Background: an optimization exercise with open tools, aiming at a short achievable clock period and few clock cycles. Do not read the settings as production practice.
Where RTL was checked, it was by simulation tests only, not by an equivalence proof against the original.
Not every run is shown, and edits may drop behaviour that the tests do not exercise.
Function not checked in runs 3, 4 and 9: the RTL went through the layout flow alone.
Power figures rest on the tool's default switching activity, not on a simulated workload.

==> flow/design.v <==
`timescale 1ns / 1ps
module CPU#(parameter ADDR_BITS=12)(clk, rst, go, rom_data_out, ram_data_out, rom_addr, ram_addr,
            ram_data_in, ram_rw, led_data_in, halt);
    input clk, rst, go;
    input [31:0]rom_data_out;
    input [31:0]ram_data_out;
    output [9:0]rom_addr;
    output [ADDR_BITS-3:0]ram_addr;
    output [31:0]ram_data_in;
    output [31:0]led_data_in;
    output ram_rw;
    output halt;
    reg         e_valid;
    reg  [31:0] e_A, e_B, e_B2, e_v0, e_a0;
    reg  [4:0]  e_shamt, e_rd;
    reg         e_wr;
    reg         s_add, s_sub, s_and, s_or, s_nor, s_slt, s_sltu, s_sll, s_srl, s_sra, s_link, s_lw;
    reg         e_sw, e_br, e_bne, e_pt, e_jr, e_sys;
    reg  [31:0] e_alt, e_jrp, e_link;
    reg  [9:0]  e_maddr;
    reg         e_rw;
    wire        redirect;
    wire [31:0] redir_tgt;
    wire        d_redir;           
    wire        d_taken;
    wire [10:0] d_rlo;             
    wire        stall;
    wire [31:0] e_res;
    reg  [9:0]  pc_lo;
    reg         f_abs;
    reg  [19:0] f_hi;
    reg  [1:0]  f_b10;
    reg  [5:0]  f_dhi;
    reg         f_c;
    reg  [31:0] ras;
    assign rom_addr = pc_lo;
    wire [31:0] fi = rom_data_out;
    wire [5:0]  f_op = fi[31:26];
    wire        f_isj  = (f_op == 6'd2) | (f_op == 6'd3);
    wire        f_isbr = (f_op == 6'd4) | (f_op == 6'd5);
    wire        f_isjr = (f_op == 6'd0) & (fi[5:0] == 6'd8);
    wire        f_same = (fi[25:21] == fi[20:16]);
    wire        f_pt   = f_isbr & (f_same ? ~fi[26] : (fi[15] | fi[26]));
    wire [10:0] f_seq  = {1'b0, pc_lo} + 11'd1;
    wire [10:0] f_bt   = {1'b0, pc_lo} + {1'b0, fi[9:0]} + 11'd1;
    always @(posedge clk or posedge rst) begin
        if (rst) begin
            pc_lo <= 10'd0; f_abs <= 1'b1; f_hi <= 20'd0; f_b10 <= 2'd0; f_dhi <= 6'd0; f_c <= 1'b0;
        end else if (redirect) begin
            pc_lo <= redir_tgt[11:2]; f_abs <= 1'b1; f_hi <= redir_tgt[31:12]; f_b10 <= redir_tgt[1:0];
        end else if (d_redir) begin
            pc_lo <= d_rlo[9:0]; f_abs <= 1'b0; f_dhi <= d_taken ? d_ir[15:10] : 6'd0; f_c <= d_rlo[10];
        end else if (!stall) begin
            if (f_isj) begin
                pc_lo <= fi[9:0]; f_abs <= 1'b1; f_hi <= {4'b0000, fi[25:10]}; f_b10 <= 2'd0;
            end else if (f_isjr) begin
                pc_lo <= ras[11:2]; f_abs <= 1'b1; f_hi <= ras[31:12]; f_b10 <= ras[1:0];
            end else if (f_pt) begin
                pc_lo <= f_bt[9:0]; f_abs <= 1'b0; f_dhi <= fi[15:10]; f_c <= f_bt[10];
            end else begin
                pc_lo <= f_seq[9:0]; f_abs <= 1'b0; f_dhi <= 6'd0; f_c <= f_seq[10];
            end
        end
    end
    reg         d_valid;
    reg  [31:0] d_ir;
    reg  [9:0]  d_lo;
    reg         d_abs;
    reg  [19:0] d_hiabs;
    reg  [1:0]  d_b10abs;
    reg  [5:0]  d_dhi;
    reg         d_c;
    reg         d_pt;
    reg  [31:0] d_jrp;
    always @(posedge clk) begin
        if (rst | redirect | d_redir) d_valid <= 1'b0;
        else if (!stall) d_valid <= 1'b1;
        if (!stall) begin
            d_ir <= fi; d_lo <= pc_lo; d_abs <= f_abs; d_hiabs <= f_hi; d_b10abs <= f_b10;
            d_dhi <= f_dhi; d_c <= f_c; d_pt <= f_pt; d_jrp <= ras;
        end
    end
    reg  [19:0] last_hi;
    reg  [1:0]  last_b10;
    wire [19:0] d_hi  = d_abs ? d_hiabs : (last_hi + {{14{d_dhi[5]}}, d_dhi} + {19'd0, d_c});
    wire [1:0]  d_b10 = d_abs ? d_b10abs : last_b10;
    wire [31:0] d_pc  = {d_hi, d_lo, d_b10};
    wire [31:0] d_pc4 = d_pc + 32'd4;
    wire [5:0] op = d_ir[31:26];
    wire [5:0] fn = d_ir[5:0];
    wire [4:0] rs = d_ir[25:21];
    wire [4:0] rt = d_ir[20:16];
    wire [4:0] rd = d_ir[15:11];
    wire [15:0] imm = d_ir[15:0];
    wire rtype = (op == 6'd0);
    wire i_sll  = rtype & (fn == 6'd0);
    wire i_srl  = rtype & (fn == 6'd2);
    wire i_sra  = rtype & (fn == 6'd3);
    wire i_jr   = rtype & (fn == 6'd8);
    wire i_sys  = rtype & (fn == 6'd12);
    wire i_add  = rtype & ((fn == 6'd32) | (fn == 6'd33));
    wire i_sub  = rtype & (fn == 6'd34);
    wire i_and  = rtype & (fn == 6'd36);
    wire i_or   = rtype & (fn == 6'd37);
    wire i_nor  = rtype & (fn == 6'd39);
    wire i_slt  = rtype & (fn == 6'd42);
    wire i_sltu = rtype & (fn == 6'd43);
    wire i_jal  = (op == 6'd3);
    wire i_beq  = (op == 6'd4);
    wire i_bne  = (op == 6'd5);
    wire i_addi = (op == 6'd8);
    wire i_addiu= (op == 6'd9);
    wire i_slti = (op == 6'd10);
    wire i_andi = (op == 6'd12);
    wire i_ori  = (op == 6'd13);
    wire i_lw   = (op == 6'd35);
    wire i_sw   = (op == 6'd43);
    wire r_alu  = i_sll | i_srl | i_sra | i_add | i_sub | i_and | i_or | i_nor | i_slt | i_sltu;
    wire i_alu  = i_addi | i_addiu | i_slti | i_andi | i_ori | i_lw;
    wire [4:0] dst = i_jal ? 5'd31 : (r_alu ? rd : rt);
    wire wr = (r_alu | i_alu | i_jal) & (dst != 5'd0);
    wire use_imm = i_addi | i_addiu | i_slti | i_andi | i_ori | i_lw | i_sw;
    wire sext = i_addi | i_slti | i_lw | i_sw;
    wire [31:0] immv = {{16{sext & imm[15]}}, imm};
    wire [31:0] d_bt = d_pc4 + {{14{imm[15]}}, imm, 2'b00};
    wire [31:0] zk = {e_A[30:0] | e_B2[30:0], 1'b0};
    wire        sum0 = ((e_A ^ e_B2) == zk);
    wire        d_fast = d_valid & (i_beq | i_bne) & e_valid & e_wr & s_add &
                         (((e_rd == rs) & (rt == 5'd0)) | ((e_rd == rt) & (rs == 5'd0)));
    assign d_taken = sum0 ^ i_bne;
    assign d_redir = d_fast & (d_taken ^ d_pt) & ~redirect;
    wire [10:0] d_seq = {1'b0, d_lo} + 11'd1;
    wire [10:0] d_tk  = {1'b0, d_lo} + {1'b0, imm[9:0]} + 11'd1;
    assign d_rlo = d_taken ? d_tk : d_seq;
    reg [31:0] rf [1:31];
    wire e_w = e_valid & e_wr;
    wire [31:0] rf_s  = (rs == 5'd0) ? 32'd0 : rf[rs];
    wire [31:0] rf_t  = (rt == 5'd0) ? 32'd0 : rf[rt];
    wire byp_s = e_w & (e_rd == rs);
    wire byp_t = e_w & (e_rd == rt);
    wire [31:0] rs_v  = byp_s ? e_res : rf_s;
    wire [31:0] rt_v  = byp_t ? e_res : rf_t;
    wire [31:0] b2_v  = (byp_t & ~use_imm) ? e_res : (use_imm ? immv : rf_t);
    wire [11:0] d_maddr = rs_v[11:0] + imm[11:0];
    wire [31:0] v0_v  = (e_w & (e_rd == 5'd2)) ? e_res : rf[2];
    wire [31:0] a0_v  = (e_w & (e_rd == 5'd4)) ? e_res : rf[4];
    always @(posedge clk) begin
        if (e_w) rf[e_rd] <= e_res;
    end
    always @(posedge clk) begin
        if (!stall & d_valid) begin
            last_hi <= d_hi; last_b10 <= d_b10;
        end
        if (!stall & d_valid & i_jal) ras <= d_pc4;
    end
    always @(posedge clk) begin
        if (rst | redirect) begin e_valid <= 1'b0; e_rw <= 1'b0; end
        else if (!stall) begin e_valid <= d_valid; e_rw <= d_valid & i_sw; end
        if (!stall) begin
            e_A <= rs_v; e_B <= rt_v; e_B2 <= b2_v; e_v0 <= v0_v; e_a0 <= a0_v;
            e_shamt <= d_ir[10:6]; e_rd <= dst; e_wr <= wr;
            s_add <= i_add | i_addi | i_addiu; s_sub <= i_sub; s_and <= i_and | i_andi;
            s_or <= i_or | i_ori; s_nor <= i_nor; s_slt <= i_slt | i_slti; s_sltu <= i_sltu;
            s_sll <= i_sll; s_srl <= i_srl; s_sra <= i_sra; s_link <= i_jal; s_lw <= i_lw;
            e_sw <= i_sw; e_br <= i_beq | i_bne; e_bne <= i_bne; e_pt <= d_fast ? d_taken : d_pt;
            e_jr <= i_jr; e_sys <= i_sys;
            e_alt <= d_pt ? d_pc4 : d_bt;
            e_jrp <= d_jrp; e_link <= d_pc4;
            e_maddr <= d_maddr[11:2];
        end
    end
    wire [31:0] sum  = e_A + e_B2;
    wire [31:0] diff = e_A - e_B2;
    wire        lt   = $signed(e_A) < $signed(e_B2);
    wire        ltu  = e_A < e_B2;
    wire [31:0] shl  = e_B2 << e_shamt;
    wire [31:0] shr  = e_B2 >> e_shamt;
    wire [31:0] sar  = $signed(e_B2) >>> e_shamt;
    assign e_res = ({32{s_add}} & sum) | ({32{s_sub}} & diff) | ({32{s_and}} & (e_A & e_B2)) |
                   ({32{s_or}} & (e_A | e_B2)) | ({32{s_nor}} & ~(e_A | e_B2)) |
                   ({32{s_slt}} & {31'd0, lt}) | ({32{s_sltu}} & {31'd0, ltu}) |
                   ({32{s_sll}} & shl) | ({32{s_srl}} & shr) | ({32{s_sra}} & sar) |
                   ({32{s_link}} & e_link) | ({32{s_lw}} & ram_data_out);
    assign ram_addr    = e_maddr;
    assign ram_data_in = e_B;
    assign ram_rw      = e_rw;
    wire eq    = (e_A == e_B);
    wire taken = eq ^ e_bne;
    assign redirect  = e_valid & ((e_br & (taken ^ e_pt)) | (e_jr & (e_A != e_jrp)));
    assign redir_tgt = e_jr ? e_A : e_alt;
    wire is34  = (e_v0 == 32'd34);
    wire pause = e_valid & e_sys & ~is34;
    reg  h_halt, h_rel;
    assign stall = pause & ~h_rel;
    assign halt  = h_halt;
    always @(posedge clk) begin
        if (rst) begin h_halt <= 1'b0; h_rel <= 1'b0; end
        else if (h_halt) begin if (go) begin h_halt <= 1'b0; h_rel <= 1'b1; end end
        else if (h_rel) h_rel <= 1'b0;
        else if (pause) h_halt <= 1'b1;
    end
    reg [31:0] led;
    always @(posedge clk or posedge rst) begin
        if (rst) led <= 32'd0;
        else if (e_valid & e_sys & is34) led <= e_a0;
    end
    assign led_data_in = led;
endmodule
==> flow/run.sh <==
#!/bin/bash
# synth_recipe.tcl (not shown) runs the flow's synth.tcl, then flattens the netlist and writes it again
# the make line also repeats each setting of config.mk as NAME=value (left out here)
make -C /OpenROAD-flow-scripts/flow DESIGN_CONFIG=/design/flow/config.mk WORK_HOME=/design/flow/orfs CLKGATE_MAP_FILE= SYNTH_SCRIPT=/design/flow/synth_recipe.tcl finish
==> flow/config.mk <==
export PLATFORM = sky130hd
export DESIGN_NAME = CPU
export DESIGN_NICKNAME = CPU
export VERILOG_FILES = /design/flow/design.v
export SDC_FILE = /design/flow/constraint.sdc
export NUM_CORES = 4
export LEC_CHECK = 0
export CAP_MARGIN = 20
export CORE_MARGIN = 2
export CORE_UTILIZATION = 40
export SETUP_SLACK_MARGIN = 5
export SLEW_MARGIN = 20
==> flow/constraint.sdc <==
create_clock -name core_clock -period 10.0 [get_ports {clk}]
set_input_delay 2.0000 -clock core_clock [delete_from_list [all_inputs] [get_ports {clk}]]
set_output_delay 2.0000 -clock core_clock [all_outputs]
set_load 0.01 [all_outputs]
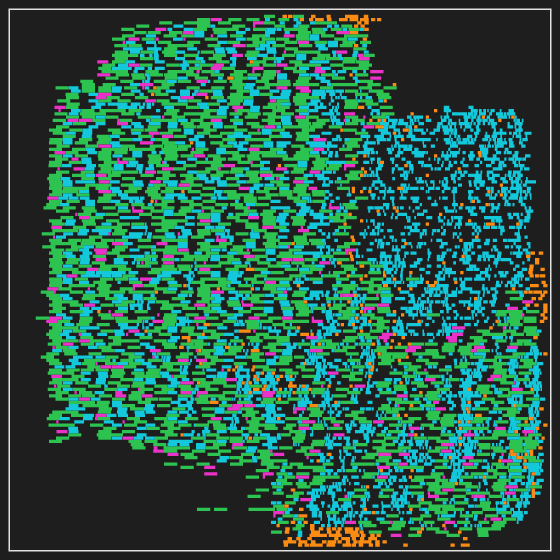
Figure 1: run 1, placement by cell class.
Green marks registers, cells 1530. Magenta marks clock drivers and dummy loads, cells 307. Cyan marks remaining logic cells, cells 3623. Orange marks remaining buffers and delay cells, cells 397.

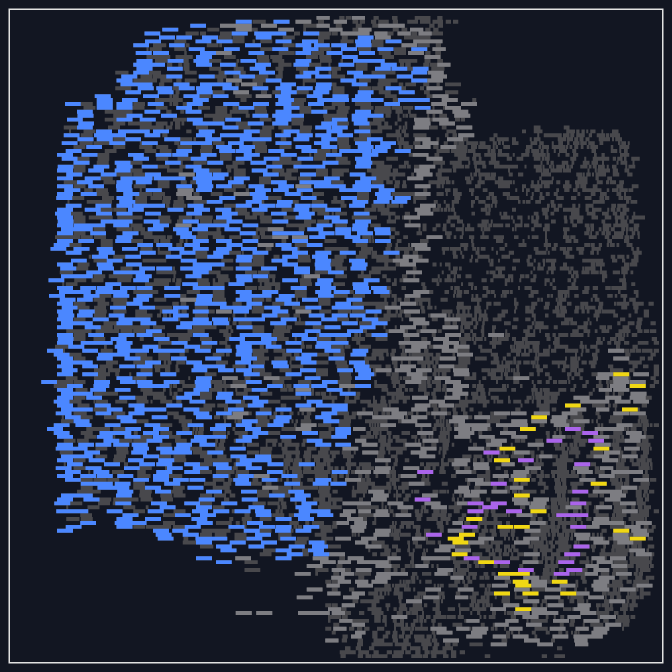
Figure 2: run 1, where the registers sit.
Other sequential cells in the stronger gray, the rest of the logic in the fainter gray.
Yellow marks d_jrp, flops 32, where bottom right. Purple marks e_alt, flops 30, where bottom right. Blue marks rf, flops 992.

==> impl_metrics.ini, run 1 <==
[synth]
syn_inst = 5502
syn_area_per_cell_um2 = 14.65
synth_commonest_cells = edfxtp_1, mux4_2, nor2_1, nand2_1, mux2i_1
synth.distinct_cells = 101
synth_edf_count = 1443
yosysTopAreaCell = edfxtp_1
yosysMostFrequentCell = edfxtp_1
ys_ff_latch = 1530
netlist_area_um2 = 80600

[routing]
wl_met1_mm = 110.5
vias = 53860
top_layer_used = met5
detail-route-antenna-nets = 0
vias_per_cell = 6.326
wirelength_mm = 288.0

[critical_path]
worst_ep_arrival_time_ns = 5.71
reg2reg_slack_ns = 4.85
worst_setup_path_end_kind = flop
startpoint_type = flop
crit_buf_inv = 2
critPathRequiredTime_ns = 10.56
worstSetupPathDepth = 25

[timing]
slew_headroom_pct = 23.71
tns_ns = 0
slew_viol_final = 0

[finish]
final_util_pct = 46.39
seq_area_um2 = 45470
dominant_cells = sequential cells
multi_input_area_share_pct = 36.75
n_all_inverters = 170
largest_reg_flops = 992
area_share_nonclk_buffers_pct = 3.823

[power]
power_frac_seq_pct = 44.0
powerDensity_nw_per_um2 = 191.2
top_power_group = sequential cells
net-switching-power_uw = 5155
power_uw = 17740
p_comb_share_pct = 19.8
leakage_uw = 0.03252
swShare_pct = 29.05

[global_routing]
antenna_found_initial = 7
gr-usage-met1_pct = 36.57
grt_use_met3_pct = 4.562
grt_overflow = 0
grtUsageTotal_pct = 27.74
use_met2_pct = 44.37

[clock_network]
path_clk_slew_ns = 0.06
numCtsBuffers = 165
cts_tree = done
cts_sinks = 1530
cts.repair.resized = 88
htreeDepth = 4
hold_buffers = 0

[floorplanning]
io-pin-count = 153
die_y_um = 452.9

[hold_path]
worstHoldStart = d_jrp[23]$_DFFE_PN_

[place]
gp_congestion = 0.9901
place_area_um2 = 85720
portBuffers = 152
dp_hpwl_mm = 191.6

[run_status]
outcome = timing/DRC/antenna clean

[run]
max_cap_violations = 0
Testbench counts for the RTL of run 1, summed over its fixed seeds: cycles 72,601.
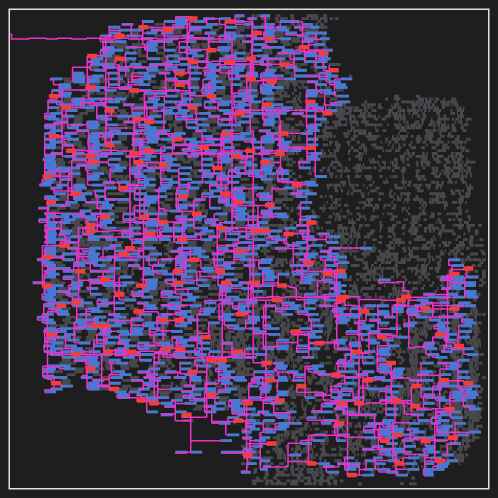
Figure 3: run 1, clock wires, drivers and flops.
Blue marks flip-flops, count 1530. Red marks clock-net drivers, count 165. Magenta marks clock wires, length 19400 um.
Position of the flops: all over the die.
clock-net power: 6430 uW
Final Skew: 0.05520 ns
clock network fraction of total power: 36.2%
Worst-Skew Late Latency: 0.84 ns

## Run 2: what changed since run 1
==> flow/flow/run.sh (new file) <==
#!/bin/bash
# Own flow: the standard layout (standard synthesis included), with the
# setup repair asked to leave a larger slack margin at the design's own clock
# period and constraints, so that repair_timing keeps working below 5 ns.
set -euo pipefail
export SETUP_SLACK_MARGIN=6.8
bash standard.sh > standard_flow.log 2>&1
==> flow/standard.sh (new file) <==
#!/bin/bash
# synth_recipe.tcl (not shown) runs the flow's synth.tcl, then flattens the netlist and writes it again
# the make line also repeats each setting of config.mk as NAME=value (left out here)
make -C /OpenROAD-flow-scripts/flow DESIGN_CONFIG=/design/flow/config.mk WORK_HOME=/design/flow/orfs CLKGATE_MAP_FILE= SYNTH_SCRIPT=/design/flow/synth_recipe.tcl "${@:-finish}"
--- a/flow/config.mk
+++ b/flow/config.mk
@@ -9,4 +9,3 @@
 export CORE_MARGIN = 2
 export CORE_UTILIZATION = 40
-export SETUP_SLACK_MARGIN = 5
 export SLEW_MARGIN = 20
removed: flow/run.sh
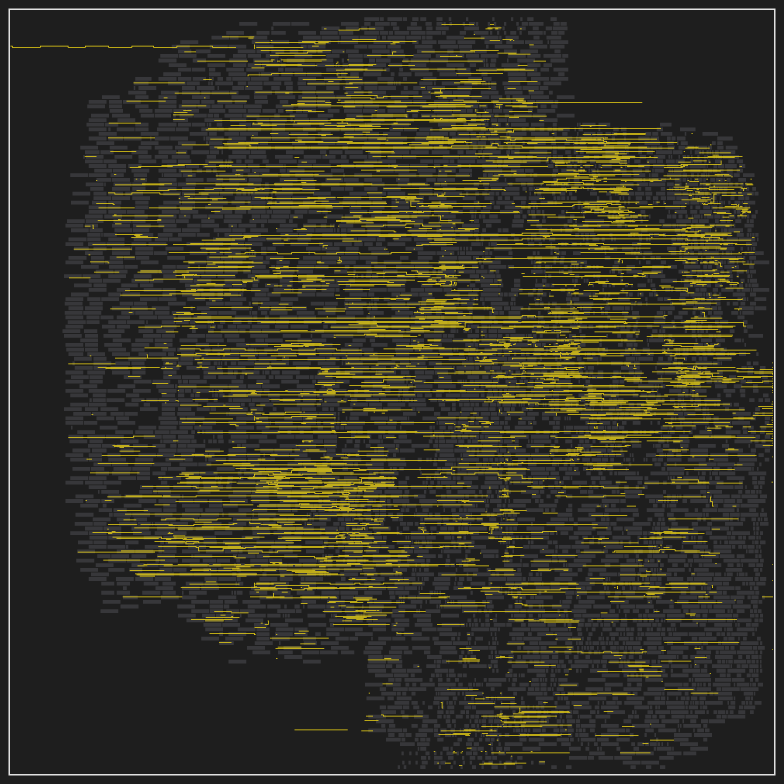
Figure 4: run 2, signal wires on met3.
The wires run mostly horizontal. The layer holds 11% of the routed length. 1131 nets have wire on it.

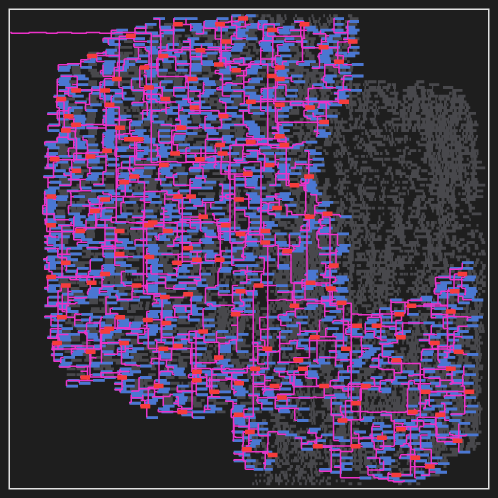
Figure 5: run 2, clock wires, drivers and flops.
Red marks clock-net drivers, count 164. Magenta marks clock wires, length 19100 um. Blue marks flip-flops, count 1530.
There are 165 routed clock nets.
Final Skew: 0.06563 ns
Worst-Skew Late Latency: 0.85 ns
clock-net power: 5980 uW
clock network fraction of total power: 30.9%

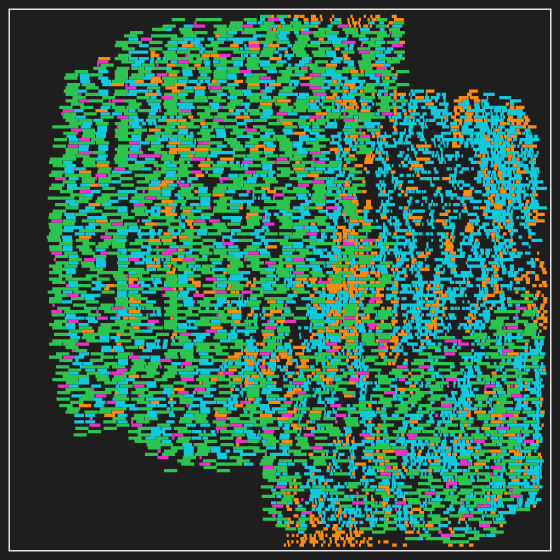
Figure 6: run 2, placement by cell class.
Green marks registers, cells 1530. Cyan marks remaining logic cells, cells 3645. Orange marks remaining buffers and delay cells, cells 1050. Magenta marks clock drivers and dummy loads, cells 300.
core area: 200100 um^2
std cell rows: 164
Final Cell Area: 106400 um^2

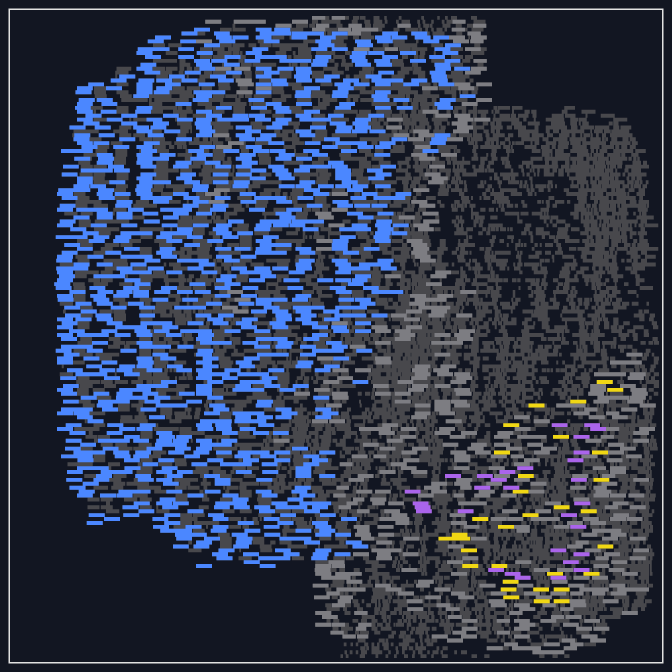
Figure 7: run 2, where the registers sit.
Other sequential cells in the stronger gray, the rest of the logic in the fainter gray.
Blue marks rf, flops 992. Yellow marks d_jrp, flops 32, where bottom right. Purple marks e_alt, flops 30, where bottom right.
sequential group power: 7740 uW
final core utilization: 53.21%
Seq. cell area: 45490 um^2
fraction of area in registers: 42.73%

==> impl_metrics.ini, run 2 <==
[run_status]
outcome = timing/DRC/antenna clean

[place]
place_area_um2 = 86290
pre_cts_ws_ns = 4.181
dp.cells = 8116
portBuffers = 152
gp_congestion = 1.028
dp_hpwl_mm = 195.4

[routing]
wirelength_mm = 333.7
remaining_drc_errors = 0
wl_per_cell_um = 36.33
wl_met3_mm = 38.06
wl_met1_mm = 119.7
vias = 59500
detail-route-antenna-nets = 0
vias_per_cell = 6.478
top_layer_used = met5

[synth]
yosysTopAreaCell = edfxtp_1
synth.distinct_cells = 101
synthAdderAreaFrac_pct = 2.906
netlist_area_um2 = 80600
syn_inst = 5502
synthSimpleGateAreaFrac_pct = 5.868
synth_compound_area_share_pct = 8.133
synth_edf_count = 1443
muxShareOfSynthArea_pct = 21.55
syn_area_per_cell_um2 = 14.65
yosysMostFrequentCell = edfxtp_1
synth_commonest_cells = edfxtp_1, mux4_2, nor2_1, nand2_1, mux2i_1
ys_ff_latch = 1530

[power]
power_frac_seq_pct = 39.9
powerComb_uw = 5660
swShare_pct = 31.40
leakage_uw = 0.03840
top_power_group = sequential cells
powerDensity_nw_per_um2 = 182.1
power_uw = 19380
p_comb_share_pct = 29.2
net-switching-power_uw = 6086

[clock_network]
path_clk_slew_ns = 0.06
cts-root-to-sink-buffers = 3
hold_buffers = 0
cts_sinks = 1530
numCtsBuffers = 164
cts.repair.resized = 1685
htreeDepth = 4
cts_tree = done

[floorplanning]
die_w_um = 452.9
io-pin-count = 153
die_y_um = 452.9
design.die.area_um2 = 205100

[global_routing]
grt_use_met3_pct = 8.881
use_met2_pct = 48.32
gr-usage-met1_pct = 40.01
grtUsageTotal_pct = 31.72
grt_overflow = 0
antenna_found_initial = 6

[finish]
multi_input_area_share_pct = 36.79
area_share_nonclk_buffers_pct = 11.64
final_cell_mix = edfxtp_1, mux4_2, buf_4
multi_input_gates = 3466
dominant_cells = sequential cells
largest_reg_flops = 992
layout_commonest_cell = edfxtp_1
n_all_inverters = 179
num-fill-cells = 15970
clock_cell_area_share_pct = 4.924

[hold_path]
worstHoldStart = d_jrp[2]$_DFFE_PN_
hold_class = reg -> reg
whs_endpoint = e_jrp[2]$_DFFE_PN_

[run]
max_cap_violations = 0

[timing]
finalHoldViolations = 0
fmax_mhz = 193.3
slew_headroom_pct = 23.23
rsz0062_at_grt = true
finalCriticalPeriod_ns = 5.173
slew_viol_final = 0
tns_ns = 0
setup_ws_ns = 4.827
hold_ws_ns = 0.4168

[critical_path]
reg2reg_slack_ns = 4.83
startpoint_type = flop
critPathMaxStageDelay_ns = 0.46
worstSetupPathDepth = 22
worst_setup_path_end_kind = flop
critPathCapture = e_alt[30]$_DFFE_PN_
cp_common_cell = o21a_1
rr_endpoint = e_alt[30]$_DFFE_PN_
crit_buf_inv = 2
critPathRequiredTime_ns = 10.57
worst_ep_arrival_time_ns = 5.75
## Run 3: what changed since run 2
--- a/flow/design.v
+++ b/flow/design.v
@@ -18,11 +18,6 @@
     reg         e_sw, e_br, e_bne, e_pt, e_jr, e_sys;
     reg  [31:0] e_alt, e_jrp, e_link;
-    reg  [9:0]  e_maddr;
-    reg         e_rw;
     wire        redirect;
     wire [31:0] redir_tgt;
-    wire        d_redir;           
-    wire        d_taken;
-    wire [10:0] d_rlo;             
     wire        stall;
     wire [31:0] e_res;
@@ -49,6 +44,4 @@
         end else if (redirect) begin
             pc_lo <= redir_tgt[11:2]; f_abs <= 1'b1; f_hi <= redir_tgt[31:12]; f_b10 <= redir_tgt[1:0];
-        end else if (d_redir) begin
-            pc_lo <= d_rlo[9:0]; f_abs <= 1'b0; f_dhi <= d_taken ? d_ir[15:10] : 6'd0; f_c <= d_rlo[10];
         end else if (!stall) begin
             if (f_isj) begin
@@ -74,5 +67,5 @@
     reg  [31:0] d_jrp;
     always @(posedge clk) begin
-        if (rst | redirect | d_redir) d_valid <= 1'b0;
+        if (rst | redirect) d_valid <= 1'b0;
         else if (!stall) d_valid <= 1'b1;
         if (!stall) begin
@@ -124,13 +117,4 @@
     wire [31:0] immv = {{16{sext & imm[15]}}, imm};
     wire [31:0] d_bt = d_pc4 + {{14{imm[15]}}, imm, 2'b00};
-    wire [31:0] zk = {e_A[30:0] | e_B2[30:0], 1'b0};
-    wire        sum0 = ((e_A ^ e_B2) == zk);
-    wire        d_fast = d_valid & (i_beq | i_bne) & e_valid & e_wr & s_add &
-                         (((e_rd == rs) & (rt == 5'd0)) | ((e_rd == rt) & (rs == 5'd0)));
-    assign d_taken = sum0 ^ i_bne;
-    assign d_redir = d_fast & (d_taken ^ d_pt) & ~redirect;
-    wire [10:0] d_seq = {1'b0, d_lo} + 11'd1;
-    wire [10:0] d_tk  = {1'b0, d_lo} + {1'b0, imm[9:0]} + 11'd1;
-    assign d_rlo = d_taken ? d_tk : d_seq;
     reg [31:0] rf [1:31];
     wire e_w = e_valid & e_wr;
@@ -142,5 +126,4 @@
     wire [31:0] rt_v  = byp_t ? e_res : rf_t;
     wire [31:0] b2_v  = (byp_t & ~use_imm) ? e_res : (use_imm ? immv : rf_t);
-    wire [11:0] d_maddr = rs_v[11:0] + imm[11:0];
     wire [31:0] v0_v  = (e_w & (e_rd == 5'd2)) ? e_res : rf[2];
     wire [31:0] a0_v  = (e_w & (e_rd == 5'd4)) ? e_res : rf[4];
@@ -149,5 +132,5 @@
     end
     always @(posedge clk) begin
-        if (!stall & d_valid) begin
+        if (!stall) begin
             last_hi <= d_hi; last_b10 <= d_b10;
         end
@@ -155,6 +138,6 @@
     end
     always @(posedge clk) begin
-        if (rst | redirect) begin e_valid <= 1'b0; e_rw <= 1'b0; end
-        else if (!stall) begin e_valid <= d_valid; e_rw <= d_valid & i_sw; end
+        if (rst | redirect) e_valid <= 1'b0;
+        else if (!stall) e_valid <= d_valid;
         if (!stall) begin
             e_A <= rs_v; e_B <= rt_v; e_B2 <= b2_v; e_v0 <= v0_v; e_a0 <= a0_v;
@@ -163,9 +146,8 @@
             s_or <= i_or | i_ori; s_nor <= i_nor; s_slt <= i_slt | i_slti; s_sltu <= i_sltu;
             s_sll <= i_sll; s_srl <= i_srl; s_sra <= i_sra; s_link <= i_jal; s_lw <= i_lw;
-            e_sw <= i_sw; e_br <= i_beq | i_bne; e_bne <= i_bne; e_pt <= d_fast ? d_taken : d_pt;
+            e_sw <= i_sw; e_br <= i_beq | i_bne; e_bne <= i_bne; e_pt <= d_pt;
             e_jr <= i_jr; e_sys <= i_sys;
             e_alt <= d_pt ? d_pc4 : d_bt;
             e_jrp <= d_jrp; e_link <= d_pc4;
-            e_maddr <= d_maddr[11:2];
         end
     end
@@ -182,7 +164,8 @@
                    ({32{s_sll}} & shl) | ({32{s_srl}} & shr) | ({32{s_sra}} & sar) |
                    ({32{s_link}} & e_link) | ({32{s_lw}} & ram_data_out);
-    assign ram_addr    = e_maddr;
+    wire [11:0] maddr = e_A[11:0] + e_B2[11:0];
+    assign ram_addr    = maddr[11:2];
     assign ram_data_in = e_B;
-    assign ram_rw      = e_rw;
+    assign ram_rw      = e_valid & e_sw;
     wire eq    = (e_A == e_B);
     wire taken = eq ^ e_bne;
@@ -191,12 +174,14 @@
     wire is34  = (e_v0 == 32'd34);
     wire pause = e_valid & e_sys & ~is34;
-    reg  h_halt, h_rel;
-    assign stall = pause & ~h_rel;
-    assign halt  = h_halt;
+    reg  [1:0] hst;
+    assign stall = pause & (hst != 2'd2);
+    assign halt  = (hst == 2'd1);
     always @(posedge clk) begin
-        if (rst) begin h_halt <= 1'b0; h_rel <= 1'b0; end
-        else if (h_halt) begin if (go) begin h_halt <= 1'b0; h_rel <= 1'b1; end end
-        else if (h_rel) h_rel <= 1'b0;
-        else if (pause) h_halt <= 1'b1;
+        if (rst) hst <= 2'd0;
+        else case (hst)
+            2'd0: if (pause) hst <= 2'd1;
+            2'd1: if (go) hst <= 2'd2;
+            default: hst <= 2'd0;
+        endcase
     end
     reg [31:0] led;
==> flow/run.sh (new file) <==
#!/bin/bash
# synth_recipe.tcl (not shown) runs the flow's synth.tcl, then flattens the netlist and writes it again
# the make line also repeats each setting of config.mk as NAME=value (left out here)
make -C /OpenROAD-flow-scripts/flow DESIGN_CONFIG=/design/flow/config.mk WORK_HOME=/design/flow/orfs CLKGATE_MAP_FILE= SYNTH_SCRIPT=/design/flow/synth_recipe.tcl finish
removed: flow/flow/run.sh
removed: flow/standard.sh
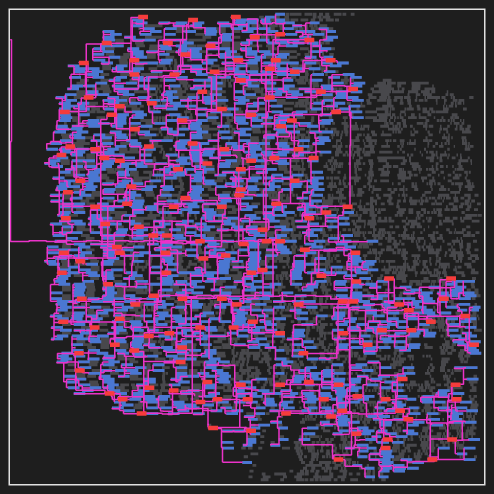
Figure 8: run 3, clock wires, drivers and flops.
Red marks clock-net drivers, count 162. Magenta marks clock wires, length 19000 um. Blue marks flip-flops, count 1518.
Position of the flops: all over the die.
Final Skew: 0.03724 ns
clock network fraction of total power: 33.9%

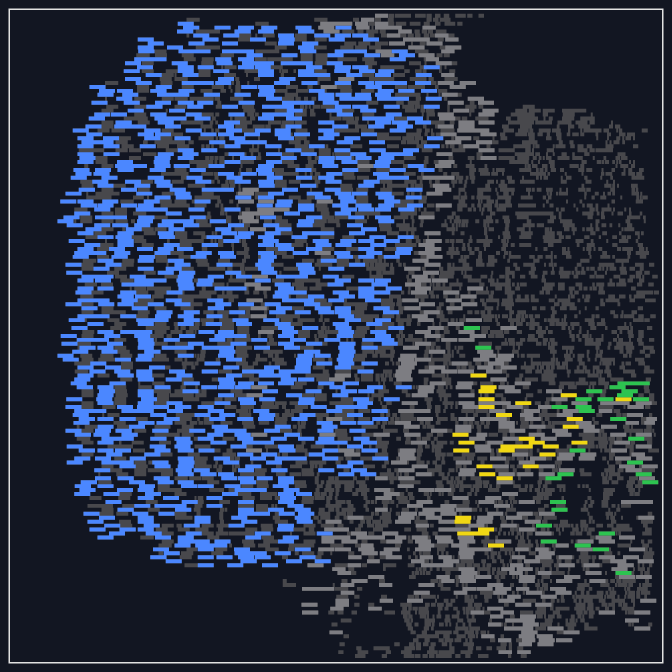
Figure 9: run 3, where the registers sit.
Other sequential cells in the stronger gray, the rest of the logic in the fainter gray.
Blue marks rf, flops 992. Yellow marks d_jrp, flops 32. Green marks e_link, flops 30.

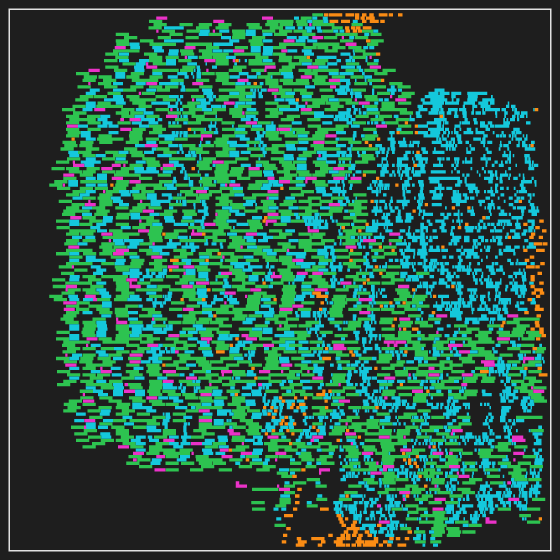
Figure 10: run 3, placement by cell class.
Orange marks remaining buffers and delay cells, cells 301. Cyan marks remaining logic cells, cells 3453. Magenta marks clock drivers and dummy loads, cells 290. Green marks registers, cells 1518.

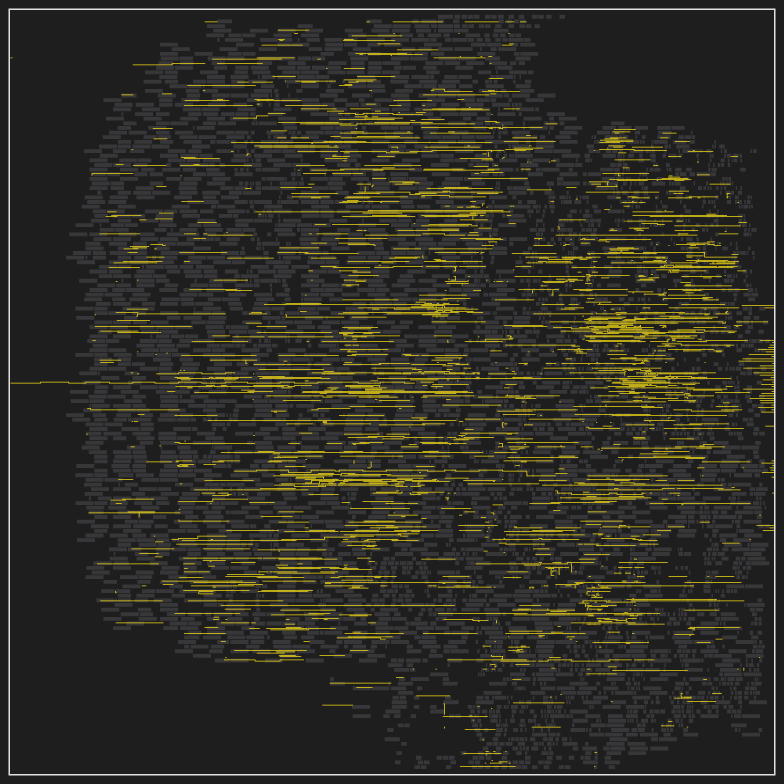
Figure 11: run 3, signal wires on met3.
783 nets have wire on it. The longest straight run is 208 um.
via count: 52.43k
grt met3 use: 4.702%
total wire length: 278.4 mm

==> impl_metrics.ini, run 3 <==
[synth]
synthSimpleGateAreaFrac_pct = 5.934
ys_ff_latch = 1518
synth_edf_count = 1432
netlist_area_um2 = 79110
synthAdderAreaFrac_pct = 2.667
syn_inst = 5331
synth.distinct_cells = 95
yosysTopAreaCell = edfxtp_1
syn_area_per_cell_um2 = 14.84

[finish]
layout_commonest_cell = edfxtp_1
final_cell_mix = edfxtp_1, mux4_2, nor2_1
seq_share_pct = 50.59
multi_input_gates = 3290
n_all_inverters = 163
dominant_cells = sequential cells
clock_cell_area_share_pct = 5.693
seq_area_um2 = 45120
multi_input_area_share_pct = 36.26
area_share_nonclk_buffers_pct = 3.058
final_util_pct = 45.27

[timing]
slew_viol_final = 0
finalCriticalPeriod_ns = 6.241
rsz0062_at_grt = false
slew_headroom_pct = 21.60
setup_ws_ns = 3.759
tns_ns = 0

[power]
seq-power_uw = 7930
leakage_uw = 0.03087
power_frac_seq_pct = 45.7
net-switching-power_uw = 5151
powerDensity_nw_per_um2 = 194.5
power_uw = 17340
clk-power_uw = 5870
swShare_pct = 29.70
powerComb_uw = 3540

[clock_network]
cts_sinks = 1518
cts-root-to-sink-buffers = 3
cts.repair.resized = 0
htreeDepth = 4
numCtsBuffers = 162

[critical_path]
reg2reg_slack_ns = 4.29
worst_setup_path_end_kind = primary output
worstSetupPathDepth = 10
rr_endpoint = e_alt[30]$_DFFE_PN_
startpoint_type = flop
critPathRequiredTime_ns = 8.00

[run_status]
outcome = timing/DRC/antenna clean

[routing]
top_layer_used = met5
wl_met3_mm = 22.89
vias_per_cell = 6.389
detail-route-antenna-nets = 0
wl_met1_mm = 105.6

[place]
gp_congestion = 1.016
pre_cts_ws_ns = 4.272
dp_hpwl_mm = 182.8
portBuffers = 152

[global_routing]
antenna_found_initial = 14
grt_overflow = 0
use_met2_pct = 43.69

[hold_path]
hold_class = reg -> reg

[floorplanning]
die_y_um = 448.7
io-pin-count = 153
core.rowCount = 163

[run]
max_cap_violations = 0
## Run 4: what changed since run 3
--- a/flow/config.mk
+++ b/flow/config.mk
@@ -9,3 +9,4 @@
 export CORE_MARGIN = 2
 export CORE_UTILIZATION = 40
+export SETUP_SLACK_MARGIN = 5
 export SLEW_MARGIN = 20
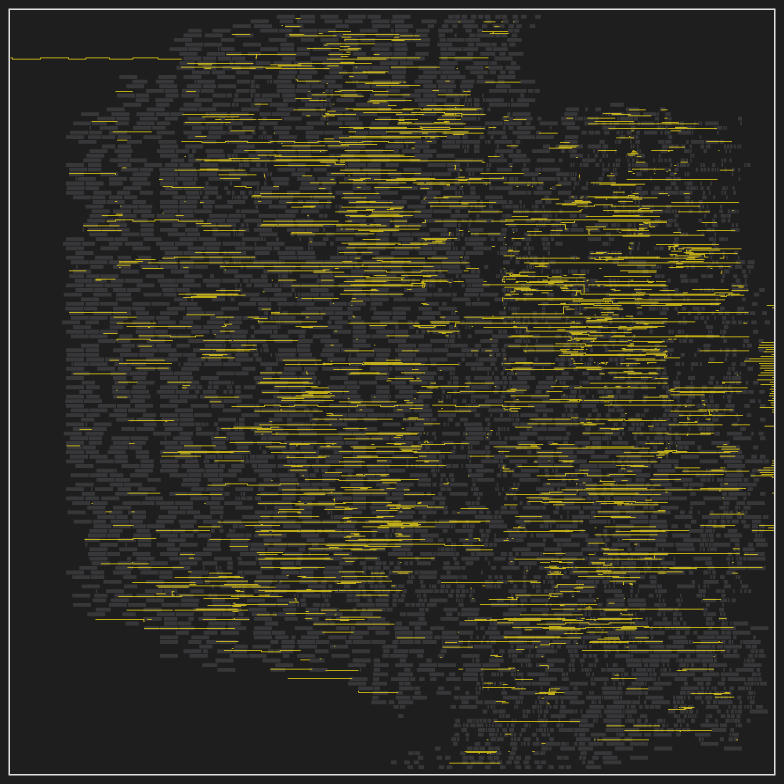
Figure 12: run 4, signal wires on met3.
The layer holds 8.1% of the routed length. 752 nets have wire on it. The layer carries 22.8 mm of wire.
total wire length: 281.9 mm
grt met3 use: 4.346%
via count: 52.75k

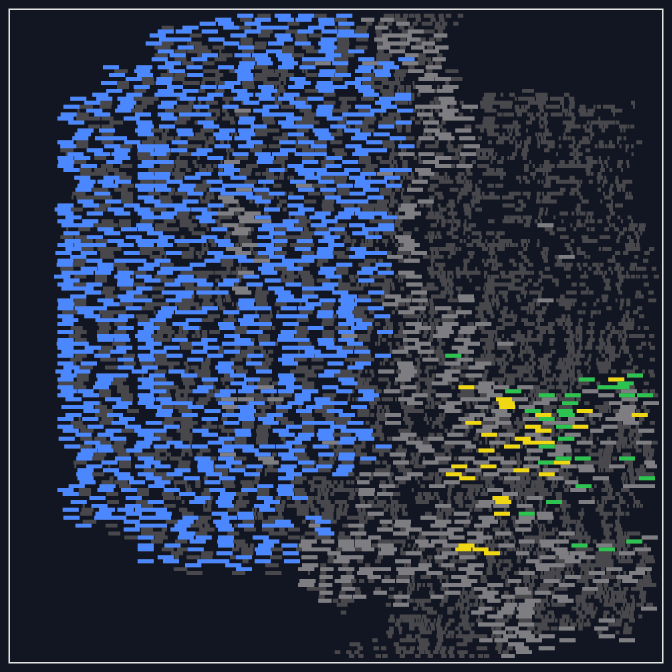
Figure 13: run 4, where the registers sit.
Other sequential cells in the stronger gray, the rest of the logic in the fainter gray.
Green marks e_link, flops 30. Blue marks rf, flops 992. Yellow marks d_jrp, flops 32.
Another 464 sequential cells are not colored.

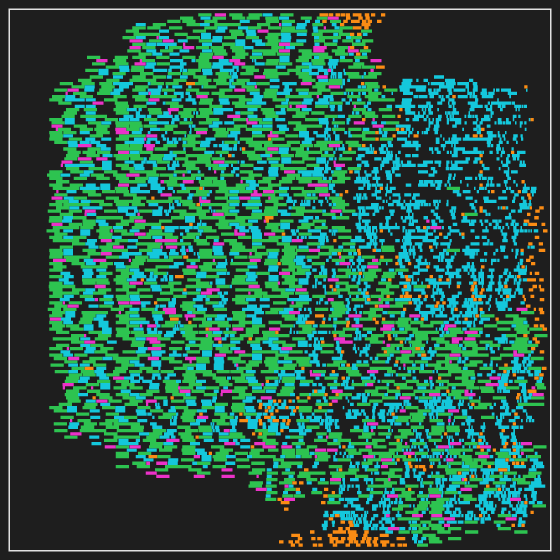
Figure 14: run 4, placement by cell class.
Green marks registers, cells 1518. Magenta marks clock drivers and dummy loads, cells 293. Cyan marks remaining logic cells, cells 3458. Orange marks remaining buffers and delay cells, cells 397.
core area: 197000 um^2
std cell rows: 163

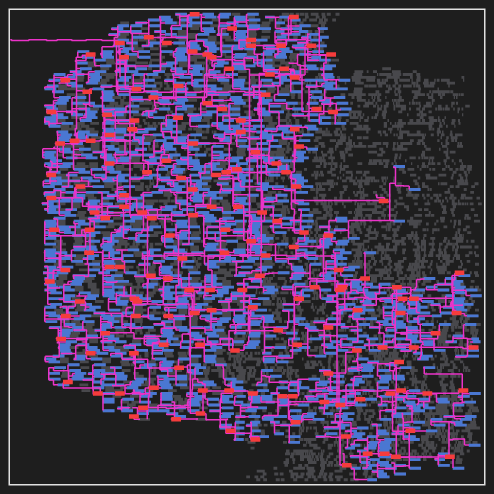
Figure 15: run 4, clock wires, drivers and flops.
Magenta marks clock wires, length 19200 um. Red marks clock-net drivers, count 163. Blue marks flip-flops, count 1518.
Position of the flops: all over the die.

==> impl_metrics.ini, run 4 <==
[finish]
clock_cell_area_share_pct = 5.923
multi_input_area_share_pct = 36.37
n_all_inverters = 168
largest_reg_flops = 992
area_share_nonclk_buffers_pct = 3.827
dominant_cells = sequential cells
final_cell_mix = edfxtp_1, mux4_2, nor2_1
multi_input_gates = 3290
num-fill-cells = 17170
final_util_pct = 46.28

[synth]
synthSimpleGateAreaFrac_pct = 5.934
muxShareOfSynthArea_pct = 21.51
synth_edf_count = 1432
syn_area_per_cell_um2 = 14.84
syn_inst = 5331
ys_ff_latch = 1518
netlist_area_um2 = 79110
yosysTopAreaCell = edfxtp_1
synth.distinct_cells = 95
yosysMostFrequentCell = edfxtp_1
synthFlopType = edfxtp_1
synth_commonest_cells = edfxtp_1, mux4_2, nor2_1, nand2_1, clkbuf_1

[routing]
wl_met3_mm = 22.84
wl_per_cell_um = 33.90
vias_per_cell = 6.344
remaining_drc_errors = 0
detail-route-antenna-nets = 0

[hold_path]
hold_class = reg -> reg
whs_endpoint = e_jrp[1]$_DFFE_PN_
worstHoldStart = d_jrp[1]$_DFFE_PN_

[global_routing]
grt_overflow = 0
use_met2_pct = 44.61
antenna_found_initial = 9
busiest_layer = met2

[clock_network]
hold_buffers = 0
path_clk_slew_ns = 0.06
cts_tree = done
cts-root-to-sink-buffers = 3
cts_sinks = 1518
cts.repair.resized = 129

[critical_path]
critPathRequiredTime_ns = 8.00
worst_ep_arrival_time_ns = 3.32
reg2reg_slack_ns = 4.79
crit_start = e_A[1]$_DFFE_PN_
worstSetupPathDepth = 12
crit_chain = buf_4, buf_6, inv_2, ha_4, a211oi_4, o21ai_2, a31oi_1, o21bai_1, nand3_1, nand2_2, xnor2_2, buf_2
rr_endpoint = e_alt[31]$_DFFE_PN_
crit_buf_inv = 4
worst_setup_path_end_kind = primary output
critPathMaxStageDelay_ns = 0.53
critPathCapture = ram_addr[9]

[power]
power_frac_seq_pct = 43.7
powerComb_uw = 4020
clk-power_uw = 6130
seq-power_uw = 7890
net-switching-power_uw = 5429
leakage_uw = 0.03165
power_uw = 18040
p_comb_share_pct = 22.3
powerDensity_nw_per_um2 = 197.8
vdd_ir_drop_max_mv = 0.1540
clock_power_share_pct = 34.0

[place]
dp.cells = 7915
pre_cts_ws_ns = 4.063
portBuffers = 152
dp_hpwl_mm = 187.5
gp_congestion = 0.9879

[timing]
hold_ws_ns = 0.4185
setup_ws_ns = 4.683
finalHoldViolations = 0
rsz0062_at_grt = true
slew_viol_final = 0
slew_headroom_pct = 19.97
fmax_mhz = 188.1
finalCriticalPeriod_ns = 5.317

[run]
max_cap_violations = 0

[run_status]
outcome = timing/DRC/antenna clean

[floorplanning]
io-pin-count = 153
==> run 5: a larger rewrite; changed files in full <==
removed: flow/run.sh
==> flow/design.v <==
`timescale 1ns / 1ps
module CPU#(parameter ADDR_BITS=12)(clk, rst, go, rom_data_out, ram_data_out, rom_addr, ram_addr,
            ram_data_in, ram_rw, led_data_in, halt);
    input clk, rst, go;
    input [31:0]rom_data_out;
    input [31:0]ram_data_out;
    output [9:0]rom_addr;
    output [ADDR_BITS-3:0]ram_addr;
    output [31:0]ram_data_in;
    output [31:0]led_data_in;
    output ram_rw;
    output halt;
    reg         e_valid;
    reg  [31:0] e_A, e_B, e_B2;
    reg  [4:0]  e_shamt, e_rd;
    reg         e_wr;
    reg         s_add, s_sub, s_and, s_or, s_nor, s_slt, s_sltu, s_sll, s_srl, s_sra, s_link, s_lw;
    reg         e_sw, e_br, e_bne, e_pt, e_jr, e_sys;
    reg  [31:0] e_jrp, e_link;
    reg  [19:0] e_hi;              
    reg  [1:0]  e_b10;
    reg  [10:0] e_alo;             
    reg  [5:0]  e_adhi;            
    reg  [9:0]  e_maddr;
    reg         e_rw;
    wire        redirect;
    wire [31:0] redir_tgt;
    wire        d_redir;           
    wire        d_taken;
    wire [10:0] d_rlo;             
    wire        stall;
    wire [31:0] e_res;
    reg  [9:0]  pc_lo;
    reg         f_abs;
    reg  [19:0] f_hi;
    reg  [1:0]  f_b10;
    reg  [5:0]  f_dhi;
    reg         f_c;
    reg  [31:0] ras;
    assign rom_addr = pc_lo;
    wire [31:0] fi = rom_data_out;
    wire [5:0]  f_op = fi[31:26];
    wire        f_isj  = (f_op == 6'd2) | (f_op == 6'd3);
    wire        f_isbr = (f_op == 6'd4) | (f_op == 6'd5);
    wire        f_isjr = (f_op == 6'd0) & (fi[5:0] == 6'd8);
    wire        f_same = (fi[25:21] == fi[20:16]);
    wire        f_pt   = f_isbr & (f_same ? ~fi[26] : (fi[15] | fi[26]));
    wire [10:0] f_seq  = {1'b0, pc_lo} + 11'd1;
    wire [10:0] f_bt   = {1'b0, pc_lo} + {1'b0, fi[9:0]} + 11'd1;
    always @(posedge clk or posedge rst) begin
        if (rst) begin
            pc_lo <= 10'd0; f_abs <= 1'b1; f_hi <= 20'd0; f_b10 <= 2'd0; f_dhi <= 6'd0; f_c <= 1'b0;
        end else if (redirect) begin
            pc_lo <= redir_tgt[11:2]; f_abs <= 1'b1; f_hi <= redir_tgt[31:12]; f_b10 <= redir_tgt[1:0];
        end else if (d_redir) begin
            pc_lo <= d_rlo[9:0]; f_abs <= 1'b0; f_dhi <= d_taken ? d_ir[15:10] : 6'd0; f_c <= d_rlo[10];
        end else if (!stall) begin
            if (f_isj) begin
                pc_lo <= fi[9:0]; f_abs <= 1'b1; f_hi <= {4'b0000, fi[25:10]}; f_b10 <= 2'd0;
            end else if (f_isjr) begin
                pc_lo <= ras[11:2]; f_abs <= 1'b1; f_hi <= ras[31:12]; f_b10 <= ras[1:0];
            end else if (f_pt) begin
                pc_lo <= f_bt[9:0]; f_abs <= 1'b0; f_dhi <= fi[15:10]; f_c <= f_bt[10];
            end else begin
                pc_lo <= f_seq[9:0]; f_abs <= 1'b0; f_dhi <= 6'd0; f_c <= f_seq[10];
            end
        end
    end
    reg         d_valid;
    reg  [31:0] d_ir;
    reg  [9:0]  d_lo;
    reg         d_abs;
    reg  [19:0] d_hiabs;
    reg  [1:0]  d_b10abs;
    reg  [5:0]  d_dhi;
    reg         d_c;
    reg         d_pt;
    reg  [31:0] d_jrp;
    always @(posedge clk) begin
        if (rst | redirect | d_redir) d_valid <= 1'b0;
        else if (!stall) d_valid <= 1'b1;
        if (!stall) begin
            d_ir <= fi; d_lo <= pc_lo; d_abs <= f_abs; d_hiabs <= f_hi; d_b10abs <= f_b10;
            d_dhi <= f_dhi; d_c <= f_c; d_pt <= f_pt; d_jrp <= ras;
        end
    end
    reg  [19:0] last_hi;
    reg  [1:0]  last_b10;
    wire [19:0] d_hi  = d_abs ? d_hiabs : (last_hi + {{14{d_dhi[5]}}, d_dhi} + {19'd0, d_c});
    wire [1:0]  d_b10 = d_abs ? d_b10abs : last_b10;
    wire [31:0] d_pc  = {d_hi, d_lo, d_b10};
    wire [31:0] d_pc4 = d_pc + 32'd4;
    wire [5:0] op = d_ir[31:26];
    wire [5:0] fn = d_ir[5:0];
    wire [4:0] rd = d_ir[15:11];
    wire [15:0] imm = d_ir[15:0];
    wire rtype = (op == 6'd0);
    wire i_sll  = rtype & (fn == 6'd0);
    wire i_srl  = rtype & (fn == 6'd2);
    wire i_sra  = rtype & (fn == 6'd3);
    wire i_jr   = rtype & (fn == 6'd8);
    wire i_sys  = rtype & (fn == 6'd12);
    wire i_add  = rtype & ((fn == 6'd32) | (fn == 6'd33));
    wire i_sub  = rtype & (fn == 6'd34);
    wire i_and  = rtype & (fn == 6'd36);
    wire i_or   = rtype & (fn == 6'd37);
    wire i_nor  = rtype & (fn == 6'd39);
    wire i_slt  = rtype & (fn == 6'd42);
    wire i_sltu = rtype & (fn == 6'd43);
    wire i_jal  = (op == 6'd3);
    wire i_beq  = (op == 6'd4);
    wire i_bne  = (op == 6'd5);
    wire i_addi = (op == 6'd8);
    wire i_addiu= (op == 6'd9);
    wire i_slti = (op == 6'd10);
    wire i_andi = (op == 6'd12);
    wire i_ori  = (op == 6'd13);
    wire i_lw   = (op == 6'd35);
    wire i_sw   = (op == 6'd43);
    wire [4:0] rs = i_sys ? 5'd2 : d_ir[25:21];
    wire [4:0] rt = i_sys ? 5'd4 : d_ir[20:16];
    wire r_alu  = i_sll | i_srl | i_sra | i_add | i_sub | i_and | i_or | i_nor | i_slt | i_sltu;
    wire i_alu  = i_addi | i_addiu | i_slti | i_andi | i_ori | i_lw;
    wire [4:0] dst = i_jal ? 5'd31 : (r_alu ? rd : d_ir[20:16]);
    wire wr = (r_alu | i_alu | i_jal) & (dst != 5'd0);
    wire use_imm = i_addi | i_addiu | i_slti | i_andi | i_ori | i_lw | i_sw;
    wire sext = i_addi | i_slti | i_lw | i_sw;
    wire [31:0] immv = {{16{sext & imm[15]}}, imm};
    wire [31:0] zk = {e_A[30:0] | e_B2[30:0], 1'b0};
    wire        sum0 = ((e_A ^ e_B2) == zk);
    wire        d_fast = d_valid & (i_beq | i_bne) & e_valid & e_wr & s_add &
                         (((e_rd == rs) & (rt == 5'd0)) | ((e_rd == rt) & (rs == 5'd0)));
    assign d_taken = sum0 ^ i_bne;
    assign d_redir = d_fast & (d_taken ^ d_pt) & ~redirect;
    wire [10:0] d_seq = {1'b0, d_lo} + 11'd1;
    wire [10:0] d_tk  = {1'b0, d_lo} + {1'b0, imm[9:0]} + 11'd1;
    assign d_rlo = d_taken ? d_tk : d_seq;
    reg  [31:0] rf [1:31];
    reg         w_wr;
    reg  [4:0]  w_rd;
    reg  [31:0] w_res;
    always @(posedge clk) begin
        if (w_wr) rf[w_rd] <= w_res;
    end
    wire [31:0] rf_s = (rs == 5'd0) ? 32'd0 : ((w_wr & (w_rd == rs)) ? w_res : rf[rs]);
    wire [31:0] rf_t = (rt == 5'd0) ? 32'd0 : ((w_wr & (w_rd == rt)) ? w_res : rf[rt]);
    wire e_w   = e_valid & e_wr;
    wire byp_s = e_w & (e_rd == rs);
    wire byp_t = e_w & (e_rd == rt);
    wire [31:0] sum, diff, oth;
    wire        lt, ltu;
    wire e_cadd = s_add, e_csub = s_sub, e_cslt = s_slt | s_sltu;
    wire e_coth = ~(s_add | s_sub);
    wire a_add = byp_s & e_cadd, a_sub = byp_s & e_csub, a_oth = byp_s & e_coth, a_rf = ~byp_s;
    wire bt    = byp_t & ~use_imm;
    wire b_add = byp_t & e_cadd, b_sub = byp_t & e_csub, b_oth = byp_t & e_coth, b_rf = ~byp_t;
    wire c_add = bt & e_cadd, c_sub = bt & e_csub, c_oth = bt & e_coth, c_rf = ~bt & ~use_imm;
    wire [31:0] rs_v = ({32{a_add}} & sum) | ({32{a_sub}} & diff) | ({32{a_oth}} & oth) | ({32{a_rf}} & rf_s);
    wire [31:0] rt_v = ({32{b_add}} & sum) | ({32{b_sub}} & diff) | ({32{b_oth}} & oth) | ({32{b_rf}} & rf_t);
    wire [31:0] b2_v = ({32{c_add}} & sum) | ({32{c_sub}} & diff) | ({32{c_oth}} & oth) | ({32{c_rf}} & rf_t) |
                       ({32{use_imm}} & immv);
    wire [11:0] ad_rf  = rf_s[11:0] + imm[11:0];
    wire [11:0] ad_oth = oth[11:0] + imm[11:0];
    wire [11:0] ad_i1  = imm[11:0] + 12'd1;
    wire [11:0] ad_slt = ((s_slt ? lt : ltu) ? ad_i1 : imm[11:0]);
    wire [11:0] cs_s   = e_A[11:0] ^ e_B2[11:0] ^ imm[11:0];
    wire [11:0] cs_c   = (e_A[11:0] & e_B2[11:0]) | (e_A[11:0] & imm[11:0]) | (e_B2[11:0] & imm[11:0]);
    wire [11:0] ad_add = cs_s + {cs_c[10:0], 1'b0};
    wire [11:0] nb     = ~e_B2[11:0];
    wire [11:0] cd_s   = e_A[11:0] ^ nb ^ imm[11:0];
    wire [11:0] cd_c   = (e_A[11:0] & nb) | (e_A[11:0] & imm[11:0]) | (nb & imm[11:0]);
    wire [11:0] ad_sub = cd_s + {cd_c[10:0], 1'b1};
    wire [11:0] d_maddr = ({12{~byp_s}} & ad_rf) | ({12{byp_s & e_cadd}} & ad_add) |
                          ({12{byp_s & e_csub}} & ad_sub) | ({12{byp_s & e_cslt}} & ad_slt) |
                          ({12{byp_s & e_coth & ~e_cslt}} & ad_oth);
    always @(posedge clk) begin
        if (!stall & d_valid) begin
            last_hi <= d_hi; last_b10 <= d_b10;
        end
        if (!stall & d_valid & i_jal) ras <= d_pc4;
    end
    always @(posedge clk) begin
        if (rst | redirect) begin e_valid <= 1'b0; e_rw <= 1'b0; end
        else if (!stall) begin e_valid <= d_valid; e_rw <= d_valid & i_sw; end
        e_A <= rs_v; e_B <= rt_v; e_B2 <= b2_v;
        e_shamt <= d_ir[10:6]; e_rd <= dst;
        e_maddr <= d_maddr[11:2];
        s_add <= i_add | i_addi | i_addiu; s_sub <= i_sub; s_and <= i_and | i_andi;
        s_or <= i_or | i_ori; s_nor <= i_nor; s_slt <= i_slt | i_slti; s_sltu <= i_sltu;
        s_sll <= i_sll; s_srl <= i_srl; s_sra <= i_sra; s_link <= i_jal; s_lw <= i_lw;
        e_link <= d_pc4;
        if (!stall) begin
            e_wr <= wr;
            e_sw <= i_sw; e_br <= i_beq | i_bne; e_bne <= i_bne; e_pt <= d_fast ? d_taken : d_pt;
            e_jr <= i_jr; e_sys <= i_sys;
            e_hi <= d_hi; e_b10 <= d_b10;
            e_alo <= d_pt ? d_seq : d_tk; e_adhi <= d_pt ? 6'd0 : d_ir[15:10];
            e_jrp <= d_jrp;
        end
    end
    wire        c_sum, c_diff;
    Add32 u_sum (.a(e_A), .b(e_B2), .ci(1'b0), .s(sum), .co(c_sum));
    Add32 u_diff(.a(e_A), .b(~e_B2), .ci(1'b1), .s(diff), .co(c_diff));
    assign ltu = ~c_diff;
    assign lt  = (e_A[31] ^ e_B2[31]) ? e_A[31] : diff[31];
    wire [31:0] shl  = e_B2 << e_shamt;
    wire [31:0] shr  = e_B2 >> e_shamt;
    wire [31:0] sar  = $signed(e_B2) >>> e_shamt;
    assign oth = ({32{s_and}} & (e_A & e_B2)) |
                 ({32{s_or}} & (e_A | e_B2)) | ({32{s_nor}} & ~(e_A | e_B2)) |
                 ({32{s_slt}} & {31'd0, lt}) | ({32{s_sltu}} & {31'd0, ltu}) |
                 ({32{s_sll}} & shl) | ({32{s_srl}} & shr) | ({32{s_sra}} & sar) |
                 ({32{s_link}} & e_link) | ({32{s_lw}} & ram_data_out);
    assign e_res = ({32{s_add}} & sum) | ({32{s_sub}} & diff) | oth;
    always @(posedge clk) begin
        w_wr <= ~rst & e_w;
        w_rd <= e_rd;
        w_res <= e_res;
    end
    assign ram_addr    = e_maddr;
    assign ram_data_in = e_B;
    assign ram_rw      = e_rw;
    wire eq    = (e_A == e_B);
    wire taken = eq ^ e_bne;
    assign redirect  = e_valid & ((e_br & (taken ^ e_pt)) | (e_jr & (e_A != e_jrp)));
    wire [19:0] alt_hi = e_hi + {{14{e_adhi[5]}}, e_adhi} + {19'd0, e_alo[10]};
    assign redir_tgt = e_jr ? e_A : {alt_hi, e_alo[9:0], e_b10};
    wire is34  = (e_A == 32'd34);
    wire pause = e_valid & e_sys & ~is34;
    reg  h_halt, h_rel;
    assign stall = h_halt | (pause & ~h_rel);
    assign halt  = h_halt;
    always @(posedge clk) begin
        if (rst) begin h_halt <= 1'b0; h_rel <= 1'b0; end
        else if (h_halt) begin if (go) begin h_halt <= 1'b0; h_rel <= 1'b1; end end
        else if (h_rel) h_rel <= 1'b0;
        else if (pause) h_halt <= 1'b1;
    end
    reg [31:0] led;
    always @(posedge clk or posedge rst) begin
        if (rst) led <= 32'd0;
        else if (e_valid & e_sys & is34 & ~h_halt & ~h_rel) led <= e_B;
    end
    assign led_data_in = led;
endmodule
module Add32(input [31:0] a, input [31:0] b, input ci, output [31:0] s, output co);
    wire [31:0] p0 = a ^ b;
    wire [31:0] g0 = (a & b);
    wire [31:0] gi = {g0[31:1], g0[0] | (p0[0] & ci)};
    wire [31:0] g1, p1, g2, p2, g3, p3, g4, p4, g5, p5;
    genvar i;
    generate
        for (i = 0; i < 32; i = i + 1) begin : lv
            if (i >= 1)  begin assign g1[i] = gi[i] | (p0[i] & gi[i-1]);  assign p1[i] = p0[i] & p0[i-1]; end
            else         begin assign g1[i] = gi[i];                       assign p1[i] = p0[i]; end
            if (i >= 2)  begin assign g2[i] = g1[i] | (p1[i] & g1[i-2]);  assign p2[i] = p1[i] & p1[i-2]; end
            else         begin assign g2[i] = g1[i];                       assign p2[i] = p1[i]; end
            if (i >= 4)  begin assign g3[i] = g2[i] | (p2[i] & g2[i-4]);  assign p3[i] = p2[i] & p2[i-4]; end
            else         begin assign g3[i] = g2[i];                       assign p3[i] = p2[i]; end
            if (i >= 8)  begin assign g4[i] = g3[i] | (p3[i] & g3[i-8]);  assign p4[i] = p3[i] & p3[i-8]; end
            else         begin assign g4[i] = g3[i];                       assign p4[i] = p3[i]; end
            if (i >= 16) begin assign g5[i] = g4[i] | (p4[i] & g4[i-16]); assign p5[i] = p4[i] & p4[i-16]; end
            else         begin assign g5[i] = g4[i];                       assign p5[i] = p4[i]; end
        end
    endgenerate
    assign s  = p0 ^ {g5[30:0], ci};
    assign co = g5[31];
endmodule
==> flow/flow/run.sh <==
#!/bin/bash
# Own flow: the standard layout (standard synthesis included), with the
# setup repair asked to leave a larger slack margin at the design's own clock
# period and constraints, so that repair_timing keeps working below 5 ns.
set -euo pipefail
export SETUP_SLACK_MARGIN=6.8
bash standard.sh > standard_flow.log 2>&1
==> flow/standard.sh <==
#!/bin/bash
# synth_recipe.tcl (not shown) runs the flow's synth.tcl, then flattens the netlist and writes it again
# the make line also repeats each setting of config.mk as NAME=value (left out here)
make -C /OpenROAD-flow-scripts/flow DESIGN_CONFIG=/design/flow/config.mk WORK_HOME=/design/flow/orfs CLKGATE_MAP_FILE= SYNTH_SCRIPT=/design/flow/synth_recipe.tcl "${@:-finish}"
==> flow/config.mk <==
export PLATFORM = sky130hd
export DESIGN_NAME = CPU
export DESIGN_NICKNAME = CPU
export VERILOG_FILES = /design/flow/design.v
export SDC_FILE = /design/flow/constraint.sdc
export NUM_CORES = 4
export LEC_CHECK = 0
export CAP_MARGIN = 20
export CORE_MARGIN = 2
export CORE_UTILIZATION = 40
export SLEW_MARGIN = 20
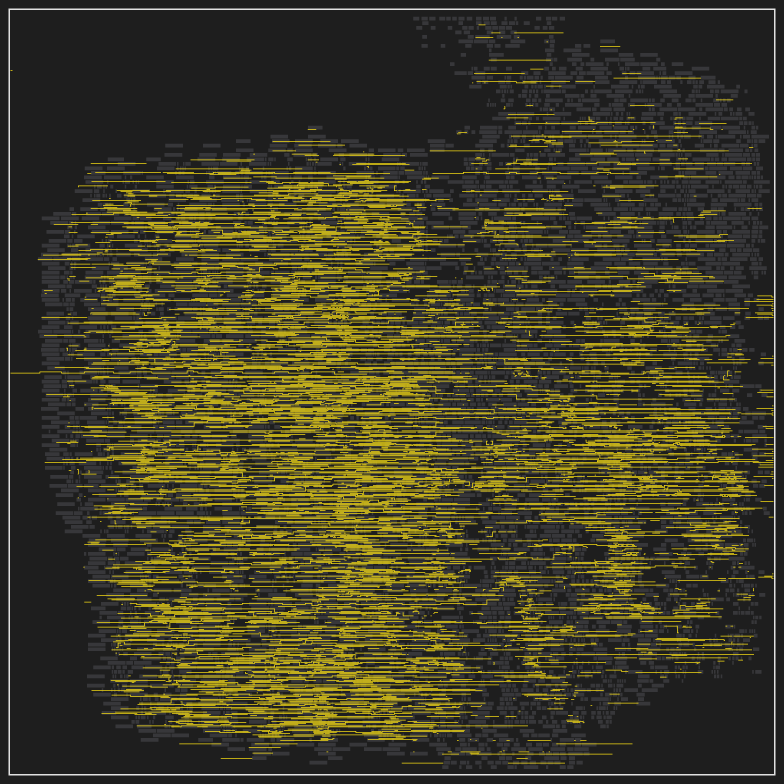
Figure 16: run 5, signal wires on met3.
The layer holds 16% of the routed length. The longest straight run is 202 um.

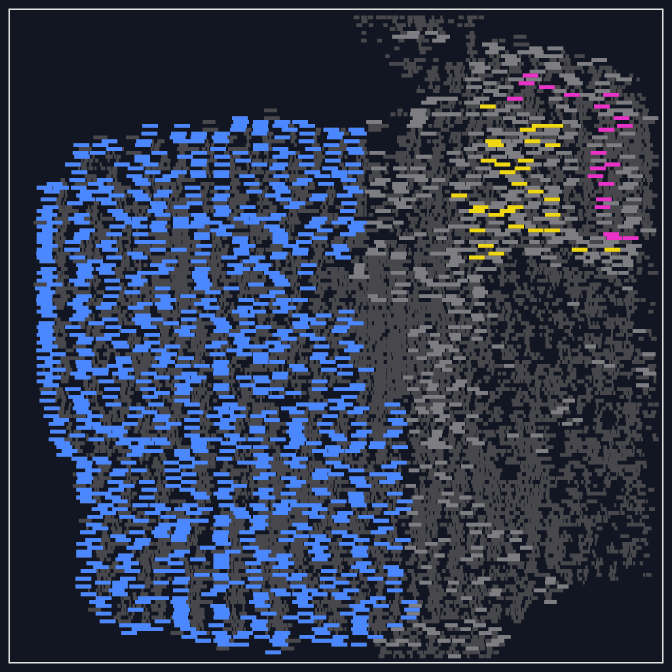
Figure 17: run 5, where the registers sit.
Other sequential cells in the stronger gray, the rest of the logic in the fainter gray.
Magenta marks e_hi, flops 20, where top right. Yellow marks d_jrp, flops 32. Blue marks rf, flops 992.
Another 459 sequential cells are not colored.

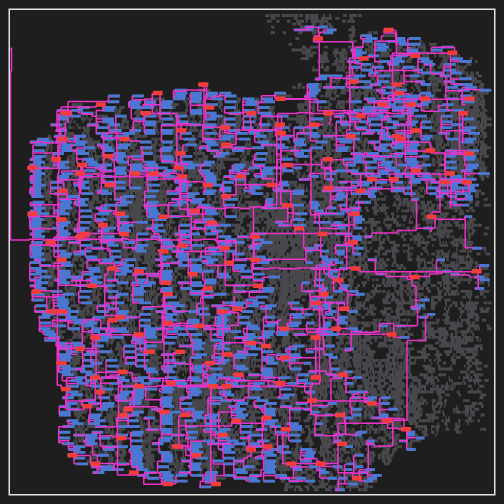
Figure 18: run 5, clock wires, drivers and flops.
Magenta marks clock wires, length 20.1 mm. Red marks clock-net drivers, count 166. Blue marks flip-flops, count 1503.
There are 167 routed clock nets. Position of the flops: all over the die.

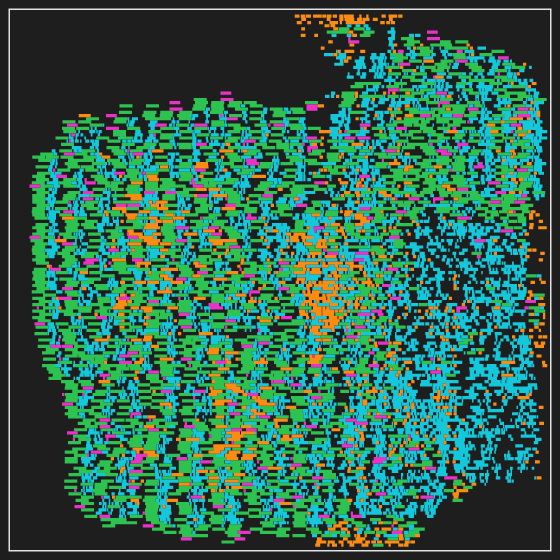
Figure 19: run 5, placement by cell class.
Green marks registers, cells 1503. Cyan marks remaining logic cells, cells 5652. Magenta marks clock drivers and dummy loads, cells 306. Orange marks remaining buffers and delay cells, cells 991.

==> impl_metrics.ini, run 5 <==
[clock_network]
cts.repair.resized = 1446
cts-root-to-sink-buffers = 3
clk_latency_ns = 0.87
htreeDepth = 4
cts_tree = done
hold_buffers = 0

[global_routing]
grt_overflow = 0
grt_use_met3_pct = 13.70
antenna_found_initial = 21
busiest_layer = met2
use_met2_pct = 53.62

[place]
portBuffers = 152
gp_congestion = 1.079
dp.cells = 10180

[critical_path]
crit_start = d_ir[24]$_DFFE_PP_
rr_endpoint = e_maddr[6]$_DFF_P_
critPathRequiredTime_ns = 10.72
crit_chain = inv_1, a41oi_4, buf_12, a31oi_4, a211oi_2, ha_2, o21a_1, o21ai_1, nand2b_1, and2_4, a31oi_4, o21bai_1, xor2_1, a211o_1
cp_common_cell = a31oi_4
startpoint_type = flop
worstSetupPathDepth = 14

[floorplanning]
io-pin-count = 153
design.die.area_um2 = 209900
core.rowCount = 166
die_y_um = 458.1

[power]
p_comb_share_pct = 28.0
net-switching-power_uw = 6490
clk-power_uw = 6440
powerDensity_nw_per_um2 = 181.5
power_uw = 19540
leakage_uw = 0.04026
top_power_group = sequential cells

[finish]
n_all_inverters = 224
layout_commonest_cell = edfxtp_1
seq_area_um2 = 43100
postLayoutCellArea_um2 = 107700
final_cell_mix = edfxtp_1, nand2_1, buf_4
area_share_nonclk_buffers_pct = 11.36

[routing]
vias_per_cell = 6.956
wirelength_mm = 419.8
wl_met3_mm = 65.66

[run_status]
outcome = timing/DRC/antenna clean

[synth]
synth_commonest_cells = edfxtp_1, nand2_1, a21oi_1, nor2_1, clkbuf_1
synthSimpleGateAreaFrac_pct = 13.65
syn_area_per_cell_um2 = 10.68
synthAdderAreaFrac_pct = 3.704
syn_inst = 7720
yosysTopAreaCell = edfxtp_1

[hold_path]
hold_class = reg -> reg

[timing]
tns_ns = 0
finalCriticalPeriod_ns = 4.829
hold_ws_ns = 0.3990
Testbench counts for the RTL of run 5, summed over its fixed seeds: cycles 72,601.
## Run 6: what changed since run 5
--- a/flow/design.v
+++ b/flow/design.v
@@ -12,5 +12,5 @@
     output halt;
     reg         e_valid;
-    reg  [31:0] e_A, e_B, e_B2;
+    reg  [31:0] e_A, e_B, e_B2, e_Ax, e_B2x;
     reg  [4:0]  e_shamt, e_rd;
     reg         e_wr;
@@ -47,4 +47,26 @@
     wire        f_pt   = f_isbr & (f_same ? ~fi[26] : (fi[15] | fi[26]));
     wire [10:0] f_seq  = {1'b0, pc_lo} + 11'd1;
+    wire        d_wrn;             
+    wire [4:0]  d_dst;
+    wire        e_w;
+    wire        f_sys  = (f_op == 6'd0) & (fi[5:0] == 6'd12);
+    wire [4:0]  f_rs   = f_sys ? 5'd2 : fi[25:21];
+    wire [4:0]  f_rt   = f_sys ? 5'd4 : fi[20:16];
+    wire        f_eS   = d_wrn & (d_dst == f_rs);
+    wire        f_eT   = d_wrn & (d_dst == f_rt);
+    wire        f_wS   = e_w & (e_rd == f_rs) & ~f_eS;
+    wire        f_wT   = e_w & (e_rd == f_rt) & ~f_eT;
+    wire [31:0] f_oS, f_oT;
+    genvar gk;
+    generate
+        for (gk = 0; gk < 32; gk = gk + 1) begin : sel
+            if (gk == 0) begin
+                assign f_oS[gk] = 1'b0; assign f_oT[gk] = 1'b0;
+            end else begin
+                assign f_oS[gk] = (f_rs == gk) & ~f_eS & ~f_wS;
+                assign f_oT[gk] = (f_rt == gk) & ~f_eT & ~f_wT;
+            end
+        end
+    endgenerate
     wire [10:0] f_bt   = {1'b0, pc_lo} + {1'b0, fi[9:0]} + 11'd1;
     always @(posedge clk or posedge rst) begin
@@ -77,4 +99,6 @@
     reg         d_pt;
     reg  [31:0] d_jrp;
+    reg         d_eS, d_eT, d_wS, d_wT, d_rs0, d_rt0;
+    reg  [31:0] d_oS, d_oT;
     always @(posedge clk) begin
         if (rst | redirect | d_redir) d_valid <= 1'b0;
@@ -83,4 +107,6 @@
             d_ir <= fi; d_lo <= pc_lo; d_abs <= f_abs; d_hiabs <= f_hi; d_b10abs <= f_b10;
             d_dhi <= f_dhi; d_c <= f_c; d_pt <= f_pt; d_jrp <= ras;
+            d_eS <= f_eS; d_eT <= f_eT; d_wS <= f_wS; d_wT <= f_wT; d_oS <= f_oS; d_oT <= f_oT;
+            d_rs0 <= (f_rs == 5'd0); d_rt0 <= (f_rt == 5'd0);
         end
     end
@@ -118,17 +144,17 @@
     wire i_lw   = (op == 6'd35);
     wire i_sw   = (op == 6'd43);
-    wire [4:0] rs = i_sys ? 5'd2 : d_ir[25:21];
-    wire [4:0] rt = i_sys ? 5'd4 : d_ir[20:16];
     wire r_alu  = i_sll | i_srl | i_sra | i_add | i_sub | i_and | i_or | i_nor | i_slt | i_sltu;
     wire i_alu  = i_addi | i_addiu | i_slti | i_andi | i_ori | i_lw;
     wire [4:0] dst = i_jal ? 5'd31 : (r_alu ? rd : d_ir[20:16]);
     wire wr = (r_alu | i_alu | i_jal) & (dst != 5'd0);
+    assign d_wrn = d_valid & wr;
+    assign d_dst = dst;
     wire use_imm = i_addi | i_addiu | i_slti | i_andi | i_ori | i_lw | i_sw;
     wire sext = i_addi | i_slti | i_lw | i_sw;
     wire [31:0] immv = {{16{sext & imm[15]}}, imm};
-    wire [31:0] zk = {e_A[30:0] | e_B2[30:0], 1'b0};
-    wire        sum0 = ((e_A ^ e_B2) == zk);
+    wire [31:0] zk = {e_Ax[30:0] | e_B2x[30:0], 1'b0};
+    wire        sum0 = ((e_Ax ^ e_B2x) == zk);
     wire        d_fast = d_valid & (i_beq | i_bne) & e_valid & e_wr & s_add &
-                         (((e_rd == rs) & (rt == 5'd0)) | ((e_rd == rt) & (rs == 5'd0)));
+                         ((d_eS & d_rt0) | (d_eT & d_rs0));
     assign d_taken = sum0 ^ i_bne;
     assign d_redir = d_fast & (d_taken ^ d_pt) & ~redirect;
@@ -137,16 +163,25 @@
     assign d_rlo = d_taken ? d_tk : d_seq;
     reg  [31:0] rf [1:31];
-    reg         w_wr;
-    reg  [4:0]  w_rd;
+    reg  [31:0] w_oh;              
     reg  [31:0] w_res;
-    always @(posedge clk) begin
-        if (w_wr) rf[w_rd] <= w_res;
-    end
-    wire [31:0] rf_s = (rs == 5'd0) ? 32'd0 : ((w_wr & (w_rd == rs)) ? w_res : rf[rs]);
-    wire [31:0] rf_t = (rt == 5'd0) ? 32'd0 : ((w_wr & (w_rd == rt)) ? w_res : rf[rt]);
-    wire e_w   = e_valid & e_wr;
-    wire byp_s = e_w & (e_rd == rs);
-    wire byp_t = e_w & (e_rd == rt);
+    integer k;
+    always @(posedge clk) begin
+        for (k = 1; k < 32; k = k + 1)
+            if (w_oh[k]) rf[k] <= w_res;
+    end
+    reg  [31:0] rf_s, rf_t;
+    always @(*) begin
+        rf_s = {32{d_wS}} & w_res;
+        rf_t = {32{d_wT}} & w_res;
+        for (k = 1; k < 32; k = k + 1) begin
+            rf_s = rf_s | ({32{d_oS[k]}} & rf[k]);
+            rf_t = rf_t | ({32{d_oT[k]}} & rf[k]);
+        end
+    end
+    assign e_w = e_valid & e_wr;
+    wire byp_s = d_eS;
+    wire byp_t = d_eT;
     wire [31:0] sum, diff, oth;
+    wire [11:0] oth12;             
     wire        lt, ltu;
     wire e_cadd = s_add, e_csub = s_sub, e_cslt = s_slt | s_sltu;
@@ -161,5 +196,5 @@
                        ({32{use_imm}} & immv);
     wire [11:0] ad_rf  = rf_s[11:0] + imm[11:0];
-    wire [11:0] ad_oth = oth[11:0] + imm[11:0];
+    wire [11:0] ad_oth = oth12 + imm[11:0];
     wire [11:0] ad_i1  = imm[11:0] + 12'd1;
     wire [11:0] ad_slt = ((s_slt ? lt : ltu) ? ad_i1 : imm[11:0]);
@@ -191,5 +226,5 @@
         e_link <= d_pc4;
         if (!stall) begin
-            e_wr <= wr;
+            e_wr <= wr; e_Ax <= rs_v; e_B2x <= b2_v;
             e_sw <= i_sw; e_br <= i_beq | i_bne; e_bne <= i_bne; e_pt <= d_fast ? d_taken : d_pt;
             e_jr <= i_jr; e_sys <= i_sys;
@@ -199,32 +234,33 @@
         end
     end
-    wire        c_sum, c_diff;
-    Add32 u_sum (.a(e_A), .b(e_B2), .ci(1'b0), .s(sum), .co(c_sum));
-    Add32 u_diff(.a(e_A), .b(~e_B2), .ci(1'b1), .s(diff), .co(c_diff));
-    assign ltu = ~c_diff;
-    assign lt  = (e_A[31] ^ e_B2[31]) ? e_A[31] : diff[31];
-    wire [31:0] shl  = e_B2 << e_shamt;
-    wire [31:0] shr  = e_B2 >> e_shamt;
-    wire [31:0] sar  = $signed(e_B2) >>> e_shamt;
-    assign oth = ({32{s_and}} & (e_A & e_B2)) |
-                 ({32{s_or}} & (e_A | e_B2)) | ({32{s_nor}} & ~(e_A | e_B2)) |
-                 ({32{s_slt}} & {31'd0, lt}) | ({32{s_sltu}} & {31'd0, ltu}) |
+    assign sum  = e_A + e_B2;
+    assign diff = e_A - e_B2;
+    assign ltu  = e_Ax < e_B2x;
+    assign lt   = $signed(e_Ax) < $signed(e_B2x);
+    wire [31:0] shl  = e_B2x << e_shamt;
+    wire [31:0] shr  = e_B2x >> e_shamt;
+    wire [31:0] sar  = $signed(e_B2x) >>> e_shamt;
+    wire [31:0] oth0 = ({32{s_and}} & (e_Ax & e_B2x)) |
+                 ({32{s_or}} & (e_Ax | e_B2x)) | ({32{s_nor}} & ~(e_Ax | e_B2x)) |
                  ({32{s_sll}} & shl) | ({32{s_srl}} & shr) | ({32{s_sra}} & sar) |
                  ({32{s_link}} & e_link) | ({32{s_lw}} & ram_data_out);
+    assign oth12 = oth0[11:0];
+    assign oth = oth0 | ({32{s_slt}} & {31'd0, lt}) | ({32{s_sltu}} & {31'd0, ltu});
     assign e_res = ({32{s_add}} & sum) | ({32{s_sub}} & diff) | oth;
-    always @(posedge clk) begin
-        w_wr <= ~rst & e_w;
-        w_rd <= e_rd;
-        w_res <= e_res;
+    integer j;
+    always @(posedge clk) begin
+        if (rst) w_oh <= 32'd0;
+        else if (!stall) for (j = 0; j < 32; j = j + 1) w_oh[j] <= e_w & (e_rd == j) & (j != 0);
+        if (!stall) w_res <= e_res;
     end
     assign ram_addr    = e_maddr;
     assign ram_data_in = e_B;
     assign ram_rw      = e_rw;
-    wire eq    = (e_A == e_B);
+    wire eq    = (e_Ax == e_B);
     wire taken = eq ^ e_bne;
-    assign redirect  = e_valid & ((e_br & (taken ^ e_pt)) | (e_jr & (e_A != e_jrp)));
+    assign redirect  = e_valid & ((e_br & (taken ^ e_pt)) | (e_jr & (e_Ax != e_jrp)));
     wire [19:0] alt_hi = e_hi + {{14{e_adhi[5]}}, e_adhi} + {19'd0, e_alo[10]};
-    assign redir_tgt = e_jr ? e_A : {alt_hi, e_alo[9:0], e_b10};
-    wire is34  = (e_A == 32'd34);
+    assign redir_tgt = e_jr ? e_Ax : {alt_hi, e_alo[9:0], e_b10};
+    wire is34  = (e_Ax == 32'd34);
     wire pause = e_valid & e_sys & ~is34;
     reg  h_halt, h_rel;
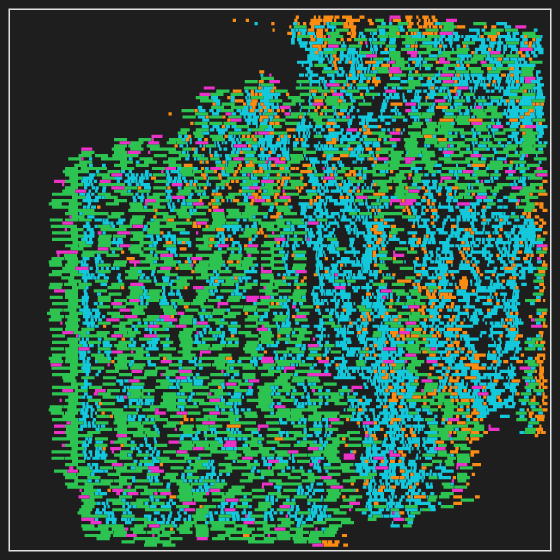
Figure 20: run 6, placement by cell class.
Green marks registers, cells 1655. Cyan marks remaining logic cells, cells 4507. Orange marks remaining buffers and delay cells, cells 911. Magenta marks clock drivers and dummy loads, cells 329.

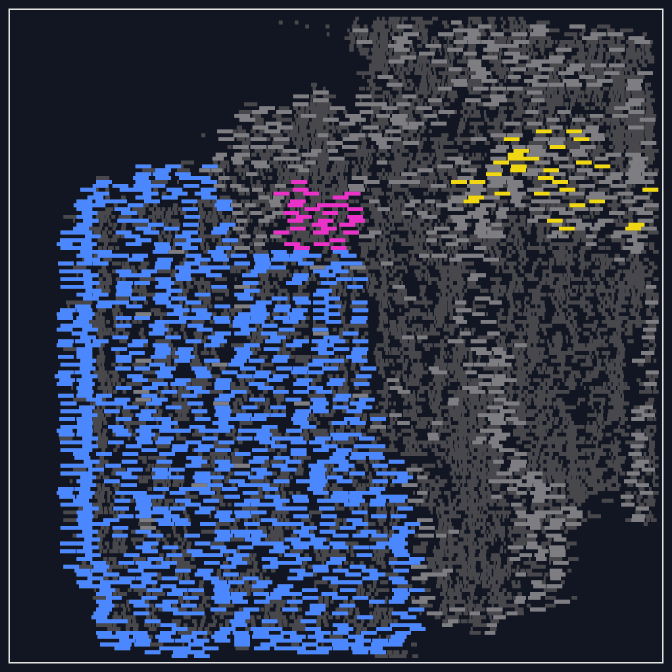
Figure 21: run 6, where the registers sit.
Other sequential cells in the stronger gray, the rest of the logic in the fainter gray.
Yellow marks d_jrp, flops 32, where top right. Magenta marks d_oS, flops 31. Blue marks rf, flops 992.
Another 600 sequential cells are not colored.
sequential group power: 8350 uW
final core utilization: 50.98%
fraction of area in registers: 46.10%
Seq. cell area: 47640 um^2

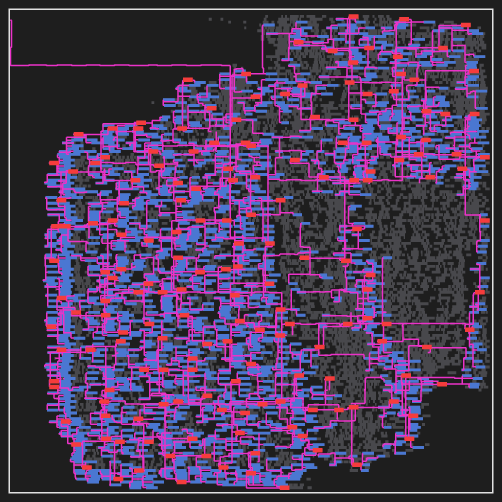
Figure 22: run 6, clock wires, drivers and flops.
Red marks clock-net drivers, count 176. Magenta marks clock wires, length 21.2 mm. Blue marks flip-flops, count 1655.
Position of the flops: all over the die. There are 177 routed clock nets.
clock-net power: 7050 uW
Final Skew: 0.1114 ns

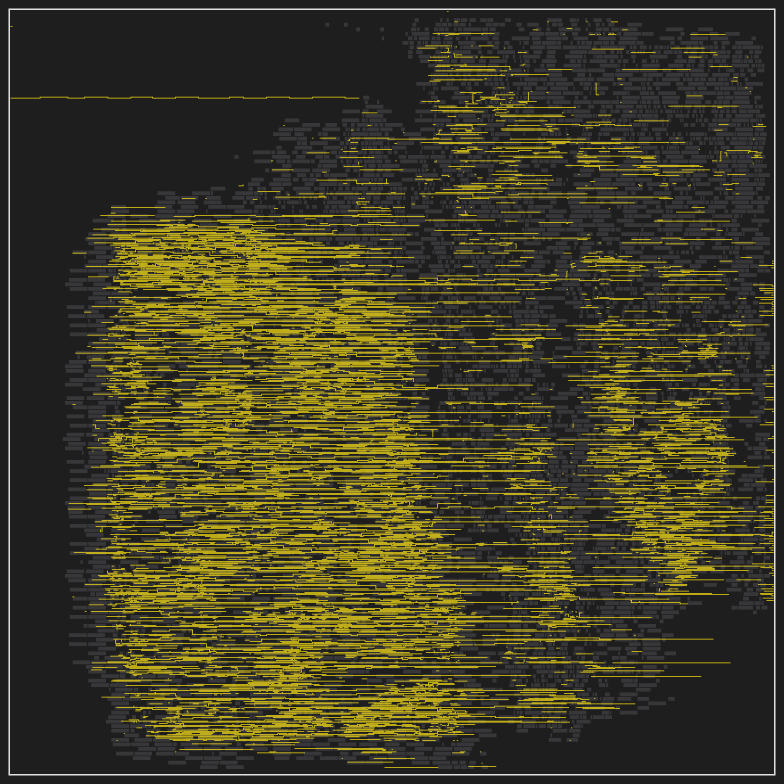
Figure 23: run 6, signal wires on met3.
The layer holds 16% of the routed length. The wires run mostly horizontal. 1457 nets have wire on it.

==> impl_metrics.ini, run 6 <==
[place]
portBuffers = 152
dp.cells = 9200
pre_cts_ws_ns = 3.643

[routing]
vias = 71760
remaining_drc_errors = 0
wl_per_cell_um = 39.91
detail-route-antenna-nets = 0

[synth]
netlist_area_um2 = 81800
syn_area_per_cell_um2 = 12.49
yosysTopAreaCell = edfxtp_1
synthSimpleGateAreaFrac_pct = 8.640
muxShareOfSynthArea_pct = 4.345
yosysMostFrequentCell = edfxtp_1
ys_ff_latch = 1655
synth_compound_area_share_pct = 18.20
synth_edf_count = 1387

[floorplanning]
core.rowCount = 165
core_area_um2 = 202700
design.die.area_um2 = 208100
io-pin-count = 153

[finish]
dominant_cells = sequential cells
area_share_nonclk_buffers_pct = 8.263
num-fill-cells = 17130
postLayoutCellArea_um2 = 103300
multi_input_gates = 4231

[critical_path]
critPathMaxStageDelay_ns = 1.00
cp_common_cell = a21oi_2
crit_chain = or2_2, a21oi_2, a21oi_2, a221o_1, ha_4, a21o_1, a21oi_2, o31ai_4, buf_12, a31oi_4, xnor2_1, a221o_1
crit_buf_inv = 1
critPathCapture = e_maddr[7]$_DFF_P_

[clock_network]
cts.repair.resized = 1458
numCtsBuffers = 176
cts_tree = done

[timing]
finalCriticalPeriod_ns = 3.899
finalHoldViolations = 0
fmax_mhz = 256.5

[hold_path]
whs_endpoint = e_jrp[31]$_DFFE_PP_
hold_class = reg -> reg

[power]
net-switching-power_uw = 6471
powerDensity_nw_per_um2 = 199.2

[global_routing]
busiest_layer = met2
antenna_found_initial = 15

[run_status]
outcome = timing/DRC/antenna clean
Testbench counts for the RTL of run 6, summed over its fixed seeds: cycles 72,601.
## Run 7: what changed since run 6
--- a/flow/design.v
+++ b/flow/design.v
@@ -17,5 +17,9 @@
     reg         s_add, s_sub, s_and, s_or, s_nor, s_slt, s_sltu, s_sll, s_srl, s_sra, s_link, s_lw;
     reg         e_sw, e_br, e_bne, e_pt, e_jr, e_sys;
-    reg  [31:0] e_jrp, e_link;
+    reg  [31:0] e_jrp;
+    reg  [9:0]  e_llo;             
+    reg         e_lc;
+    wire [31:0] e_link;            
+    wire        e_jal;
     reg  [19:0] e_hi;              
     reg  [1:0]  e_b10;
@@ -27,4 +31,7 @@
     wire [31:0] redir_tgt;
     wire        d_redir;           
+    wire        replay;            
+    wire [19:0] d_hi;
+    wire [1:0]  d_b10;
     wire        d_taken;
     wire [10:0] d_rlo;             
@@ -39,4 +46,5 @@
     reg  [31:0] ras;
     assign rom_addr = pc_lo;
+    wire [31:0] ras_f = e_jal ? e_link : ras;
     wire [31:0] fi = rom_data_out;
     wire [5:0]  f_op = fi[31:26];
@@ -75,4 +83,6 @@
         end else if (redirect) begin
             pc_lo <= redir_tgt[11:2]; f_abs <= 1'b1; f_hi <= redir_tgt[31:12]; f_b10 <= redir_tgt[1:0];
+        end else if (replay) begin
+            pc_lo <= d_lo; f_abs <= 1'b1; f_hi <= d_hi; f_b10 <= d_b10;
         end else if (d_redir) begin
             pc_lo <= d_rlo[9:0]; f_abs <= 1'b0; f_dhi <= d_taken ? d_ir[15:10] : 6'd0; f_c <= d_rlo[10];
@@ -81,5 +91,5 @@
                 pc_lo <= fi[9:0]; f_abs <= 1'b1; f_hi <= {4'b0000, fi[25:10]}; f_b10 <= 2'd0;
             end else if (f_isjr) begin
-                pc_lo <= ras[11:2]; f_abs <= 1'b1; f_hi <= ras[31:12]; f_b10 <= ras[1:0];
+                pc_lo <= ras_f[11:2]; f_abs <= 1'b1; f_hi <= ras_f[31:12]; f_b10 <= ras_f[1:0];
             end else if (f_pt) begin
                 pc_lo <= f_bt[9:0]; f_abs <= 1'b0; f_dhi <= fi[15:10]; f_c <= f_bt[10];
@@ -102,9 +112,9 @@
     reg  [31:0] d_oS, d_oT;
     always @(posedge clk) begin
-        if (rst | redirect | d_redir) d_valid <= 1'b0;
+        if (rst | redirect | d_redir | replay) d_valid <= 1'b0;
         else if (!stall) d_valid <= 1'b1;
         if (!stall) begin
             d_ir <= fi; d_lo <= pc_lo; d_abs <= f_abs; d_hiabs <= f_hi; d_b10abs <= f_b10;
-            d_dhi <= f_dhi; d_c <= f_c; d_pt <= f_pt; d_jrp <= ras;
+            d_dhi <= f_dhi; d_c <= f_c; d_pt <= f_pt; d_jrp <= ras_f;
             d_eS <= f_eS; d_eT <= f_eT; d_wS <= f_wS; d_wT <= f_wT; d_oS <= f_oS; d_oT <= f_oT;
             d_rs0 <= (f_rs == 5'd0); d_rt0 <= (f_rt == 5'd0);
@@ -113,8 +123,8 @@
     reg  [19:0] last_hi;
     reg  [1:0]  last_b10;
-    wire [19:0] d_hi  = d_abs ? d_hiabs : (last_hi + {{14{d_dhi[5]}}, d_dhi} + {19'd0, d_c});
-    wire [1:0]  d_b10 = d_abs ? d_b10abs : last_b10;
+    assign      d_hi  = d_abs ? d_hiabs : (last_hi + {{14{d_dhi[5]}}, d_dhi} + {19'd0, d_c});
+    assign      d_b10 = d_abs ? d_b10abs : last_b10;
     wire [31:0] d_pc  = {d_hi, d_lo, d_b10};
-    wire [31:0] d_pc4 = d_pc + 32'd4;
+    wire [10:0] d_seq = {1'b0, d_lo} + 11'd1;
     wire [5:0] op = d_ir[31:26];
     wire [5:0] fn = d_ir[5:0];
@@ -159,5 +169,4 @@
     assign d_taken = sum0 ^ i_bne;
     assign d_redir = d_fast & (d_taken ^ d_pt) & ~redirect;
-    wire [10:0] d_seq = {1'b0, d_lo} + 11'd1;
     wire [10:0] d_tk  = {1'b0, d_lo} + {1'b0, imm[9:0]} + 11'd1;
     assign d_rlo = d_taken ? d_tk : d_seq;
@@ -183,5 +192,5 @@
     wire byp_t = d_eT;
     wire [31:0] sum, diff, oth;
-    wire [11:0] oth12;             
+    wire [11:0] log12, sh12;       
     wire        lt, ltu;
     wire e_cadd = s_add, e_csub = s_sub, e_cslt = s_slt | s_sltu;
@@ -195,6 +204,9 @@
     wire [31:0] b2_v = ({32{c_add}} & sum) | ({32{c_sub}} & diff) | ({32{c_oth}} & oth) | ({32{c_rf}} & rf_t) |
                        ({32{use_imm}} & immv);
+    assign replay  = d_valid & (i_lw | i_sw) & byp_s & (s_sll | s_srl | s_sra) & ~redirect;
     wire [11:0] ad_rf  = rf_s[11:0] + imm[11:0];
-    wire [11:0] ad_oth = oth12 + imm[11:0];
+    wire [11:0] ad_log = log12 + imm[11:0];
+    wire [11:0] ad_lw  = ram_data_out[11:0] + imm[11:0];
+    wire [11:0] ad_lnk = {e_llo, e_b10} + imm[11:0];
     wire [11:0] ad_i1  = imm[11:0] + 12'd1;
     wire [11:0] ad_slt = ((s_slt ? lt : ltu) ? ad_i1 : imm[11:0]);
@@ -208,14 +220,15 @@
     wire [11:0] d_maddr = ({12{~byp_s}} & ad_rf) | ({12{byp_s & e_cadd}} & ad_add) |
                           ({12{byp_s & e_csub}} & ad_sub) | ({12{byp_s & e_cslt}} & ad_slt) |
-                          ({12{byp_s & e_coth & ~e_cslt}} & ad_oth);
+                          ({12{byp_s & (s_and | s_or | s_nor)}} & ad_log) |
+                          ({12{byp_s & s_lw}} & ad_lw) | ({12{byp_s & s_link}} & ad_lnk);
     always @(posedge clk) begin
         if (!stall & d_valid) begin
-            last_hi <= d_hi; last_b10 <= d_b10;
+            if (!replay) begin last_hi <= d_hi; last_b10 <= d_b10; end
         end
-        if (!stall & d_valid & i_jal) ras <= d_pc4;
+        if (!stall & e_jal) ras <= e_link;
     end
     always @(posedge clk) begin
         if (rst | redirect) begin e_valid <= 1'b0; e_rw <= 1'b0; end
-        else if (!stall) begin e_valid <= d_valid; e_rw <= d_valid & i_sw; end
+        else if (!stall) begin e_valid <= d_valid & ~replay; e_rw <= d_valid & i_sw & ~replay; end
         e_A <= rs_v; e_B <= rt_v; e_B2 <= b2_v;
         e_shamt <= d_ir[10:6]; e_rd <= dst;
@@ -224,5 +237,5 @@
         s_or <= i_or | i_ori; s_nor <= i_nor; s_slt <= i_slt | i_slti; s_sltu <= i_sltu;
         s_sll <= i_sll; s_srl <= i_srl; s_sra <= i_sra; s_link <= i_jal; s_lw <= i_lw;
-        e_link <= d_pc4;
+        e_llo <= d_seq[9:0]; e_lc <= d_seq[10];
         if (!stall) begin
             e_wr <= wr; e_Ax <= rs_v; e_B2x <= b2_v;
@@ -241,9 +254,13 @@
     wire [31:0] shr  = e_B2x >> e_shamt;
     wire [31:0] sar  = $signed(e_B2x) >>> e_shamt;
-    wire [31:0] oth0 = ({32{s_and}} & (e_Ax & e_B2x)) |
-                 ({32{s_or}} & (e_Ax | e_B2x)) | ({32{s_nor}} & ~(e_Ax | e_B2x)) |
-                 ({32{s_sll}} & shl) | ({32{s_srl}} & shr) | ({32{s_sra}} & sar) |
-                 ({32{s_link}} & e_link) | ({32{s_lw}} & ram_data_out);
-    assign oth12 = oth0[11:0];
+    wire [31:0] logr = ({32{s_and}} & (e_Ax & e_B2x)) |
+                 ({32{s_or}} & (e_Ax | e_B2x)) | ({32{s_nor}} & ~(e_Ax | e_B2x));
+    wire [31:0] shr_ = ({32{s_sll}} & shl) | ({32{s_srl}} & shr) | ({32{s_sra}} & sar);
+    assign log12 = logr[11:0];
+    assign sh12  = shr_[11:0];
+    wire [19:0] lhi = e_hi + {19'd0, e_lc};
+    assign e_link = {lhi, e_llo, e_b10};
+    assign e_jal  = e_valid & s_link;
+    wire [31:0] oth0 = logr | shr_ | ({32{s_link}} & e_link) | ({32{s_lw}} & ram_data_out);
     assign oth = oth0 | ({32{s_slt}} & {31'd0, lt}) | ({32{s_sltu}} & {31'd0, ltu});
     assign e_res = ({32{s_add}} & sum) | ({32{s_sub}} & diff) | oth;
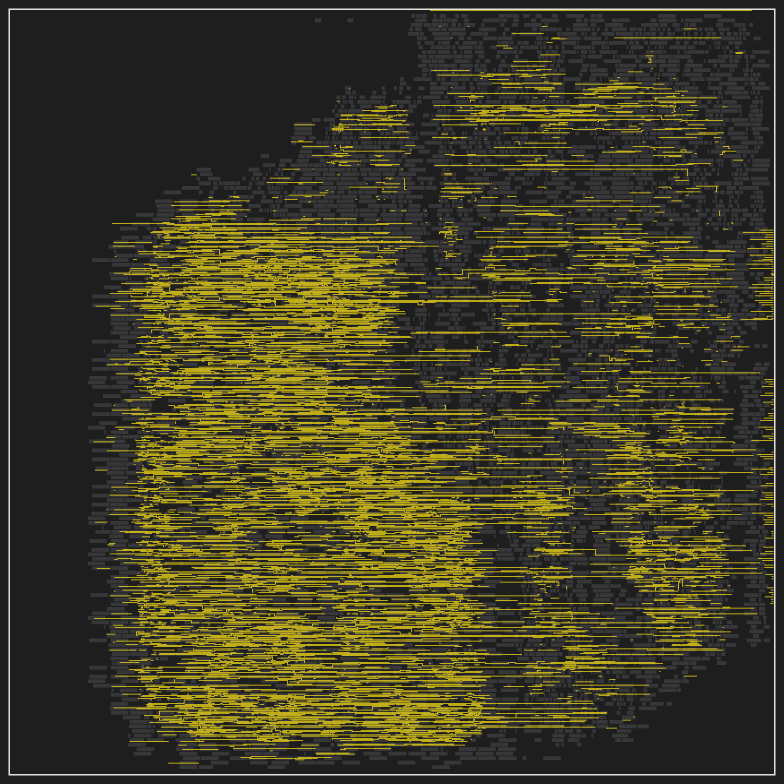
Figure 24: run 7, signal wires on met3.
The longest straight run is 247 um. The layer holds 16% of the routed length. The wires run mostly horizontal. 1584 nets have wire on it. The layer carries 64.1 mm of wire.

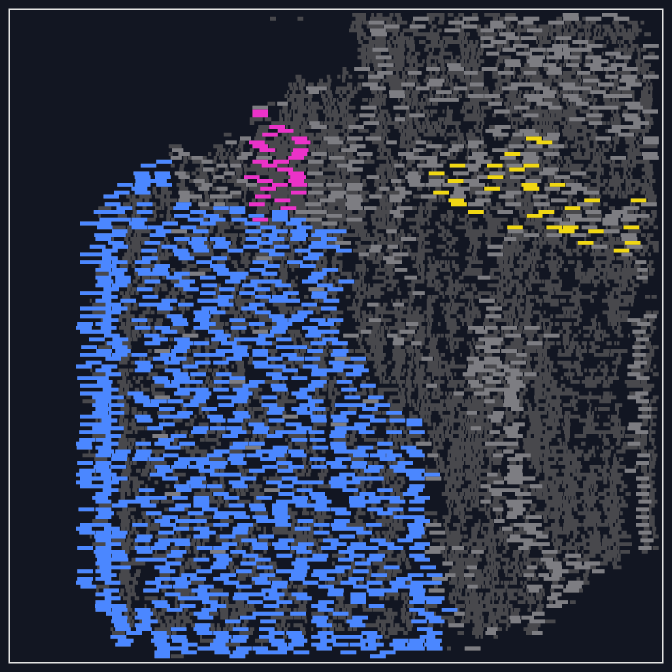
Figure 25: run 7, where the registers sit.
Other sequential cells in the stronger gray, the rest of the logic in the fainter gray.
Blue marks rf, flops 992. Yellow marks d_jrp, flops 32. Magenta marks d_oS, flops 31, where top middle.

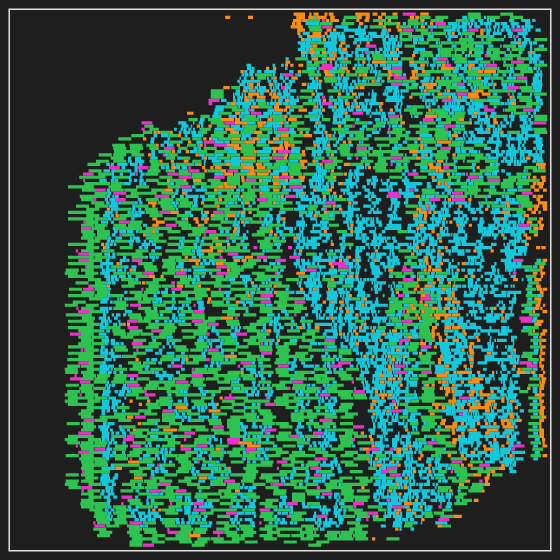
Figure 26: run 7, placement by cell class.
Orange marks remaining buffers and delay cells, cells 935. Cyan marks remaining logic cells, cells 4732. Magenta marks clock drivers and dummy loads, cells 316. Green marks registers, cells 1634.

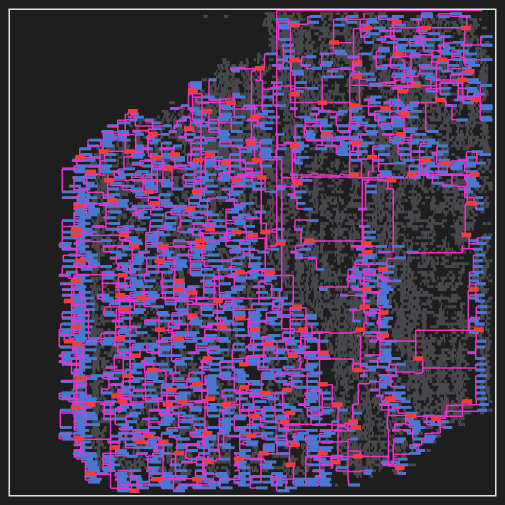
Figure 27: run 7, clock wires, drivers and flops.
Red marks clock-net drivers, count 170. Magenta marks clock wires, length 20.5 mm. Blue marks flip-flops, count 1634.
There are 171 routed clock nets.

==> impl_metrics.ini, run 7 <==
[place]
place_area_um2 = 88260
dp.cells = 9449

[clock_network]
hold_buffers = 0
htreeDepth = 4
cts_tree = done
path_clk_slew_ns = 0.07
numCtsBuffers = 170

[critical_path]
rr_endpoint = e_maddr[9]$_DFF_P_
critPathMaxStageDelay_ns = 0.62
reg2reg_slack_ns = 6.09
crit_start = d_oS[24]$_DFFE_PN_
critPathCapture = e_maddr[9]$_DFF_P_

[power]
power_frac_seq_pct = 40.4
powerDensity_nw_per_um2 = 194.0
vdd_ir_drop_max_mv = 0.2101
leakage_uw = 0.03827
seq-power_uw = 8280

[synth]
syn_inst = 6770
muxShareOfSynthArea_pct = 4.306
ys_ff_latch = 1634
yosysMostFrequentCell = edfxtp_1
synthSimpleGateAreaFrac_pct = 9.368
synthFlopType = edfxtp_1

[routing]
wirelength_mm = 409.4
top_layer_used = met5

[finish]
area_share_nonclk_buffers_pct = 8.758
dominant_cells = sequential cells
seq_area_um2 = 47210
n_all_inverters = 244
seq_share_pct = 44.73

[timing]
rsz0062_at_grt = true
slew_headroom_pct = 21.14
finalHoldViolations = 0
finalCriticalPeriod_ns = 3.910
fmax_mhz = 255.8
slew_viol_final = 0
hold_ws_ns = 0.4189

[hold_path]
whs_endpoint = e_jrp[29]$_DFFE_PN_
hold_class = reg -> reg
worstHoldStart = d_jrp[29]$_DFFE_PN_

[run_status]
outcome = timing/DRC/antenna clean

[floorplanning]
design.die.area_um2 = 210700
core_area_um2 = 206400
Testbench counts for the RTL of run 7, summed over its fixed seeds: cycles 72,897.
## Run 8: what changed since run 7
--- a/flow/design.v
+++ b/flow/design.v
@@ -66,4 +66,5 @@
     wire        f_wT   = e_w & (e_rd == f_rt) & ~f_eT;
     wire [31:0] f_oS, f_oT;
+    wire [11:0] f_rf12;            
     genvar gk;
     generate
@@ -111,4 +112,5 @@
     reg         d_eS, d_eT, d_wS, d_wT, d_rs0, d_rt0;
     reg  [31:0] d_oS, d_oT;
+    reg  [11:0] d_rf12;
     always @(posedge clk) begin
         if (rst | redirect | d_redir | replay) d_valid <= 1'b0;
@@ -118,4 +120,5 @@
             d_dhi <= f_dhi; d_c <= f_c; d_pt <= f_pt; d_jrp <= ras_f;
             d_eS <= f_eS; d_eT <= f_eT; d_wS <= f_wS; d_wT <= f_wT; d_oS <= f_oS; d_oT <= f_oT;
+            d_rf12 <= f_rf12;
             d_rs0 <= (f_rs == 5'd0); d_rt0 <= (f_rt == 5'd0);
         end
@@ -205,5 +208,13 @@
                        ({32{use_imm}} & immv);
     assign replay  = d_valid & (i_lw | i_sw) & byp_s & (s_sll | s_srl | s_sra) & ~redirect;
-    wire [11:0] ad_rf  = rf_s[11:0] + imm[11:0];
+    reg  [11:0] f_rd12;
+    integer ka;
+    always @(*) begin
+        f_rd12 = 12'd0;
+        for (ka = 1; ka < 32; ka = ka + 1)
+            f_rd12 = f_rd12 | ({12{fi[25:21] == ka}} & (w_oh[ka] ? w_res[11:0] : rf[ka][11:0]));
+    end
+    assign f_rf12 = f_rd12;
+    wire [11:0] ad_rf  = (d_wS ? w_res[11:0] : d_rf12) + imm[11:0];
     wire [11:0] ad_log = log12 + imm[11:0];
     wire [11:0] ad_lw  = ram_data_out[11:0] + imm[11:0];
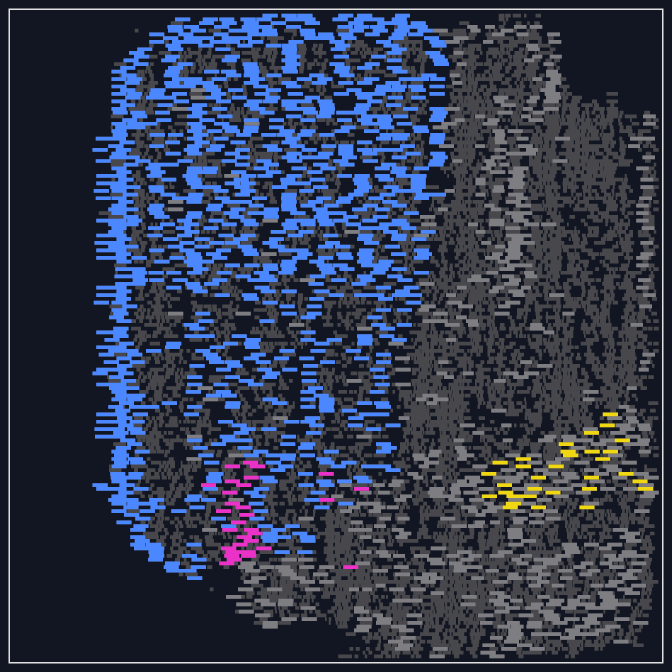
Figure 28: run 8, where the registers sit.
Other sequential cells in the stronger gray, the rest of the logic in the fainter gray.
Yellow marks d_jrp, flops 32. Blue marks rf, flops 992. Magenta marks d_oS, flops 31.
Another 591 sequential cells are not colored.
Seq. cell area: 47630 um^2
sequential group power: 8290 uW
final core utilization: 50.64%
fraction of area in registers: 42.39%

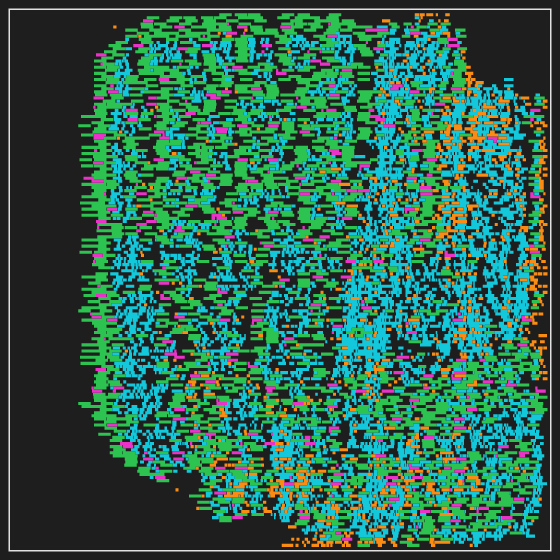
Figure 29: run 8, placement by cell class.
Green marks registers, cells 1646. Cyan marks remaining logic cells, cells 5360. Orange marks remaining buffers and delay cells, cells 975. Magenta marks clock drivers and dummy loads, cells 324.

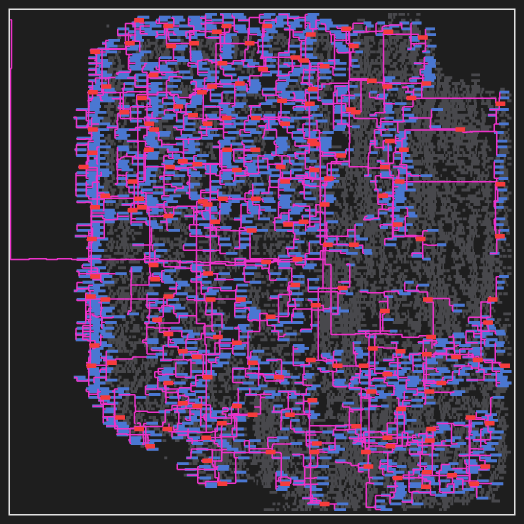
Figure 30: run 8, clock wires, drivers and flops.
Blue marks flip-flops, count 1646. Magenta marks clock wires, length 21.8 mm. Red marks clock-net drivers, count 174.
There are 175 routed clock nets.
clock network fraction of total power: 32.3%
clock-net power: 6740 uW
Worst-Skew Late Latency: 0.90 ns
Final Skew: 0.06039 ns

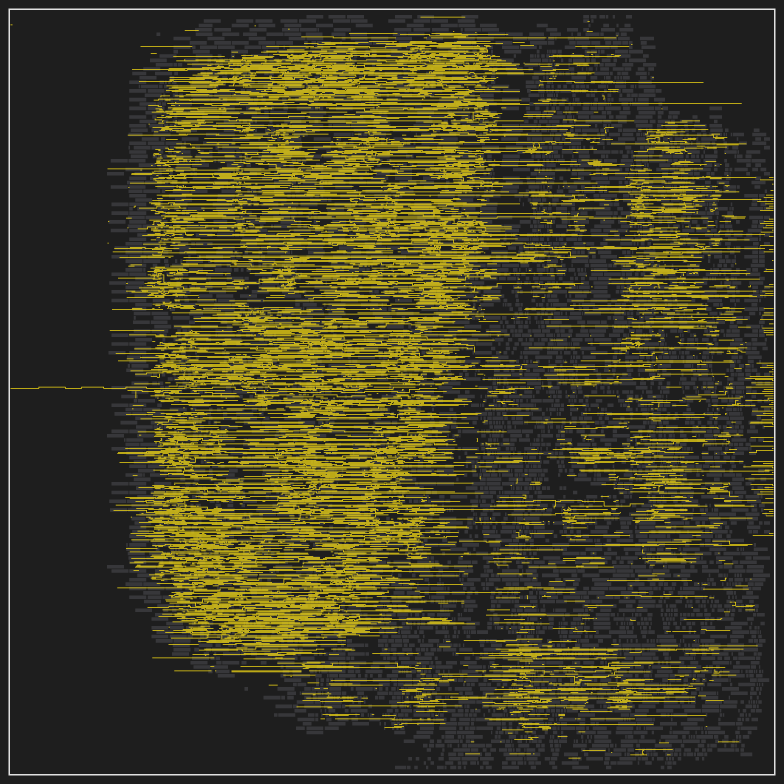
Figure 31: run 8, signal wires on met3.
The wires run mostly horizontal. The layer holds 16% of the routed length. The layer carries 76.7 mm of wire. 1768 nets have wire on it.

==> impl_metrics.ini, run 8 <==
[run_status]
outcome = timing/DRC/antenna clean

[clock_network]
hold_buffers = 0
cts_tree = done
numCtsBuffers = 174
cts-root-to-sink-buffers = 3
cts.repair.resized = 1435
htreeDepth = 4
path_clk_slew_ns = 0.06

[finish]
dominant_cells = sequential cells
clock_cell_area_share_pct = 5.202
final_cell_mix = edfxtp_1, buf_4, mux2i_1
layout_commonest_cell = edfxtp_1
postLayoutCellArea_um2 = 112400
num-fill-cells = 18890

[synth]
synthFlopType = edfxtp_1
syn_area_per_cell_um2 = 11.80
synth_compound_area_share_pct = 18.52
synth_commonest_cells = edfxtp_1, clkbuf_1, mux2i_1, nand2_1, a22oi_1
syn_inst = 7557
synthSimpleGateAreaFrac_pct = 9.273
netlist_area_um2 = 89150
synth_edf_count = 1399
synth.distinct_cells = 109

[power]
leakage_uw = 0.04002
power_uw = 20850
powerComb_uw = 5830
top_power_group = sequential cells
p_comb_share_pct = 28.0
power_frac_seq_pct = 39.7
net-switching-power_uw = 6854
powerDensity_nw_per_um2 = 185.6
swShare_pct = 32.87

[critical_path]
critPathCapture = d_oS[11]$_DFFE_PN_
critPathRequiredTime_ns = 10.58
critPathMaxStageDelay_ns = 0.32
worst_ep_arrival_time_ns = 4.26
crit_start = rom_data_out[31]
startpoint_type = input pin
rr_endpoint = e_maddr[5]$_DFF_P_
crit_chain = buf_8, nor4_4, nand4_1, buf_4, nor2_4, buf_6, buf_6, o21ai_2, o21ai_1, nand4_1, buf_6, buf_12, or3b_4, buf_12, nor2_2

[floorplanning]
die_w_um = 476.1
core.rowCount = 173
io-pin-count = 153

[routing]
vias_per_cell = 7.403
detail-route-antenna-nets = 0
wl_per_cell_um = 41.92
remaining_drc_errors = 0
top_layer_used = met5
wl_met3_mm = 76.75
wirelength_mm = 474.3

[global_routing]
antenna_found_initial = 23
gr-usage-met1_pct = 46.24
grt_overflow = 0
grt_use_met3_pct = 18.49

[place]
dp.cells = 10370
dp_hpwl_mm = 279.0
gp_congestion = 1.036

[timing]
finalCriticalPeriod_ns = 3.679
finalHoldViolations = 0
setup_ws_ns = 6.321
slew_viol_final = 0

[hold_path]
worstHoldStart = d_jrp[10]$_DFFE_PN_
whs_endpoint = e_jrp[10]$_DFFE_PN_
hold_class = reg -> reg

[run]
max_cap_violations = 0
Testbench counts for the RTL of run 8, summed over its fixed seeds: cycles 72,897.
--- run 9: outline of the changes from run 8 ---
flow/design.v: 332 -> 682 lines; modules unchanged: 0
  Mux1_2: new, 13 lines
  Mux2_4: new, 19 lines
  Extender: new, 15 lines
  Register: new, 20 lines
  RegFile: new, 22 lines
  ALU: new, 76 lines
  Controller: new, 66 lines
  RegisterUsage: new, 12 lines
  CorrelationDetec: new, 19 lines
  IF_ID: new, 24 lines
  ID_EX: new, 108 lines
  EX_MEM: new, 64 lines
  MEM_WB: new, 52 lines
  CPU: edited, 308 -> 158 lines
  removed: Add32
==> module CorrelationDetec as of run 9 <==
module CorrelationDetec(
    input R1_Used,
    input R2_Used,
    input EX_RegWrite,
    input MEM_RegWrite,
    input [4:0]R1_no,
    input [4:0]R2_no,
    input [4:0]EX_WriteReg,
    input [4:0]MEM_WriteReg,
    output R1_EX_Related,
    output R1_MEM_Related,
    output R2_EX_Related,
    output R2_MEM_Related
    );
    assign R1_EX_Related = R1_Used && (~(R1_no==0)) && (EX_RegWrite && (R1_no==EX_WriteReg));
    assign R1_MEM_Related = R1_Used && (~(R1_no==0)) && (MEM_RegWrite && (R1_no==MEM_WriteReg));
    assign R2_EX_Related = R2_Used && (~(R2_no==0)) && (EX_RegWrite && (R2_no==EX_WriteReg));
    assign R2_MEM_Related = R2_Used && (~(R2_no==0)) && (MEM_RegWrite && (R2_no==MEM_WriteReg));
endmodule
==> module ALU as of run 9 <==
module ALU(
	input[31:0] alu_a_data,
	input[31:0] alu_b_data,
	input[3:0] alu_op,
	input[4:0] alu_shmat,
	output alu_equal,
	output reg[31:0] alu_result1,
	output reg[31:0] alu_result2
    );
assign alu_equal = ((alu_a_data == alu_b_data) ? 1 :0);
always @(alu_a_data or alu_b_data or alu_op or alu_shmat)
begin
case(alu_op[3:0])
	4'b0000: 
	begin
		alu_result1 = alu_b_data << alu_shmat;
		alu_result2 = 0;
	end
 	4'b0001: 
 	begin
 		alu_result1 = (($signed(alu_b_data)) >>> alu_shmat);
 		alu_result2 = 0;
 	end
 	4'b0010:
	begin
		alu_result1 = alu_b_data >> alu_shmat;
		alu_result2 = 0;
	end 
 	4'b0101: 
	begin
		alu_result1 = alu_a_data + alu_b_data;
		alu_result2 = 0;
	end 
 	4'b0110:
	begin
		alu_result1 = alu_a_data - alu_b_data;
		alu_result2 = 0;
	end 
 	4'b0111:
	begin
		alu_result1 = alu_a_data & alu_b_data;
		alu_result2 = 0;
	end 
 	4'b1000:
	begin
		alu_result1 = alu_a_data | alu_b_data;
		alu_result2 = 0;
	end 
 	4'b1001:
	begin
		alu_result1 = alu_a_data ^ alu_b_data;
		alu_result2 = 0;
	end 
 	4'b1010:
	begin
		alu_result1 = ~(alu_a_data | alu_b_data);
		alu_result2 = 0;
	end 
 	4'b1011:
	begin
	alu_result1 = ($signed(alu_a_data) < $signed(alu_b_data)) ? 1 : 0;
    alu_result2 = 0;
	end 
 	4'b1100:
	begin
		alu_result1 = (alu_a_data < alu_b_data) ? 1 : 0;
		alu_result2 = 0;
	end 
 	default:  
 	begin
 		alu_result1 = 0;
 		alu_result2 = 0;
 	end
endcase
end
endmodule
==> module IF_ID as of run 9 <==
module IF_ID(
	input clk,
	input Enable,
	input rst,
	input Effective_in,
	input [31:0]PC_in,
	input [31:0]IR_in,
	output reg Effective_out,
    output reg [31:0]PC_out,
	output reg [31:0]IR_out
	);
	always@ (posedge clk) begin
		if (!Enable && !rst) begin
			PC_out <= PC_in;
			IR_out <= IR_in;
			Effective_out <= Effective_in;
			end
		else if (!Enable && rst) begin
			PC_out <= 0;
			IR_out <= 0;
			Effective_out <= 0;
			end
		end
endmodule
==> flow/run.sh (new file) <==
#!/bin/bash
# synth_recipe.tcl (not shown) runs the flow's synth.tcl, then flattens the netlist and writes it again
# the make line also repeats each setting of config.mk as NAME=value (left out here)
make -C /OpenROAD-flow-scripts/flow DESIGN_CONFIG=/design/flow/config.mk WORK_HOME=/design/flow/orfs CLKGATE_MAP_FILE= SYNTH_SCRIPT=/design/flow/synth_recipe.tcl finish
removed: flow/flow/run.sh
removed: flow/standard.sh
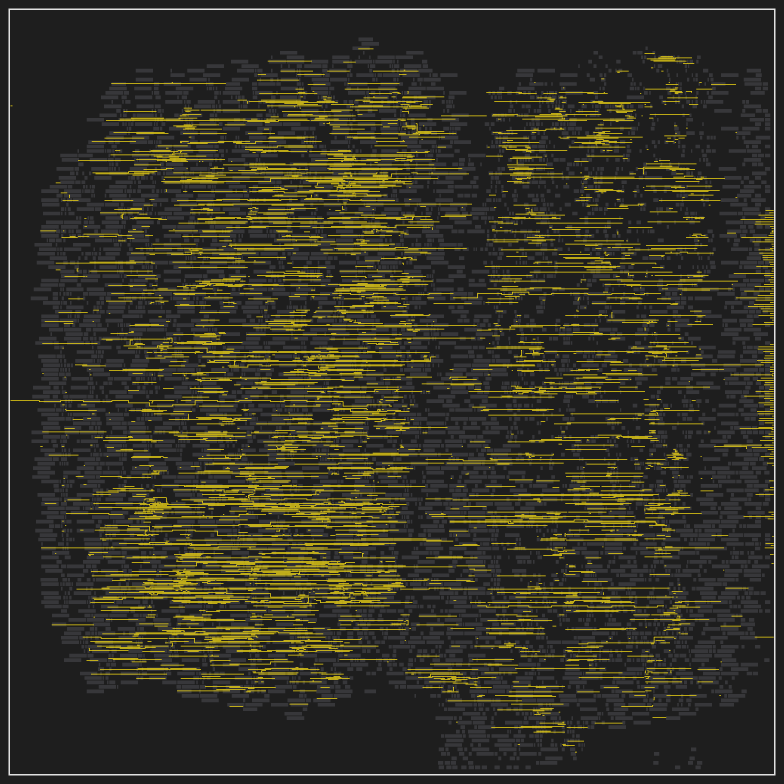
Figure 32: run 9, signal wires on met3.
The wires run mostly horizontal. The longest straight run is 171 um.
via count: 70.06k
grt met3 use: 6.737%

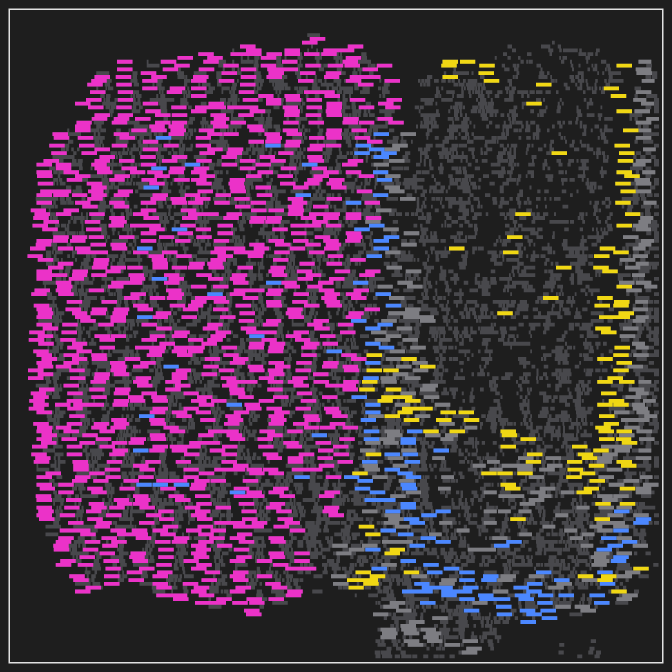
Figure 33: run 9, sequential cells colored by instance or generate block.
Other sequential cells in the stronger gray, the rest of the logic in the fainter gray.
Blue marks id_ex, flops 146. Yellow marks ex_mem, flops 138. Magenta marks regfile, flops 1024.
Non-Filler Instances: 10.69k
Die ar.: 216500 um^2
final core utilization: 45.14%

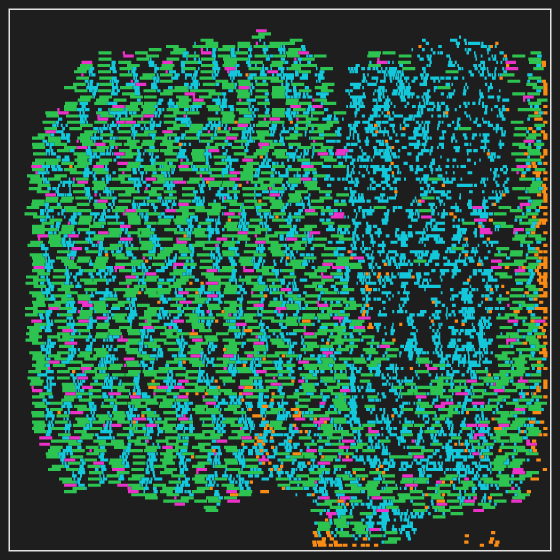
Figure 34: run 9, placement by cell class.
Orange marks remaining buffers and delay cells, cells 343. Magenta marks clock drivers and dummy loads, cells 324. Cyan marks remaining logic cells, cells 5622. Green marks registers, cells 1572.

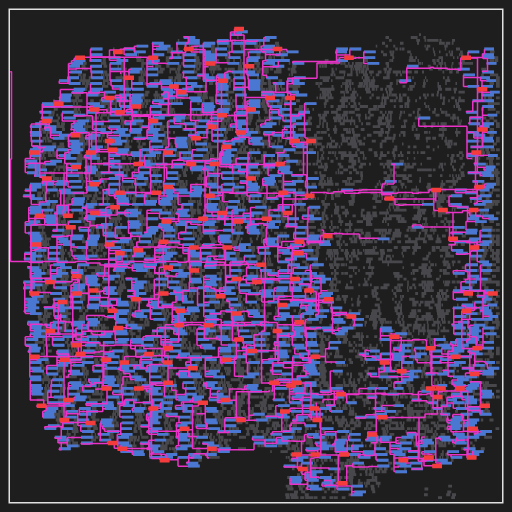
Figure 35: run 9, clock wires, drivers and flops.
Blue marks flip-flops, count 1572. Magenta marks clock wires, length 20.5 mm. Red marks clock-net drivers, count 174.
Position of the flops: all over the die.

==> impl_metrics.ini, run 9 <==
[timing]
fin_skew_ns = 0.07122
finalHoldViolations = 0
tns_ns = 0
fmax_mhz = 130.4

[finish]
seq_share_pct = 49.02
seq_area_um2 = 46890
dominant_cells = sequential cells
n_all_inverters = 126

[power]
power_uw = 17930
top_power_group = sequential cells
power_frac_seq_pct = 43.8
swShare_pct = 30.18
vdd_ir_drop_max_mv = 0.1875

[critical_path]
worst_setup_path_end_kind = flop
critPathMaxStageDelay_ns = 0.72
worst_ep_arrival_time_ns = 8.31
crit_start = ram_data_out[19]
crit_chain = clkdlybuf4s50_1, mux2_2, mux2i_1, o21ai_0, inv_1, ha_1, nor4_1, nand3_1, nor4_4, mux2i_1, buf_4, nand2_2, a211oi_4, buf_4, nand2_1, nor4_1
critPathCapture = id_ex.R2_forward_out[0]$_SDFFCE_PN0P_
reg2reg_slack_ns = 2.41

[synth]
yosysMostFrequentCell = edfxtp_1
synthAdderAreaFrac_pct = 2.040
ys_ff_latch = 1572
muxShareOfSynthArea_pct = 8.600
syn_area_per_cell_um2 = 10.90
netlist_area_um2 = 85120
synthFlopType = edfxtp_1

[routing]
wl_per_cell_um = 33.38
detail-route-antenna-nets = 0
vias_per_cell = 6.553

[hold_path]
worstHoldStart = mem_wb.R2_out[24]$_SDFFCE_PN0P_
whs_endpoint = ledData.reg_data[24]$_DFFE_PP0P_
hold_class = reg -> reg

[run_status]
outcome = timing/DRC/antenna clean

[place]
place_area_um2 = 89680
portBuffers = 152
gp_congestion = 1.010
dp.cells = 10360

[clock_network]
numCtsBuffers = 174
cts-root-to-sink-buffers = 3
cts_tree = done
path_clk_slew_ns = 0.07
hold_buffers = 0

[global_routing]
antenna_found_initial = 27
busiest_layer = met2

==> afterwards: timing with drivers on the ports <==
The results above use ideal ports. As a check the final layouts listed here were re-extracted and re-timed, cells and wires unchanged. Step 1 sets driving cells, clkbuf_16 on the clock port and buf_2 on the other inputs (assumed; they add their load-dependent delay and slew). Step 2 times the ports against the registers' clock, not the clock port: input delays grow and output delays shrink by t, the midpoint of the rising clock arrivals with the driver on. Three values: ideal ports, drivers, drivers and shift; two values: the first two.
| run | t, ns | setup WS [ns] | slew at the worst register clock pin (ns) |
|---|---|---|---|
| run 1 | 0.905 | 4.849 / 4.849 / 4.302 | 0.06 / 0.06 |
| run 2 | 0.916 | 4.827 / 4.827 / 4.804 | 0.07 / 0.07 |
| run 3 | 0.883 | 3.759 / 3.676 / 4.290 | 0.07 / 0.07 |
| run 4 | 0.909 | 4.683 / 4.585 / 4.144 | 0.07 / 0.07 |
| run 5 | 0.921 | 5.171 / 5.171 / 4.347 | 0.08 / 0.08 |
| run 6 | 0.943 | 6.101 / 6.101 / 5.261 | 0.07 / 0.07 |
| run 7 | 0.932 | 6.090 / 6.090 / 5.439 | 0.08 / 0.08 |
| run 8 | 0.963 | 6.321 / 6.376 / 5.414 | 0.07 / 0.07 |
| run 9 | 0.909 | 2.332 / 2.395 / 1.486 | 0.07 / 0.07 |
After both steps setup and hold are still met in every run listed. The setup slack of run 8, which loses most, moves by +0.055 ns with the drivers and by -0.907 ns with both steps.
